Source: an optimization exercise on an open RTL-to-GDS flow (aim: small area). Production flows keep margins and buffers that such runs may drop. Where RTL was checked, it was by simulation tests only, not by an equivalence proof against the original. Not every run is shown, and edits may drop behaviour that the tests do not exercise. Only the layout flow was run in run 5; the RTL was not checked for function there. Power figures rest on the tool's default switching activity, not on a simulated workload.

**Run 1: the clock network**

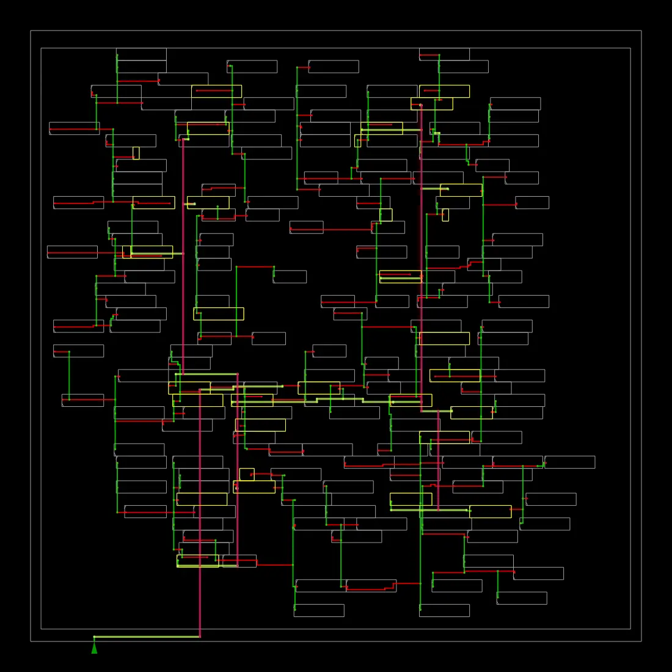
**Run 1: clock network drawn from the DEF**

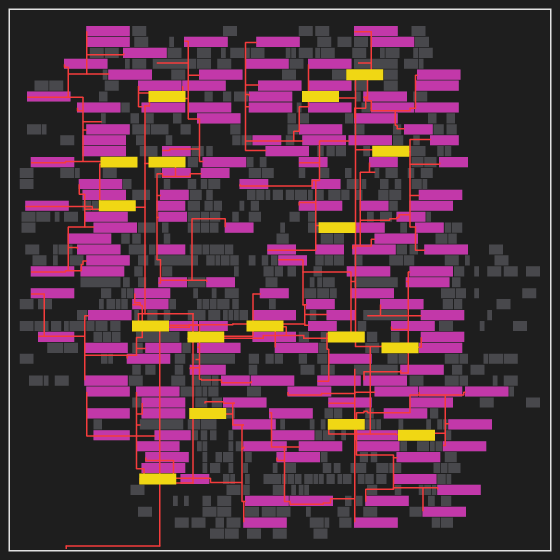
**Run 1: register map, names as in the netlist**

Scale bar: 50 µm. Other sequential cells in the stronger grey, the rest of the logic in the fainter grey.
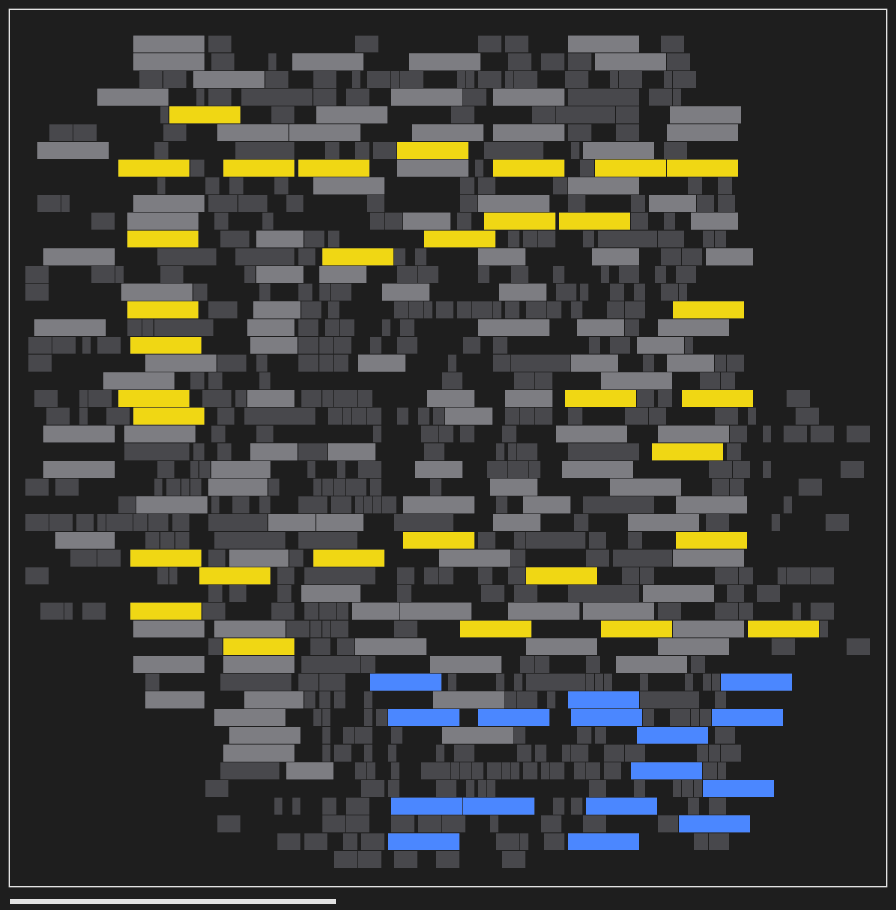
**Run 1: met2 routing**

Scale bar: 50 µm.
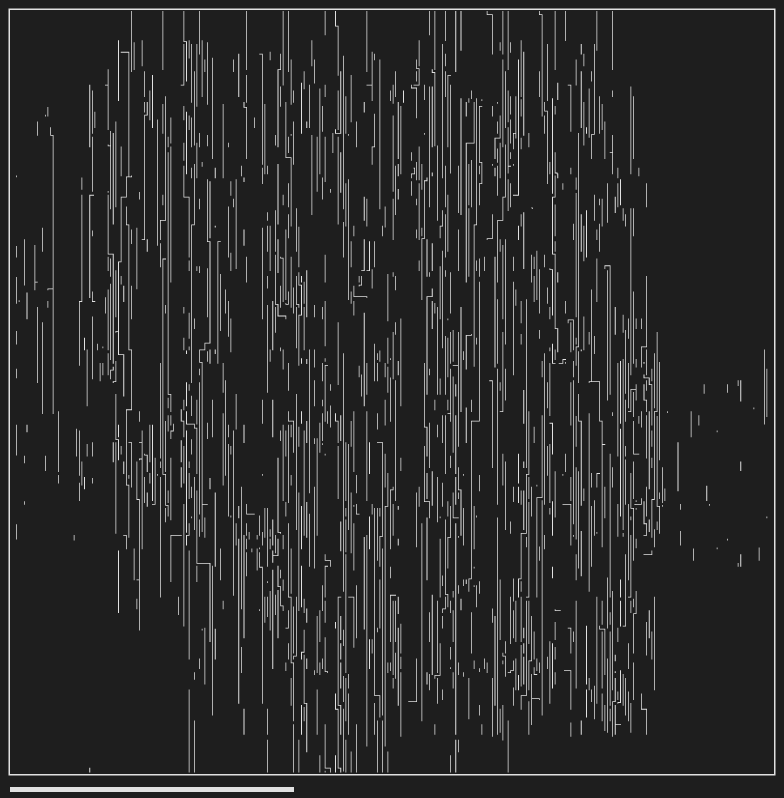
===== design/flow/constraint.sdc =====
create_clock -name core_clock -period 10.0 [get_ports {clk}]
set_input_delay 2.0000 -clock core_clock [delete_from_list [all_inputs] [get_ports {clk}]]
set_output_delay 2.0000 -clock core_clock [all_outputs]
set_load 0.01 [all_outputs]

===== design/flow/config.mk =====
export PLATFORM = sky130hd
export DESIGN_NAME = pulse_system
export DESIGN_NICKNAME = pulse_system
export VERILOG_FILES = /design/flow/design.v
export SDC_FILE = /design/flow/constraint.sdc
export NUM_CORES = 4
export LEC_CHECK = 0
export CAP_MARGIN = 20
export CORE_MARGIN = 2
export CORE_UTILIZATION = 40
export SLEW_MARGIN = 20

===== design/flow/design.v =====
`timescale 1ns / 1ps
module pulse_system (
    input         clk,
    input         reset_n,
    input  [ 1:0] avs_address,
    input         avs_write,
    input  [31:0] avs_writedata,
    output [31:0] avs_readdata,
    output        pulse_out,
    output [ 5:0] led
);
  reg        start_r;    
  reg        start_q;    
  reg        d_nz;       
  reg        w_nz;       
  reg        r_ok;       
  reg [31:0] delay_q;    
  reg [31:0] width_q;    
  reg [31:0] rep_q;      
  wire wr_start = avs_write & (avs_address == 2'd0);
  wire wr_delay = avs_write & (avs_address == 2'd1);
  wire wr_width = avs_write & (avs_address == 2'd2);
  wire wr_rep   = avs_write & (avs_address == 2'd3);
  wire wd_nz    = |avs_writedata;
  always @(posedge clk or negedge reset_n) begin
    if (!reset_n) begin
      start_r <= 1'b0;
      start_q <= 1'b0;
      d_nz    <= 1'b0;
      w_nz    <= 1'b0;
      r_ok    <= 1'b0;
    end else begin
      start_q <= start_r;
      if (wr_start) start_r <= avs_writedata[0];
      if (wr_delay) d_nz <= wd_nz;
      if (wr_width) w_nz <= wd_nz;
      if (wr_rep)   r_ok <= 1'b1;
    end
  end
  always @(posedge clk) begin
    if (wr_delay) delay_q <= avs_writedata;
    if (wr_width) width_q <= avs_writedata;
    if (wr_rep)   rep_q   <= avs_writedata;
  end
  wire sel_delay = (avs_address == 2'd1) & d_nz;
  wire sel_width = (avs_address == 2'd2) & w_nz;
  wire sel_rep   = (avs_address == 2'd3) & r_ok;
  assign avs_readdata = ({32{sel_delay}} & delay_q)
                      | ({32{sel_width}} & width_q)
                      | ({32{sel_rep}}   & rep_q)
                      | {31'd0, (avs_address == 2'd0) & start_r};
  reg        dly;        
  reg        pls;        
  reg        cam;        
  reg        inf;        
  reg [31:0] cnt;        
  reg [15:0] nrep;       
  wire start_ev = start_r & ~start_q;
  wire c_one    = (cnt == 32'd1);
  wire n_one    = (nrep[15:1] == 15'd0);    
  wire r_nz     = r_ok & (|rep_q[15:0]);
  wire        load  = start_ev | c_one;
  wire        use_d = d_nz & (start_ev | pls);
  wire        use_w = ~use_d & w_nz;
  wire [31:0] ldv   = ({32{use_d}} & delay_q) | ({32{use_w}} & width_q);
  always @(posedge clk or negedge reset_n) begin
    if (!reset_n) begin
      dly <= 1'b0;
      pls <= 1'b0;
    end else if (start_ev) begin
      dly <= d_nz;
      pls <= ~d_nz & w_nz;
    end else if (c_one) begin
      dly <= pls & d_nz;
      pls <= (dly & w_nz) | (pls & ~d_nz);
    end
  end
  always @(posedge clk) begin
    cnt <= load ? ldv : cnt - 32'd1;
    if (start_ev) begin
      nrep <= rep_q[15:0];
      inf  <= ~r_nz;
      cam  <= 1'b1;
    end else if (pls & c_one) begin
      nrep <= nrep - 16'd1;
      if (n_one & ~inf) cam <= 1'b0;
    end
  end
  wire cam_dly = dly & cam;
  wire cam_pls = pls & cam;
  assign pulse_out = pls;
  assign led = {cam_pls, cam_dly, cam_pls, cam_dly, pls, dly};
endmodule

===== design/flow/run.sh =====
#!/bin/bash
# synth_recipe.tcl (not shown) runs the flow's synth.tcl, then flattens the netlist and writes it again
# the make line also repeats each setting of config.mk as NAME=value (left out here)
make -C /OpenROAD-flow-scripts/flow DESIGN_CONFIG=/design/flow/config.mk WORK_HOME=/design/flow/orfs CLKGATE_MAP_FILE= SYNTH_SCRIPT=/design/flow/synth_recipe.tcl finish

==> summary.txt, run 1 <==
min cycle time layout -> 6.48 ns
share of layout cells above drive strength 1 -> 0.0851
met3 WL -> 1060 µm
Nets -> 673
synthesis-to-finish area growth -> 24.7%
met3 Use GR -> 0.0359
first-pass iteration count of the detailed router -> 6
nonclk buf count -> 85
part of the Yosys area used for sequential elements -> 0.622
most instantiated cells after synthesis -> edfxtp_1 (113), inv_1 (38), and3_1 (34)
Cell Pwr Density -> 248 nW/µm²
Post-CTS Setup Bufs -> 0
worst hold path depth -> 0
CP max stage cell -> clkdlybuf4s50_1
antenna fix cells -> 0
VDD IR max -> 0.160 mV
TNS Setup -> 0 ns
beginning of the critical path -> avs_address[0]
Post-Syn Instances -> 569
Routed met1 length -> 7320 µm
Post-synth EDFFs -> 113
NonClk Buf Share -> 0.0997
Final period util -> 0.648
CTS clk-pin slew, worst paths -> 0.06 ns
DP Worst Slack -> 3.57 ns
Synth Area in Compound Gates -> 0.138
CTS tree -> done
Detailed Route Iter0 Violations -> 683
number of I/O port buffers -> 75
dominant kind of cell by area -> sequential cells
Final HPWL DP -> 11000 µm
first-pass GRT wire length -> 26500 µm
FMAX -> 0.154 GHz
Worst Hold End -> start_q
Synth Area in XOR/XNOR -> 0.0502
vias in the first global route -> 4888
FF-to-FF path depth -> 6
Int Power -> 1540 µW
critical path class -> input pin to output port
status -> timing/DRC/antenna clean
Inverters -> 39
GR peak layer -> met2
pin count of the biggest net entering global routing -> 39
Seq power -> 904 µW
starting density of the core -> 0.410
H-tree levels -> 4
Area contributors post-synth -> edfxtp_1 (50%), dfxtp_1 (9.7%), a222oi_1 (4.6%), xnor2_1 (4.0%), and3_1 (3.1%)
top cell family by delay on the critical path -> buffers and inverters
cell taking the most area after synthesis -> edfxtp_1
worst setup margin -> 3.52 ns
CTS Root Cell -> clkbuf_16
well-tap cell count -> 220
placed cell count -> 833
slack of the worst reg-to-reg path -> 6.80 ns
Post-synth ARST share -> 0.0458
CP endpoint -> avs_readdata[22]
fraction of area in multi-input gates -> 0.266
Final GP Congestion -> 0.796
worst slew pin tran -> 1.09 ns
Multi-input comb cells -> 337
Die Y -> 134 µm
maxcap violations -> 0
Placed Area -> 7730 µm²
sw power -> 561 µW
die area -> 18100 µm²
Hold Crit Start -> start_r
number of core rows -> 47
Notes on 'the clock network' above:
TritonCTS Buffers: 17
seq_cells: 153
Clk Latency, worst-skew pair: 0.42 ns
clk_skew: 0.00887 ns

Notes on 'clock network drawn from the DEF' above:
Key: yellow = cells driving clock nets [count 17]; magenta = flip-flops [count 153]; red = clock wires [length 1780 µm]
Position of the flops: all over the die.
Clock group: 788 µW
clock network power share: 0.375

Notes on 'register map, names as in the netlist' above:
Key: yellow = delay_q [sequential cells 32]; blue = nrep [sequential cells 16]
Another 105 sequential cells are not coloured.
fraction of area in registers: 0.499
Reg area: 4230 µm²
Core Util, Final: 0.511

Notes on 'met2 routing' above:
586 nets have wire on it. The longest straight run is 49.0 µm.
DR vias: 4958
met2 Usage GRT: 0.300
DRT Wirelength: 16400 µm

--- run 2 (diff from run 1) ---
==> design/flow/flow/run.sh (new file) <==
#!/bin/bash
# Layout flow: the standard synthesis, then its combinational logic re-mapped for area
# (flip-flops kept as they are), then the standard ORFS layout with small port buffers
# and a clock tree without dummy loads. Each tool's output goes to a log_*.log file here.
set -euo pipefail
W=$(pwd)
R=$W/orfs/results/$FLOW_PLATFORM/pulse_system/base
YOSYS=$(command -v yosys || echo "$FLOW_HOME/../tools/install/yosys/bin/yosys")
LIB=$FLOW_HOME/platforms/$FLOW_PLATFORM/lib/sky130_fd_sc_hd__tt_025C_1v80.lib

# 1. standard synthesis
bash standard.sh synth > log_1_synth.log 2>&1
cp "$R/1_2_yosys.v" "$W/std_1_2_yosys.v"

# 2. re-map the combinational logic; keep the standard netlist if this fails
if REMAP_LIB=$LIB REMAP_IN=$W/std_1_2_yosys.v REMAP_OUT=$W/remap_1_2_yosys.v \
   REMAP_SCRIPT=$W/flow/remap.abc REMAP_TOP=$FLOW_TOP \
   "$YOSYS" -c flow/remap.tcl > log_2_remap.log 2>&1; then
  cp "$W/remap_1_2_yosys.v" "$R/1_2_yosys.v"
  rm -f "$R/1_synth.odb" "$R/1_synth.sdc"
  bash standard.sh synth > log_3_synth_odb.log 2>&1
fi

# 3. layout
CTS="-sink_clustering_enable -repair_clock_nets -dont_use_dummy_load -buf_list sky130_fd_sc_hd__clkbuf_4"
bash standard.sh \
  "BUFFER_PORTS_ARGS=-buffer_cell sky130_fd_sc_hd__buf_1" \
  "CTS_ARGS=$CTS" \
  finish > log_4_layout.log 2>&1
==> design/flow/flow/remap.abc (new file) <==
&get -n
&deepsyn -T 60
&dch -f
&nf -a
&put
topo
==> design/flow/flow/remap.tcl (new file) <==
# Re-map the combinational logic of a mapped netlist; flip-flop instances are kept as they are.
yosys -import
set lib $::env(REMAP_LIB)
set in  $::env(REMAP_IN)
set out $::env(REMAP_OUT)
set script $::env(REMAP_SCRIPT)
read_verilog $in
read_liberty -ignore_miss_func $lib
# keep every sequential cell (and tie cells) as a black box
set seq {}
set fh [open $in r]; set txt [read $fh]; close $fh
foreach {m c} [regexp -all -inline {(sky130_fd_sc_hd__[a-z0-9_]+)} $txt] {
  if {[regexp {__(df|edf|sdf|dl|sedf|conb)} $c] && [lsearch $seq $c] < 0} { lappend seq $c }
}
foreach c $seq { blackbox $c }
hierarchy -top $::env(REMAP_TOP)
flatten
opt_clean
setundef -zero
abc -script $script -liberty $lib -dont_use *probe* -dont_use *lpflow*
opt_clean -purge
hilomap -singleton -hicell sky130_fd_sc_hd__conb_1 HI -locell sky130_fd_sc_hd__conb_1 LO
insbuf -buf sky130_fd_sc_hd__buf_1 A X
splitnets
opt_clean -purge
stat -liberty $lib
hierarchy -top $::env(REMAP_TOP)
write_verilog -noattr -noexpr -nohex -nodec $out
==> design/flow/standard.sh (new file) <==
#!/bin/bash
# synth_recipe.tcl (not shown) runs the flow's synth.tcl, then flattens the netlist and writes it again
# the make line also repeats each setting of config.mk as NAME=value (left out here)
make -C /OpenROAD-flow-scripts/flow DESIGN_CONFIG=/design/flow/config.mk WORK_HOME=/design/flow/orfs CLKGATE_MAP_FILE= SYNTH_SCRIPT=/design/flow/synth_recipe.tcl "${@:-finish}"
removed: design/flow/run.sh
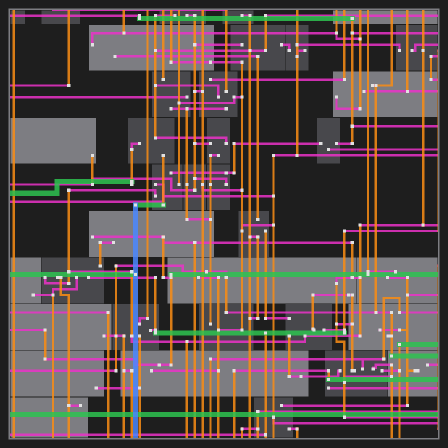
**Above:** run 2 (a small window of the routed layout).
Window x 52 to 77, y 52 to 77 µm. Cells in grey, sequential cells in the stronger grey; small squares are vias.
Key: magenta = met1; blue = met4; orange = met2; green = met3
Sequential cells in the window: 7. Most frequent: edfxtp_1 (4). Netlist names of flops here include cnt (3), delay_q (2), width_q (2). 25 logic cells have their middle in the window.

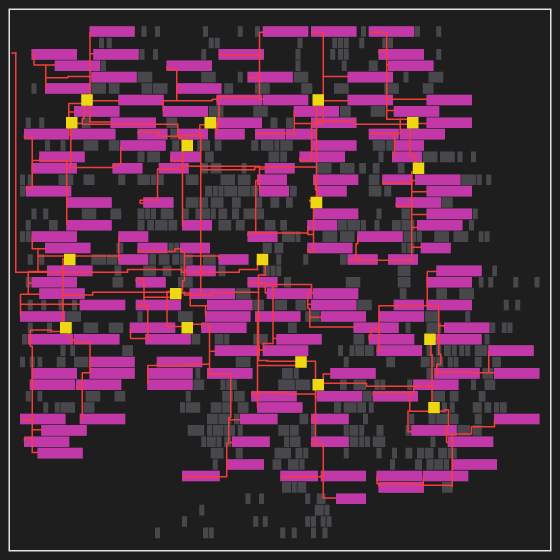
**Above:** run 2 (clock network drawn from the DEF).
Clk Latency, worst-skew pair: 0.55 ns
clock network power share: 0.178
clk_skew: 0.0294 ns

==> run 2 against run 1 <==
Compared with the run above:
- flip-flop and latch count unchanged
- clock skew grew 0.021 ns
- critical endpoint is now avs_readdata[2]
- register-to-register slack got worse by 0.38 ns
- hold slack improved by 0.0068 ns
- final cell count is 12% lower
- clock power shrank 67%
- die area decreased by 8.0%
- largest cell class unchanged
- combinational power decreased by 26%
- non-clock buffer count decreased by 2
==> summary.txt, run 2 <==
status -> timing/DRC/antenna clean
Final HPWL DP -> 10100 µm (-7.9%)
Post-Syn Instances -> 479 (-16%)
Worst Hold End -> start_q
VDD IR max -> 0.0935 mV (-42%)
die area -> 16600 µm² (-8.0%)
DR vias -> 4437 (-11%)
synthesis-to-finish area growth -> 11.3%
Inverters -> 36 (-7.7%)
CTS tree -> done
Nets -> 614 (-8.8%)
antenna fix cells -> 1 (+1)
fraction of area in multi-input gates -> 0.270 (+0.00361)
Die Y -> 129 µm (-4.1%)
Seq power -> 891 µW (-1%)
starting density of the core -> 0.411 (about the same)
Detailed Route Iter0 Violations -> 447 (-35%)
TritonCTS Buffers -> 17 (unchanged)
met3 WL -> 917 µm (-13%)
Slew headroom -> 0.382
beginning of the critical path -> avs_address[1]
NonClk Buf Share -> 0.0492 (-0.0505)
worst hold path depth -> 0 (unchanged)
H-tree levels -> 4 (unchanged)
vias in the first global route -> 4362 (-11%)
Core Util, Final -> 0.457 (-0.0547)
seq_cells -> 153 (unchanged)
Routed met1 length -> 6740 µm (-7.9%)
worst setup margin -> 4.56 ns (+1.04 ns)
Final period util -> 0.544 (-0.104)
top cell family by delay on the critical path -> buffers and inverters
sw power -> 449 µW (-20%)
met3 Use GR -> 0.0499 (+0.0140)
Post-CTS Setup Bufs -> 0 (unchanged)
maxcap violations -> 0 (unchanged)
min cycle time layout -> 5.44 ns (-1.04 ns)
FF-to-FF path depth -> 8 (+2)
worst slew pin tran -> 0.928 ns (-0.163 ns)
number of I/O port buffers -> 75 (unchanged)
TNS Setup -> 0 ns (unchanged)
Multi-input comb cells -> 286 (-15%)
CTS clk-pin slew, worst paths -> 0.11 ns (+0.05 ns)
Placed Area -> 6810 µm² (-12%)
slack of the worst reg-to-reg path -> 6.42 ns (-0.38 ns)
Hold Crit Start -> start_r
Final GP Congestion -> 0.844 (+6.0%)
Int Power -> 1000 µW (-35%)
dominant kind of cell by area -> sequential cells
DRT Wirelength -> 15200 µm (-7.4%)
well-tap cell count -> 188 (-15%)
most frequent cells in the layout -> edfxtp_1 (113), buf_1 (75), clkinv_1 (36)
share of layout cells above drive strength 1 -> 0.0470 (-0.0382)
critical path class -> input pin to output port
first-pass GRT wire length -> 24000 µm (-9.5%)
CTS Root Cell -> clkbuf_4
nonclk buf count -> 83 (-2.4%)
Cell Pwr Density -> 209 nW/µm² (-16%)
width of the die -> 129 µm
Buf/Inv on CP -> 4
first-pass iteration count of the detailed router -> 6 (unchanged)
number of core rows -> 45 (-4.3%)
met2 Usage GRT -> 0.303 (+0.00295)
DP Worst Slack -> 4.60 ns (+1.03 ns)
commonest non-fill, non-tap cell in the layout -> edfxtp_1
placed cell count -> 746 (-10%)
CP Capture Type -> output port
CP max stage cell -> a222oi_1
FMAX -> 0.184 GHz (+19%)
Reg area -> 4230 µm² (unchanged)
pin count of the biggest net entering global routing -> 35 (-10%)
GR peak layer -> met2
fraction of area in registers -> 0.609 (+0.110)
CP endpoint -> avs_readdata[2]
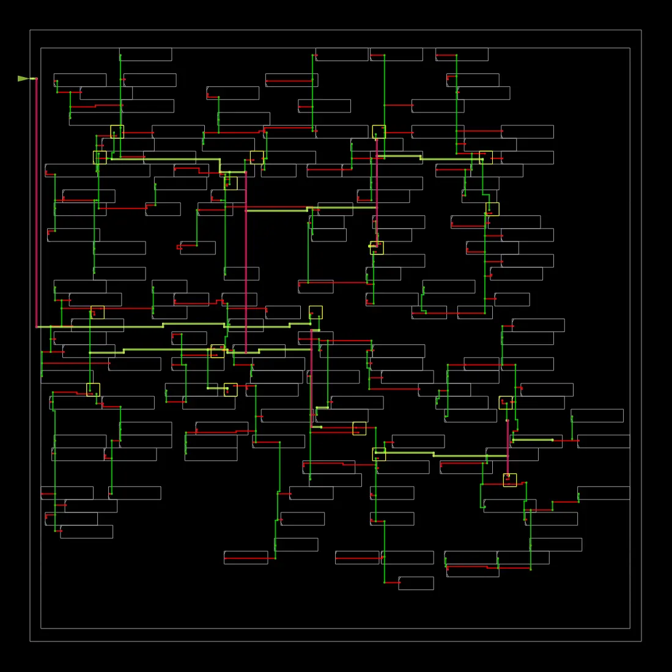
**Above:** run 2 (the clock network).
Clock group: 259 µW
clkbuf count: 17
Sink Count: 153

--- run 3 (diff from run 2) ---
--- a/design/flow/design.v
+++ b/design/flow/design.v
@@ -77,13 +77,12 @@
   end
   always @(posedge clk) begin
     cnt <= load ? ldv : cnt - 32'd1;
+    nrep <= start_ev ? rep_q[15:0] : nrep - {15'd0, pls & c_one};
     if (start_ev) begin
-      nrep <= rep_q[15:0];
       inf  <= ~r_nz;
       cam  <= 1'b1;
-    end else if (pls & c_one) begin
-      nrep <= nrep - 16'd1;
-      if (n_one & ~inf) cam <= 1'b0;
+    end else if (pls & c_one & n_one & ~inf) begin
+      cam  <= 1'b0;
     end
   end
   wire cam_dly = dly & cam;
--- a/design/flow/flow/run.sh
+++ b/design/flow/flow/run.sh
@@ -22,7 +22,7 @@
 fi
 
 # 3. layout
-CTS="-sink_clustering_enable -repair_clock_nets -dont_use_dummy_load -buf_list sky130_fd_sc_hd__clkbuf_4"
+CTS="-sink_clustering_enable -repair_clock_nets -dont_use_dummy_load -buf_list sky130_fd_sc_hd__clkbuf_8"
 bash standard.sh \
   "BUFFER_PORTS_ARGS=-buffer_cell sky130_fd_sc_hd__buf_1" \
   "CTS_ARGS=$CTS" \
--- a/design/flow/config.mk
+++ b/design/flow/config.mk
@@ -7,5 +7,5 @@
 export LEC_CHECK = 0
 export CAP_MARGIN = 20
 export CORE_MARGIN = 2
-export CORE_UTILIZATION = 40
+export CORE_UTILIZATION = 70
 export SLEW_MARGIN = 20
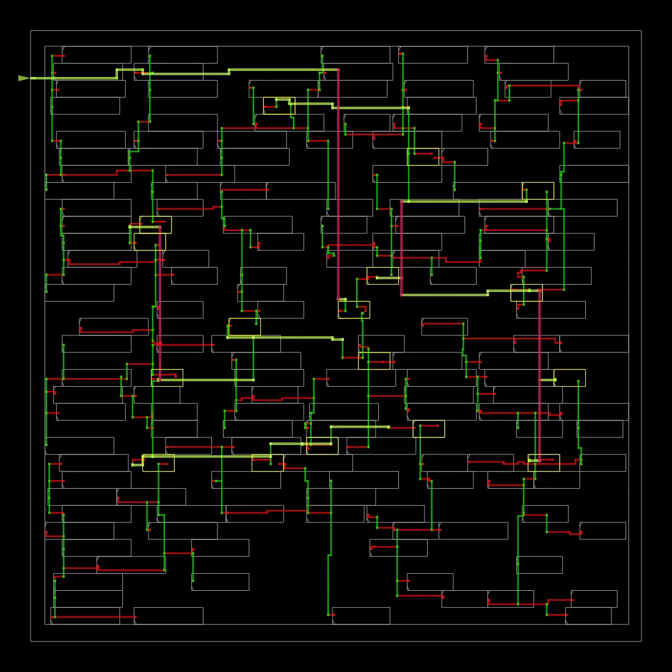
**Above:** run 3 (the clock network).
clk_skew: 0.0416 ns
Clock group: 335 µW
Clk Latency, worst-skew pair: 0.46 ns

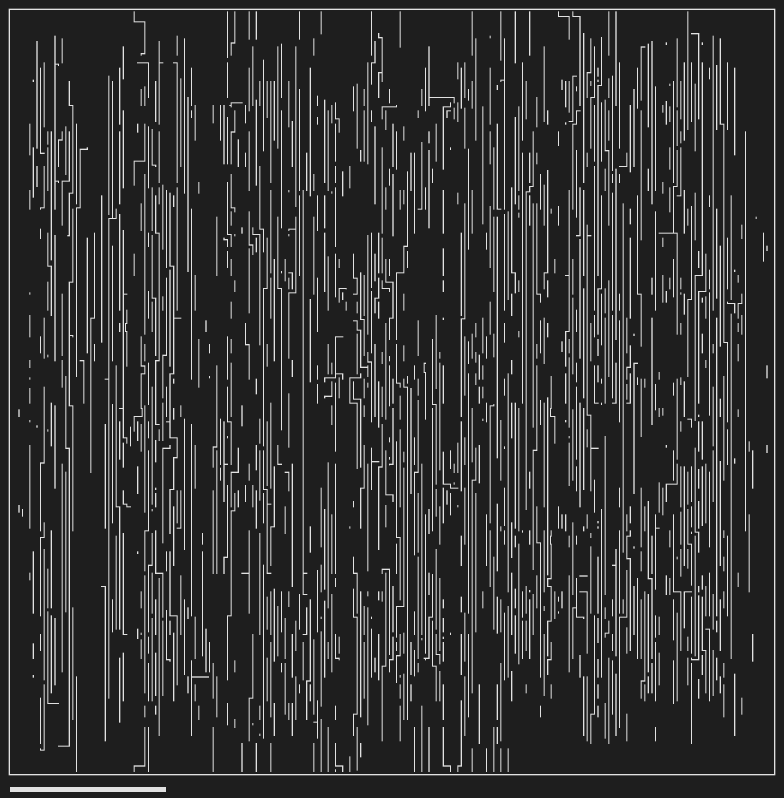
**Above:** run 3 (met2 routing).
Scale bar: 20 µm.
The layer carries 7380 µm of wire. The wires run mostly vertical.
DR vias: 4686
DRT Wirelength: 14500 µm
met2 Usage GRT: 0.512

==> run 3 against run 2 <==
Compared with the run above:
- final cell count down 8.6%
- via count grew 5.6%
- die area down 43%
- global-route usage up 12 points
- utilization up 34 points
- combinational power grew 5%
- first-iteration DRC count up 5.8%
- maximum frequency is 2.3% higher
- routed wire length fell by 4.8%
- worst setup slack better by 0.12 ns
- synthesized cell count is 2.7% higher
- highest routed layer unchanged
- largest cell class unchanged
- hold slack improved by 0.016 ns
==> summary.txt, run 3 <==
status -> timing/DRC/antenna clean
beginning of the critical path -> avs_address[0]
CTS Root Cell -> clkbuf_8
Routed met1 length -> 5530 µm (-18%)
DP Worst Slack -> 4.69 ns (+0.0967 ns)
TritonCTS Buffers -> 17 (unchanged)
first-pass iteration count of the detailed router -> 10 (+4)
Seq power -> 906 µW (+2%)
most frequent cells in the layout -> edfxtp_1 (97), buf_1 (75), dfxtp_1 (49)
H-tree levels -> 4 (unchanged)
FF-to-FF path depth -> 8 (unchanged)
worst hold path depth -> 0 (unchanged)
Post-Syn Instances -> 492 (+2.7%)
maxcap violations -> 0 (unchanged)
Final GP Congestion -> 0.878 (+4.0%)
Core Util, Final -> 0.796 (+0.339)
met3 WL -> 1300 µm (+42%)
die area -> 9550 µm² (-43%)
fraction of area in registers -> 0.592 (-0.0168)
GR peak layer -> met2
Cell Pwr Density -> 227 nW/µm² (+8.4%)
starting density of the core -> 0.712 (+0.301)
placed cell count -> 681 (-8.7%)
Multi-input comb cells -> 297 (+3.8%)
NonClk Buf Share -> 0.0519 (+0.00271)
CP max stage cell -> a222oi_1
Slew headroom -> 0.330 (-0.0515)
synthesis-to-finish area growth -> 11.7%
Reg area -> 4070 µm² (-3.8%)
commonest non-fill, non-tap cell in the layout -> edfxtp_1
CTS tree -> done
Crit. path cell count -> 6
Hold Crit Start -> start_r
VDD IR max -> 0.153 mV (+64%)
top cell family by delay on the critical path -> buffers and inverters
Placed Area -> 6640 µm² (-2.6%)
min cycle time layout -> 5.32 ns (-0.124 ns)
well-tap cell count -> 108 (-43%)
number of I/O port buffers -> 75 (unchanged)
Inverters -> 38 (+5.6%)
Post-CTS Setup Bufs -> 0 (unchanged)
met3 Use GR -> 0.0734 (+0.0235)
width of the die -> 97.7 µm (-24%)
sw power -> 478 µW (+6.4%)
seq_cells -> 153 (unchanged)
CTS clk-pin slew, worst paths -> 0.09 ns (-0.02 ns)
Int Power -> 1080 µW (+7.6%)
dominant kind of cell by area -> sequential cells
number of core rows -> 34 (-24%)
Buf/Inv on CP -> 4 (unchanged)
worst slew pin tran -> 1.00 ns (+0.0772 ns)
vias in the first global route -> 4612 (+5.7%)
critical path class -> input pin to output port
first-pass GRT wire length -> 23100 µm (-3.8%)
clkbuf count -> 17 (unchanged)
antenna fix cells -> 0 (-1)
TNS Setup -> 0 ns (unchanged)
FMAX -> 0.188 GHz (+2.3%)
Final period util -> 0.532 (-0.0124)
Post-Layout Inst Area -> 6870 µm²
Die Y -> 97.7 µm (-24%)
Sink Count -> 153 (unchanged)
Worst Hold End -> start_q
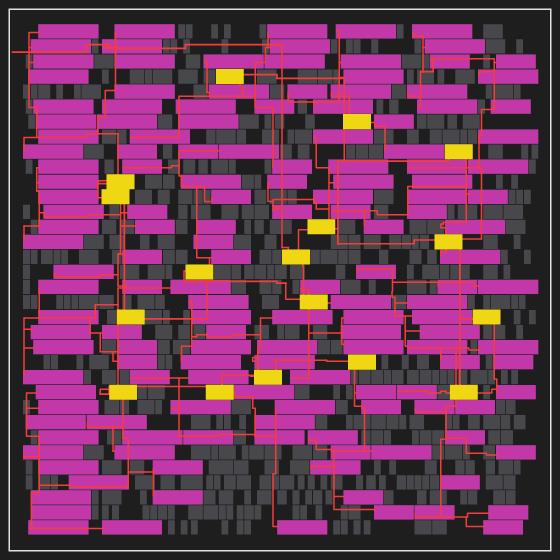
**Above:** run 3 (clock network drawn from the DEF).
clock network power share: 0.215

--- run 4 (diff from run 3) ---
==> design/flow/flow/run.sh (replaced) <==
#!/bin/bash
# Layout flow: the standard synthesis, then its combinational logic re-mapped for area
# (flip-flops kept as they are, and the result proven equivalent to the standard netlist),
# then the standard ORFS layout with small port buffers and a clock tree without dummy loads.
# Each tool's output goes to a log_*.log file in this folder.
set -euo pipefail
W=$(pwd)
R=$W/orfs/results/$FLOW_PLATFORM/pulse_system/base
YOSYS=$(command -v yosys || echo "$FLOW_HOME/../tools/install/yosys/bin/yosys")
LIB=$FLOW_HOME/platforms/$FLOW_PLATFORM/lib/sky130_fd_sc_hd__tt_025C_1v80.lib

# 1. standard synthesis
bash standard.sh synth > log_1_synth.log 2>&1
cp "$R/1_2_yosys.v" "$W/std_1_2_yosys.v"

# 2. re-map the combinational logic; keep the standard netlist unless the result is proven
#    equivalent and free of generic cells
if REMAP_LIB=$LIB REMAP_IN=$W/std_1_2_yosys.v REMAP_OUT=$W/remap_1_2_yosys.v \
   REMAP_SCRIPT=$W/flow/remap.abc REMAP_TOP=$FLOW_TOP \
   "$YOSYS" -c flow/remap.tcl > log_2_remap.log 2>&1 \
   && EQ_LIB=$LIB EQ_GOLD=$W/std_1_2_yosys.v EQ_GATE=$W/remap_1_2_yosys.v EQ_TOP=$FLOW_TOP \
   "$YOSYS" -c flow/eqcheck.tcl > log_3_eqcheck.log 2>&1; then
  cp "$W/remap_1_2_yosys.v" "$R/1_2_yosys.v"
  rm -f "$R/1_synth.odb" "$R/1_synth.sdc"
  bash standard.sh synth > log_4_synth_odb.log 2>&1
  echo "using the re-mapped netlist"
else
  echo "using the standard netlist"
fi

# 3. layout
CTS="-sink_clustering_enable -repair_clock_nets -dont_use_dummy_load -buf_list sky130_fd_sc_hd__clkbuf_8"
bash standard.sh \
  "BUFFER_PORTS_ARGS=-buffer_cell sky130_fd_sc_hd__buf_1" \
  "CTS_ARGS=$CTS" \
  finish > log_5_layout.log 2>&1
==> design/flow/flow/eqcheck.tcl (new file) <==
# Combinational equivalence of two netlists of the same design whose flip-flops have the same
# names: each cell is read as its liberty function, flip-flop outputs are matched by name and the
# proof is by induction over them.
yosys -import
set lib $::env(EQ_LIB)
read_verilog $::env(EQ_GOLD)
yosys rename $::env(EQ_TOP) gold
read_verilog $::env(EQ_GATE)
yosys rename $::env(EQ_TOP) gate
read_liberty -ignore_miss_func $lib
blackbox sky130_fd_sc_hd__conb_1
flatten gold gate
async2sync
yosys rename -hide w:_*
equiv_make gold gate eq
hierarchy -top eq
equiv_simple
equiv_induct
equiv_status -assert
==> design/flow/flow/remap.abc (replaced) <==
&get -n
&deepsyn -T 30
&nf -a -R 1000
&st
&deepsyn -T 30
&nf -a -R 1000
&put
topo
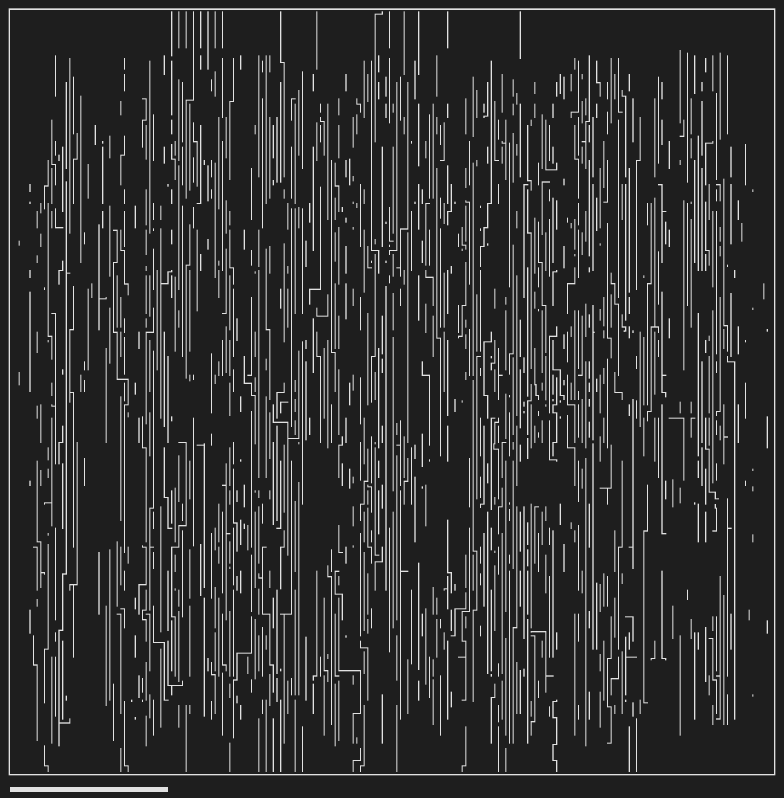
**Above:** run 4 (met2 routing).
Scale bar: 20 µm.
532 nets have wire on it. The longest straight run is 49.6 µm. The wires run mostly vertical.
met2 Usage GRT: 0.483
DRT Wirelength: 14000 µm
DR vias: 4564

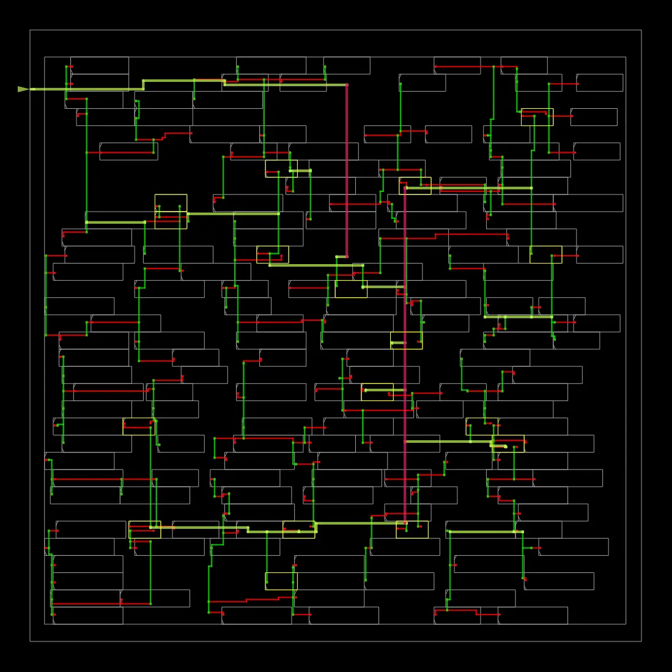
**Above:** run 4 (the clock network).
clk_skew: 0.0287 ns
Clock group: 331 µW
Clk Latency, worst-skew pair: 0.44 ns

==> run 4 against run 3 <==
Compared with the run above:
- hold slack about the same
- die area down 2.0%
- clock skew is 0.013 ns lower
- global-route usage fell by 0.42 points
- count of clock-buffer cells in the layout is the same
- flip-flop and latch count did not move
- design area decreased by 2.1%
- worst setup slack worse by 0.17 ns
- synthesized area fell by 2.1%
- largest cell class unchanged
- highest routed layer unchanged
==> summary.txt, run 4 <==
TritonCTS Buffers -> 17 (unchanged)
starting density of the core -> 0.729 (+0.0173)
Routed met1 length -> 5530 µm (about the same)
FMAX -> 0.182 GHz (-3.1%)
worst hold path depth -> 0 (unchanged)
met3 Use GR -> 0.0737 (+0.000318)
Buf/Inv on CP -> 4 (unchanged)
sw power -> 462 µW (-3.4%)
top cell family by delay on the critical path -> buffers and inverters
Int Power -> 1080 µW (-0.24%)
Seq power -> 895 µW (-1%)
Cell Pwr Density -> 229 nW/µm² (+0.88%)
most frequent cells in the layout -> edfxtp_1 (97), buf_1 (75), dfxtp_1 (49)
min cycle time layout -> 5.49 ns (+0.172 ns)
fraction of area in registers -> 0.605 (+0.0124)
number of core rows -> 33 (-2.9%)
Syn Nets -> 511
clock network power share -> 0.215 (about the same)
Post-Layout Inst Area -> 6730 µm² (-2.1%)
Multi-input comb cells -> 280 (-5.7%)
NonClk Buf Share -> 0.0530 (+0.00109)
placed cell count -> 660 (-3.1%)
Post-Syn Instances -> 474 (-3.7%)
Die Y -> 96.8 µm (-0.99%)
Syn. warnings -> 1
VDD IR max -> 0.147 mV (-3.9%)
Post-CTS Setup Bufs -> 0 (unchanged)
Inverters -> 37 (-2.6%)
CP max stage cell -> a222oi_1
antenna fix cells -> 0 (unchanged)
dominant kind of cell by area -> sequential cells
Reg area -> 4070 µm² (unchanged)
TNS Setup -> 0 ns (unchanged)
Worst Hold End -> start_q
commonest non-fill, non-tap cell in the layout -> edfxtp_1
Core Util, Final -> 0.815 (+0.0193)
Final period util -> 0.549 (+0.0172)
Placed Area -> 6490 µm² (-2.1%)
well-tap cell count -> 105 (-2.8%)
clkbuf count -> 17 (unchanged)
Final GP Congestion -> 0.812 (-7.5%)
RSZ-0062 raised after global routing -> no
Sink Count -> 153 (unchanged)
Crit. path cell count -> 6 (unchanged)
number of I/O port buffers -> 75 (unchanged)
die area -> 9360 µm² (-2.0%)
first-pass GRT wire length -> 22400 µm (-2.9%)
CTS tree -> done
status -> timing/DRC/antenna clean
DP Worst Slack -> 4.59 ns (-0.107 ns)
FF-to-FF path depth -> 15 (+7)
H-tree levels -> 4 (unchanged)
vias in the first global route -> 4464 (-3.2%)
routing usage on met1 -> 0.422
CTS Root Cell -> clkbuf_8
CTS clk-pin slew, worst paths -> 0.07 ns (-0.02 ns)
seq_cells -> 153 (unchanged)
Setup-failing EPs final -> 0
Nets -> 611
Slew headroom -> 0.508 (+0.178)
Hold Crit Start -> start_r
worst slew pin tran -> 0.731 ns (-0.274 ns)
first-pass iteration count of the detailed router -> 8 (-2)
met3 WL -> 1440 µm (+11%)
width of the die -> 96.8 µm (-0.99%)
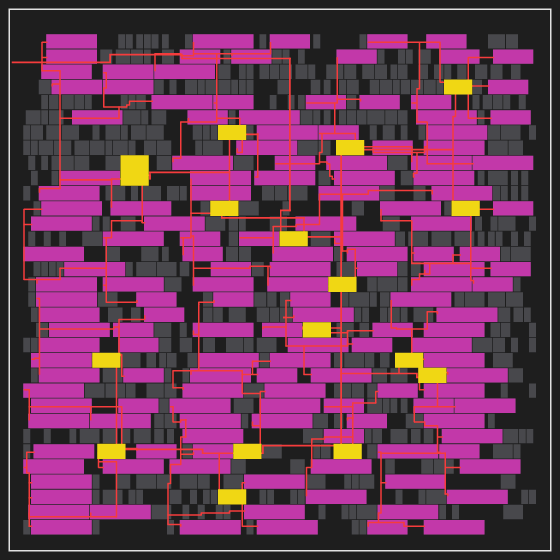
**Above:** run 4 (clock network drawn from the DEF).
Key: magenta = flip-flops [count 153]; red = clock wires [length 1410 µm]; yellow = cells driving clock nets [count 17]
There are 18 routed clock nets. Position of the flops: all over the die.

## Run 5: files that changed since run 4, shown whole
removed: design/flow/flow/run.sh
removed: design/flow/flow/eqcheck.tcl
removed: design/flow/flow/remap.abc
removed: design/flow/flow/remap.tcl
removed: design/flow/standard.sh
==> design/flow/design.v <==
`timescale 1ns / 1ps
module soc_system_pulse_start_pio (
                                     address,
                                     chipselect,
                                     clk,
                                     reset_n,
                                     write_n,
                                     writedata,
                                     out_port,
                                     readdata
                                  )
;
  output           out_port;
  output  [ 31: 0] readdata;
  input   [  1: 0] address;
  input            chipselect;
  input            clk;
  input            reset_n;
  input            write_n;
  input   [ 31: 0] writedata;
wire             clk_en;
reg              data_out;
wire             out_port;
wire             read_mux_out;
wire    [ 31: 0] readdata;
  assign clk_en = 1;
  assign read_mux_out = {1 {(address == 0)}} & data_out;
  always @(posedge clk or negedge reset_n)
    begin
      if (reset_n == 0)
          data_out <= 0;
      else if (chipselect && ~write_n && (address == 0))
          data_out <= writedata;
    end
  assign readdata = {32'b0 | read_mux_out};
  assign out_port = data_out;
endmodule
`timescale 1ns / 1ps
module soc_system_pulse_delay_pio (
                                     address,
                                     chipselect,
                                     clk,
                                     reset_n,
                                     write_n,
                                     writedata,
                                     out_port,
                                     readdata
                                  )
;
  output  [ 31: 0] out_port;
  output  [ 31: 0] readdata;
  input   [  1: 0] address;
  input            chipselect;
  input            clk;
  input            reset_n;
  input            write_n;
  input   [ 31: 0] writedata;
wire             clk_en;
reg     [ 31: 0] data_out;
wire    [ 31: 0] out_port;
wire    [ 31: 0] read_mux_out;
wire    [ 31: 0] readdata;
  assign clk_en = 1;
  assign read_mux_out = {32 {(address == 0)}} & data_out;
  always @(posedge clk or negedge reset_n)
    begin
      if (reset_n == 0)
          data_out <= 0;
      else if (chipselect && ~write_n && (address == 0))
          data_out <= writedata[31 : 0];
    end
  assign readdata = {32'b0 | read_mux_out};
  assign out_port = data_out;
endmodule
module pulse_generator (
    input  logic        clk,
    input  logic        reset_n,
    input  logic        start_in,
    input  logic [31:0] delay_cycles,
    input  logic [31:0] pulse_width_cycles,
    input  logic [15:0] repetition,
    output logic        start_ack,
    output logic        pulse_out,
    output logic        pulse_led,
    output logic        delay_led
);
  typedef enum logic [1:0] {
    IDLE  = 2'b00,
    DELAY = 2'b01,
    PULSE = 2'b10
  } state_t;
  state_t state;
  logic [31:0] counter;
  logic [15:0] repetition_counter;
  logic is_last_repetition;
  logic pulse_done;
  logic internal_start;
  assign is_last_repetition = (repetition_counter == 1) ? 1'b1 : 1'b0;
  always_ff @(posedge clk or negedge reset_n) begin
    if (!reset_n) begin
      state <= IDLE;
      counter <= 32'd0;
      repetition_counter <= 16'd0;
      start_ack <= 1'b0;
    end else if (start_in) begin
      if (start_in) begin
        if (delay_cycles > 0) begin
          repetition_counter <= repetition;
          counter <= delay_cycles;
          state <= DELAY;
        end else begin
          if (pulse_width_cycles > 0) begin
            repetition_counter <= repetition;
            counter <= pulse_width_cycles;
            state <= PULSE;
          end else begin
            state <= IDLE;   
          end
        end
        start_ack <= 1'b1;   
      end else begin
        start_ack <= 1'b0;   
      end
    end else begin
      case (state)
        IDLE: state <= IDLE;   
        DELAY: begin
          start_ack <= 1'b0;   
          if (counter == 32'd1) begin
            if (pulse_width_cycles > 0) begin
              counter <= pulse_width_cycles;
              state   <= PULSE;
            end else begin
              state <= IDLE;   
            end
          end else begin
            counter <= counter - 32'd1;
          end
        end
        PULSE: begin
          start_ack <= 1'b0;   
          if (counter == 32'd1) begin
            if (is_last_repetition) begin
              state <= IDLE;
              repetition_counter <= 16'd0;
            end else begin
              if (delay_cycles > 0) begin
                counter <= delay_cycles;
                state   <= DELAY;
              end else begin
                counter <= pulse_width_cycles;
                state   <= PULSE;
              end
              if (repetition_counter > 0) repetition_counter <= repetition_counter - 1;
            end
          end else begin
            counter <= counter - 32'd1;
          end
        end
      endcase
    end
  end
  assign pulse_led = (state == PULSE);
  assign delay_led = (state == DELAY);
  assign pulse_out = (state == PULSE);
endmodule
module pulse_generator_pio (
    input  logic        clk,
    input  logic        reset_n,
    input  logic        start_pio,
    input  logic [31:0] delay_cycles,
    input  logic [31:0] pulse_width_cycles,
    input  logic [15:0] repetition,
    output logic        pulse_out,
    output logic        pulse_led,
    output logic        delay_led
);
  logic req_ff, start_edge;
  always_ff @(posedge clk or negedge reset_n) begin
    if (!reset_n) begin
      req_ff <= 0;
    end else begin
      req_ff <= start_pio;   
    end
  end
  assign start_edge = start_pio & ~req_ff;   
  pulse_generator u_pulse_generator (
      .clk(clk),
      .reset_n(reset_n),
      .start_in(start_edge),
      .delay_cycles(delay_cycles),
      .pulse_width_cycles(pulse_width_cycles),
      .repetition(repetition),
      .start_ack(start_ack),
      .pulse_out(pulse_out),
      .pulse_led(pulse_led),
      .delay_led(delay_led)
  );
endmodule
`timescale 1ns / 1ps
module pulse_system (
    input         clk,
    input         reset_n,
    input  [ 1:0] avs_address,
    input         avs_write,
    input  [31:0] avs_writedata,
    output [31:0] avs_readdata,
    output        pulse_out,
    output [ 5:0] led
);
  wire        pulse_start_pio_export;
  wire [31:0] pulse_delay_pio_export;
  wire [31:0] pulse_width_pio_export;
  wire [31:0] pulse_repetition_pio_export;
  wire        pulse_out_camera, pulse_out_strobe;
  wire [31:0] start_rd, delay_rd, width_rd, repetition_rd;
  soc_system_pulse_start_pio pulse_start_pio (
      .clk       (clk),
      .reset_n   (reset_n),
      .address   (2'd0),
      .write_n   (~avs_write),
      .writedata (avs_writedata),
      .chipselect(avs_address == 2'd0),
      .readdata  (start_rd),
      .out_port  (pulse_start_pio_export)
  );
  soc_system_pulse_delay_pio pulse_delay_pio (
      .clk       (clk),
      .reset_n   (reset_n),
      .address   (2'd0),
      .write_n   (~avs_write),
      .writedata (avs_writedata),
      .chipselect(avs_address == 2'd1),
      .readdata  (delay_rd),
      .out_port  (pulse_delay_pio_export)
  );
  soc_system_pulse_delay_pio pulse_width_pio (
      .clk       (clk),
      .reset_n   (reset_n),
      .address   (2'd0),
      .write_n   (~avs_write),
      .writedata (avs_writedata),
      .chipselect(avs_address == 2'd2),
      .readdata  (width_rd),
      .out_port  (pulse_width_pio_export)
  );
  soc_system_pulse_delay_pio pulse_repetition_pio (
      .clk       (clk),
      .reset_n   (reset_n),
      .address   (2'd0),
      .write_n   (~avs_write),
      .writedata (avs_writedata),
      .chipselect(avs_address == 2'd3),
      .readdata  (repetition_rd),
      .out_port  (pulse_repetition_pio_export)
  );
  assign avs_readdata = (avs_address == 2'd0) ? start_rd :
                        (avs_address == 2'd1) ? delay_rd :
                        (avs_address == 2'd2) ? width_rd : repetition_rd;
  pulse_generator_pio laser_pulse (
      .clk(clk),
      .reset_n(reset_n),
      .start_pio(pulse_start_pio_export),
      .delay_cycles(pulse_delay_pio_export),
      .pulse_width_cycles(pulse_width_pio_export),
      .repetition(16'd0),
      .pulse_out(pulse_out),
      .pulse_led(led[1]),
      .delay_led(led[0])
  );
  pulse_generator_pio camera_pulse (
      .clk(clk),
      .reset_n(reset_n),
      .start_pio(pulse_start_pio_export),
      .delay_cycles(pulse_delay_pio_export),
      .pulse_width_cycles(pulse_width_pio_export),
      .repetition(pulse_repetition_pio_export[15:0]),
      .pulse_out(pulse_out_camera),
      .pulse_led(led[3]),
      .delay_led(led[2])
  );
  pulse_generator_pio strobe_pulse (
      .clk(clk),
      .reset_n(reset_n),
      .start_pio(pulse_start_pio_export),
      .delay_cycles(pulse_delay_pio_export),
      .pulse_width_cycles(pulse_width_pio_export),
      .repetition(pulse_repetition_pio_export[15:0]),
      .pulse_out(pulse_out_strobe),
      .pulse_led(led[5]),
      .delay_led(led[4])
  );
endmodule
==> design/flow/run.sh <==
#!/bin/bash
# synth_recipe.tcl (not shown) runs the flow's synth.tcl, then flattens the netlist and writes it again
# the make line also repeats each setting of config.mk as NAME=value (left out here)
make -C /OpenROAD-flow-scripts/flow DESIGN_CONFIG=/design/flow/config.mk WORK_HOME=/design/flow/orfs CLKGATE_MAP_FILE= SYNTH_SCRIPT=/design/flow/synth_recipe.tcl finish
==> design/flow/config.mk <==
export PLATFORM = sky130hd
export DESIGN_NAME = pulse_system
export DESIGN_NICKNAME = pulse_system
export VERILOG_FILES = /design/flow/design.v
export SDC_FILE = /design/flow/constraint.sdc
export NUM_CORES = 4
export LEC_CHECK = 0
export CAP_MARGIN = 20
export CORE_MARGIN = 2
export CORE_UTILIZATION = 40
export SLEW_MARGIN = 20
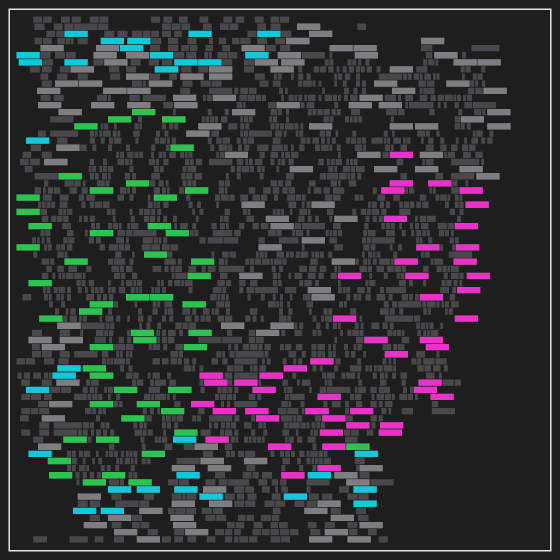
**Above:** run 5 (sequential cells coloured by instance or generate block).
Other sequential cells in the stronger grey, the rest of the logic in the fainter grey.
Key: green = camera_pulse [sequential cells 51]; magenta = strobe_pulse [sequential cells 50]; cyan = pulse_repetition_pio [sequential cells 32]
die area: 42600 µm²
non-filler instance count after layout: 2442

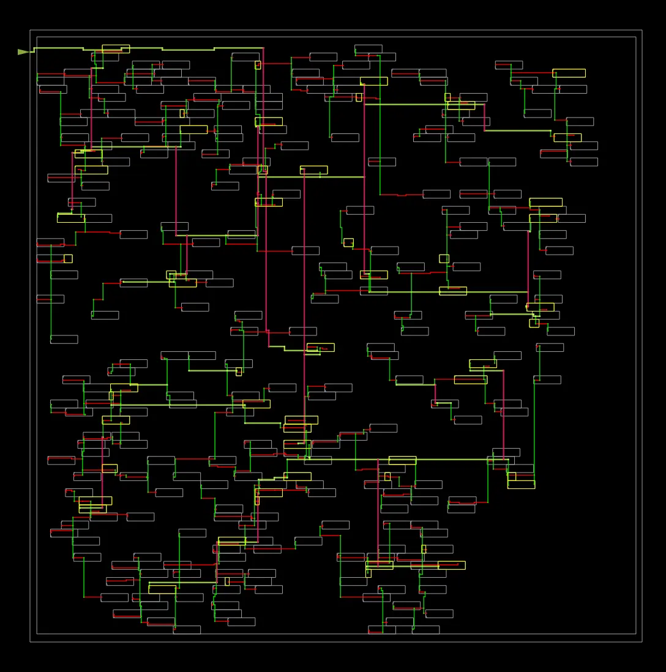
**Above:** run 5 (the clock network).
Clock group: 1210 µW
clkbuf count: 37
clk_skew: 0.0280 ns
Clk Latency, worst-skew pair: 0.59 ns

==> run 5 against run 4 <==
Compared with the run above:
- still clean on timing, DRC and antenna
- utilization decreased by 36 points
- non-clock buffer count increased by 20
- global-route usage fell by 2.1 points
- critical path depth did not move
- combinational power grew to 7.1 times the previous value
- largest power group is now combinational cells
==> summary.txt, run 5 <==
worst setup margin -> 3.60 ns
multiplexer area fraction after synthesis -> 0.0892
max-slew violation count -> 0
placed cell count -> 2386 (+260%)
RSZ-0062 raised after global routing -> no
Nets -> 1947 (+220%)
Worst Hold Margin -> 0.495 ns
number of core rows -> 74 (+120%)
Crit. path cell count -> 6 (unchanged)
seq_cells -> 248 (+62%)
DP Worst Slack -> 3.61 ns (-0.977 ns)
Hold Crit Start -> laser_pulse.u_pulse_generator.counter[21]
well-tap cell count -> 532 (+410%)
Post-Synth Simple-Gate Area -> 0.186
CTS resizes -> 0
sw power -> 2430 µW (+430%)
cell taking the most area after synthesis -> dfrtp_1
Slew headroom -> 0.268 (-0.240)
Post-Layout Inst Area -> 18600 µm² (+180%)
fraction of area in registers -> 0.334 (-0.270)
Worst Hold Class -> register to register
TNS Setup -> 0 ns (unchanged)
commonest non-fill, non-tap cell in the layout -> dfrtp_1
Die Y -> 206 µm (+110%)
first-pass iteration count of the detailed router -> 6 (-2)
crit-path cells -> buf_2 -> buf_4 -> nor2b_2 -> buf_4 -> a22o_1 -> clkdlybuf4s50_1
Post-route DRC -> 0
Final period util -> 0.640 (+0.0909)
Final GP Congestion -> 0.919 (+13%)
routed wl met2 -> 26700 µm
worst r2r src -> pulse_delay_pio.data_out[27]
min cycle time layout -> 6.40 ns (+0.909 ns)
CP max stage cell -> nor2b_2
pin count of the biggest net entering global routing -> 147
fillcell total -> 3957
CP dominant cell by count -> buf_4
highest routed layer -> met4
nonclk buf count -> 105
width of the die -> 206 µm (+110%)
sequential cell fraction of total power -> 0.362
Worst Hold End -> laser_pulse.u_pulse_generator.counter[21]
H-tree levels -> 1 (-3)
cell area after synthesis -> 16400 µm²
clk tree area frac -> 0.0580
Placed Area -> 17500 µm² (+170%)
antenna fix cells -> 0 (unchanged)
CTS Root Cell -> clkbuf_16
met3 WL -> 5620 µm (+290%)
Syn. warnings -> 5 (+4)
syn_area_per_cell -> 8.64 µm²
met3 Use GR -> 0.0566 (-0.0171)
Combinational Power Share -> 0.414
Syn Nets -> 1957 (+280%)
most frequent cells in the layout -> dfrtp_1 (248), nor2_1 (173), o21ai_0 (171), a21oi_1 (171), mux2_2 (125)
status -> timing/DRC/antenna clean
I/O pins -> 76
dominant kind of cell by area -> multi-input combinational cells
Final Power -> 5390 µW
Setup-failing EPs final -> 0 (unchanged)
heaviest power group -> combinational cells
NonClk Buf Share -> 0.0530 (about the same)
worst hold path depth -> 2 (+2)
Inverters -> 44 (+19%)
clock network power share -> 0.224 (+0.009)
slack of the worst reg-to-reg path -> 6.17 ns
Multi-input comb cells -> 1457 (+420%)
TritonCTS Buffers -> 30 (+13)
via/cell ratio -> 6.55
Synth Area in Compound Gates -> 0.264
Buf/Inv on CP -> 4 (unchanged)
leak pwr -> 0.00714 µW
worst slew pin tran -> 1.10 ns (+0.366 ns)
area taken by multi-input logic gates -> 9470 µm²
Post-synth EDFFs -> 0
CP Launch Type -> input pin
CP Capture Type -> output port
CTS tree -> done
maxcap violations -> 0
Sink Count -> 248 (+62%)
Seq power -> 1960 µW (+120%)
FMAX -> 0.156 GHz (-14%)
Post-CTS Setup Bufs -> 0 (unchanged)
Core Util, Final -> 0.457 (-0.358)
Reg area -> 6210 µm² (+53%)
largest family of logic cells by synthesized area -> compound AO/OA/AOI/OAI gates
Int Power -> 2960 µW (+170%)
top cell family by delay on the critical path -> buffers and inverters
starting density of the core -> 0.403 (-0.326)
first-pass GRT wire length -> 94900 µm (+320%)
synthesis-to-finish area growth -> 13.4%
vias in the first global route -> 15500 (+250%)
FF-to-FF path depth -> 7 (-8)
number of I/O port buffers -> 75 (unchanged)
Routed met1 length -> 25800 µm (+370%)
VDD IR max -> 0.142 mV (-3.5%)
routing usage on met1 -> 0.399 (-0.0233)
Overflow after GRT -> 0
Post-Syn Instances -> 1896 (+300%)
cts hold-fix bufs -> 0
Synth Area in XOR/XNOR -> 0.0160
Cell Pwr Density -> 290 nW/µm² (+27%)
CP Data Arrival Time -> 4.40 ns
initial antenna violation count -> 0
antenna-violating nets left -> 0
CTS clk-pin slew, worst paths -> 0.06 ns (about the same)
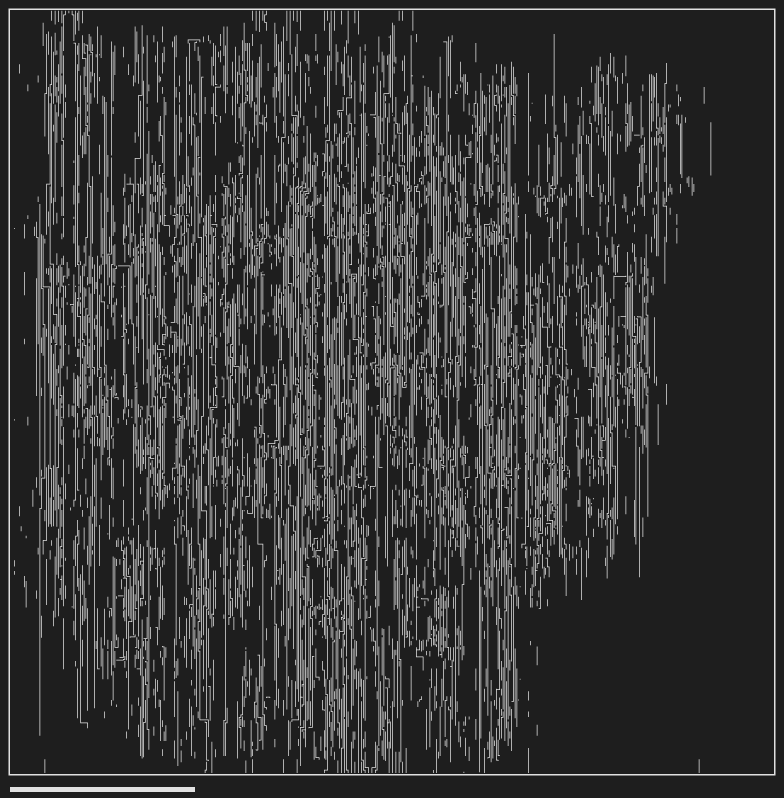
**Above:** run 5 (met2 routing).
Scale bar: 50 µm.
The wires run mostly vertical. The longest straight run is 81.9 µm. The layer carries 26.7 mm of wire. The layer holds 44% of the routed length. 1548 nets have wire on it.
met2 Usage GRT: 0.438
DRT Wirelength: 61300 µm
DR vias: 16000


==> layout pictures side by side <==
A small window of the routed layout.
Plate I
Window x 36 to 61, y 36 to 61 µm. Cells in grey, sequential cells in the stronger grey; small squares are vias.
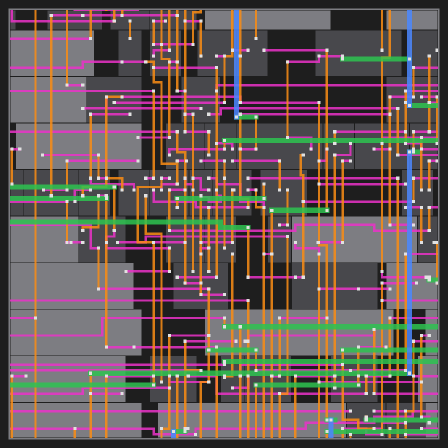
Plate II
Window x 55 to 80, y 55 to 80 µm. Cells in grey, sequential cells in the stronger grey; small squares are vias.
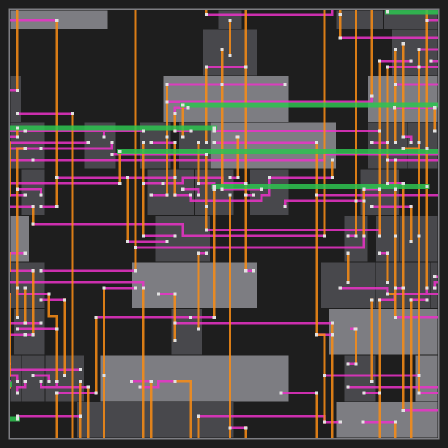
Plate III
Window x 91 to 116, y 91 to 116 µm. Cells in grey, sequential cells in the stronger grey; small squares are vias.
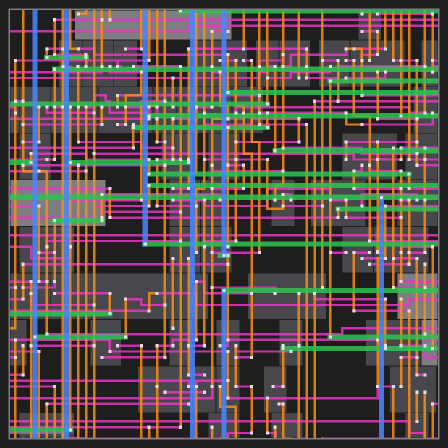
Plate IV
Window x 36 to 61, y 36 to 61 µm. Cells in grey, sequential cells in the stronger grey; small squares are vias.
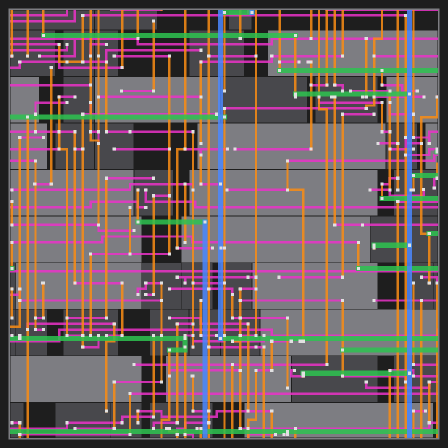
Plate III comes from run 5.
Plate IV comes from run 4.
Plate II comes from run 1.
Plate I comes from run 3.

Key to Plate I:
Key: orange = met2; magenta = met1; blue = met4; green = met3
Sequential cells in the window: 10. Most frequent: o21ai_0 (5), dfxtp_1 (5), edfxtp_1 (5). Netlist names of flops here include cnt (5), delay_q (2), width_q (2). 45 logic cells have their middle in the window.


## Gallery

Register map, names as in the netlist.
shot_01.png
Scale bar: 20 µm. Other sequential cells in the stronger grey, the rest of the logic in the fainter grey.
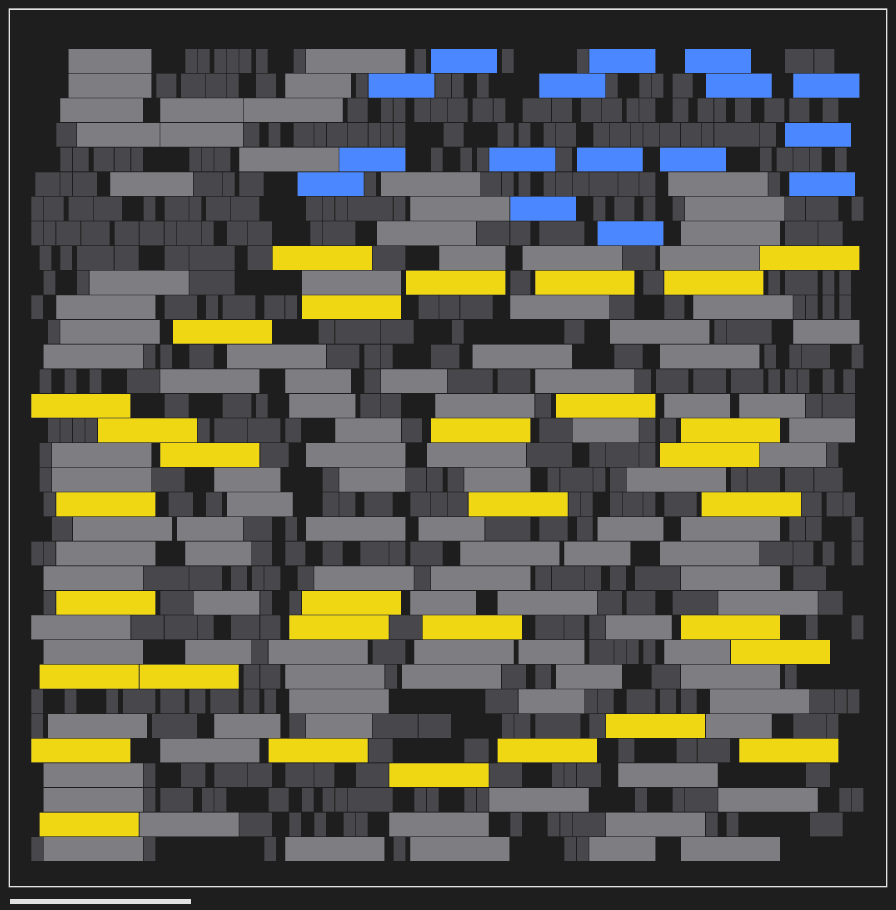
shot_02.png
Scale bar: 20 µm. Other sequential cells in the stronger grey, the rest of the logic in the fainter grey.
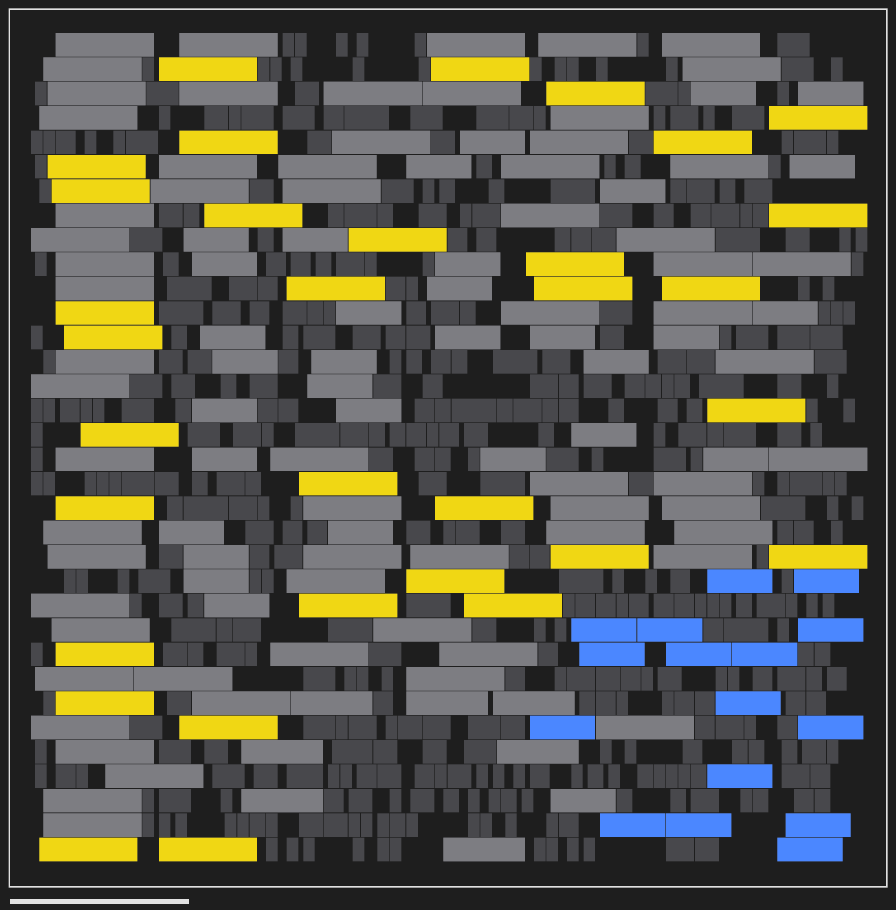
shot_03.png
Scale bar: 50 µm. Other sequential cells in the stronger grey, the rest of the logic in the fainter grey.
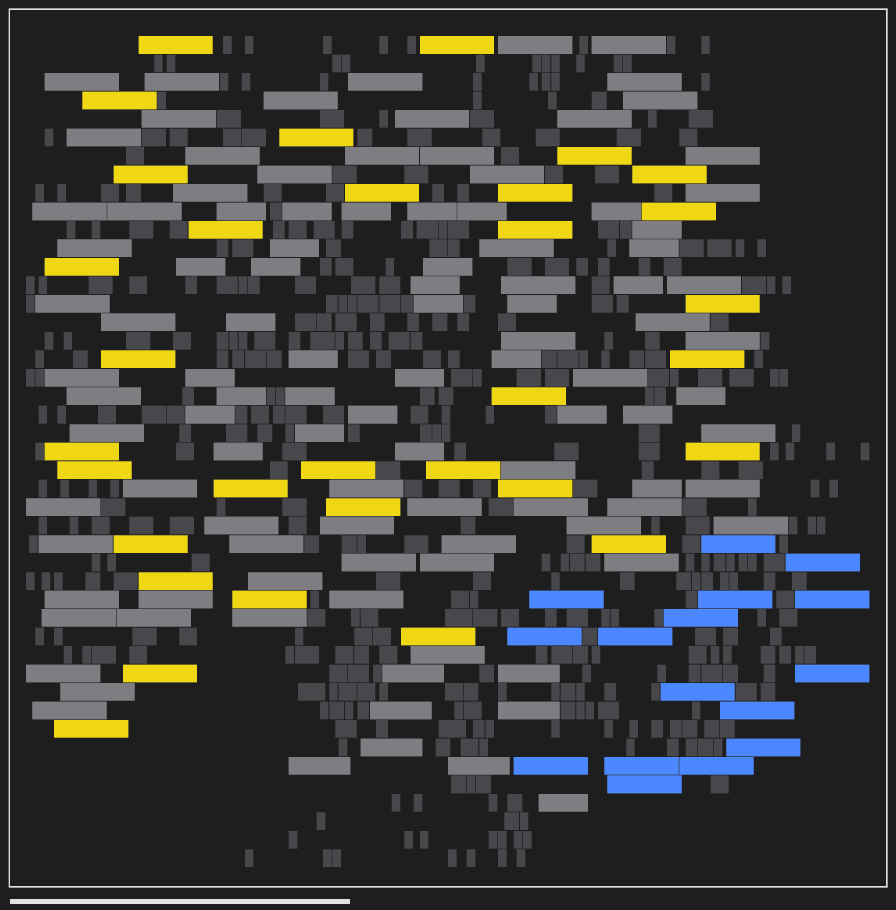
shot_03.png is run 2.
shot_01.png is run 4.
shot_02.png is run 3.
- largest die: shot_03.png

Key to shot_02.png:
Key: yellow = delay_q [sequential cells 32, where all over the die]; blue = nrep [sequential cells 16, where south-east]
Another 105 sequential cells are not coloured.

[what the ideal ports hide]
How much do the figures lean on ideal ports? The routed layouts below were timed once more, with nothing changed but the port constraints. Step 1, drivers: a clkbuf_16 drives clk and a buf_2 each remaining input, both assumed. Step 2, shift: input delay + t, output delay - t, t = (earliest + latest rising clock arrival at the registers) / 2. This alone moves slack from input paths to output paths. Slacks: ideal / step 1 / step 2; pairs: ideal / step 1.
| run | t, ns | setup slack, ns | worst hold slack (ns) | latest minus earliest clock arrival (ns) | pins driven straight from the clock port |
|---|---|---|---|---|---|
| run 1 | 0.457 | 3.516 / 3.494 / 3.494 | 0.446 / 0.446 / 0.446 | 0.009 / 0.009 | 1 |
| run 2 | 0.564 | 4.556 / 4.522 / 4.522 | 0.452 / 0.452 / 0.452 | 0.030 / 0.030 | 1 |
| run 3 | 0.469 | 4.680 / 4.656 / 4.656 | 0.468 / 0.468 / 0.468 | 0.043 / 0.043 | 1 |
| run 4 | 0.454 | 4.508 / 4.488 / 4.488 | 0.468 / 0.468 / 0.468 | 0.028 / 0.029 | 1 |
| run 5 | 0.636 | 3.599 / 3.577 / 3.577 | 0.495 / 0.495 / 0.495 | 0.028 / 0.028 | 1 |
After both steps every run listed still meets setup and hold. For run 2, which loses most, drivers alone change the setup slack by -0.034 ns; drivers and shift together by -0.034 ns.
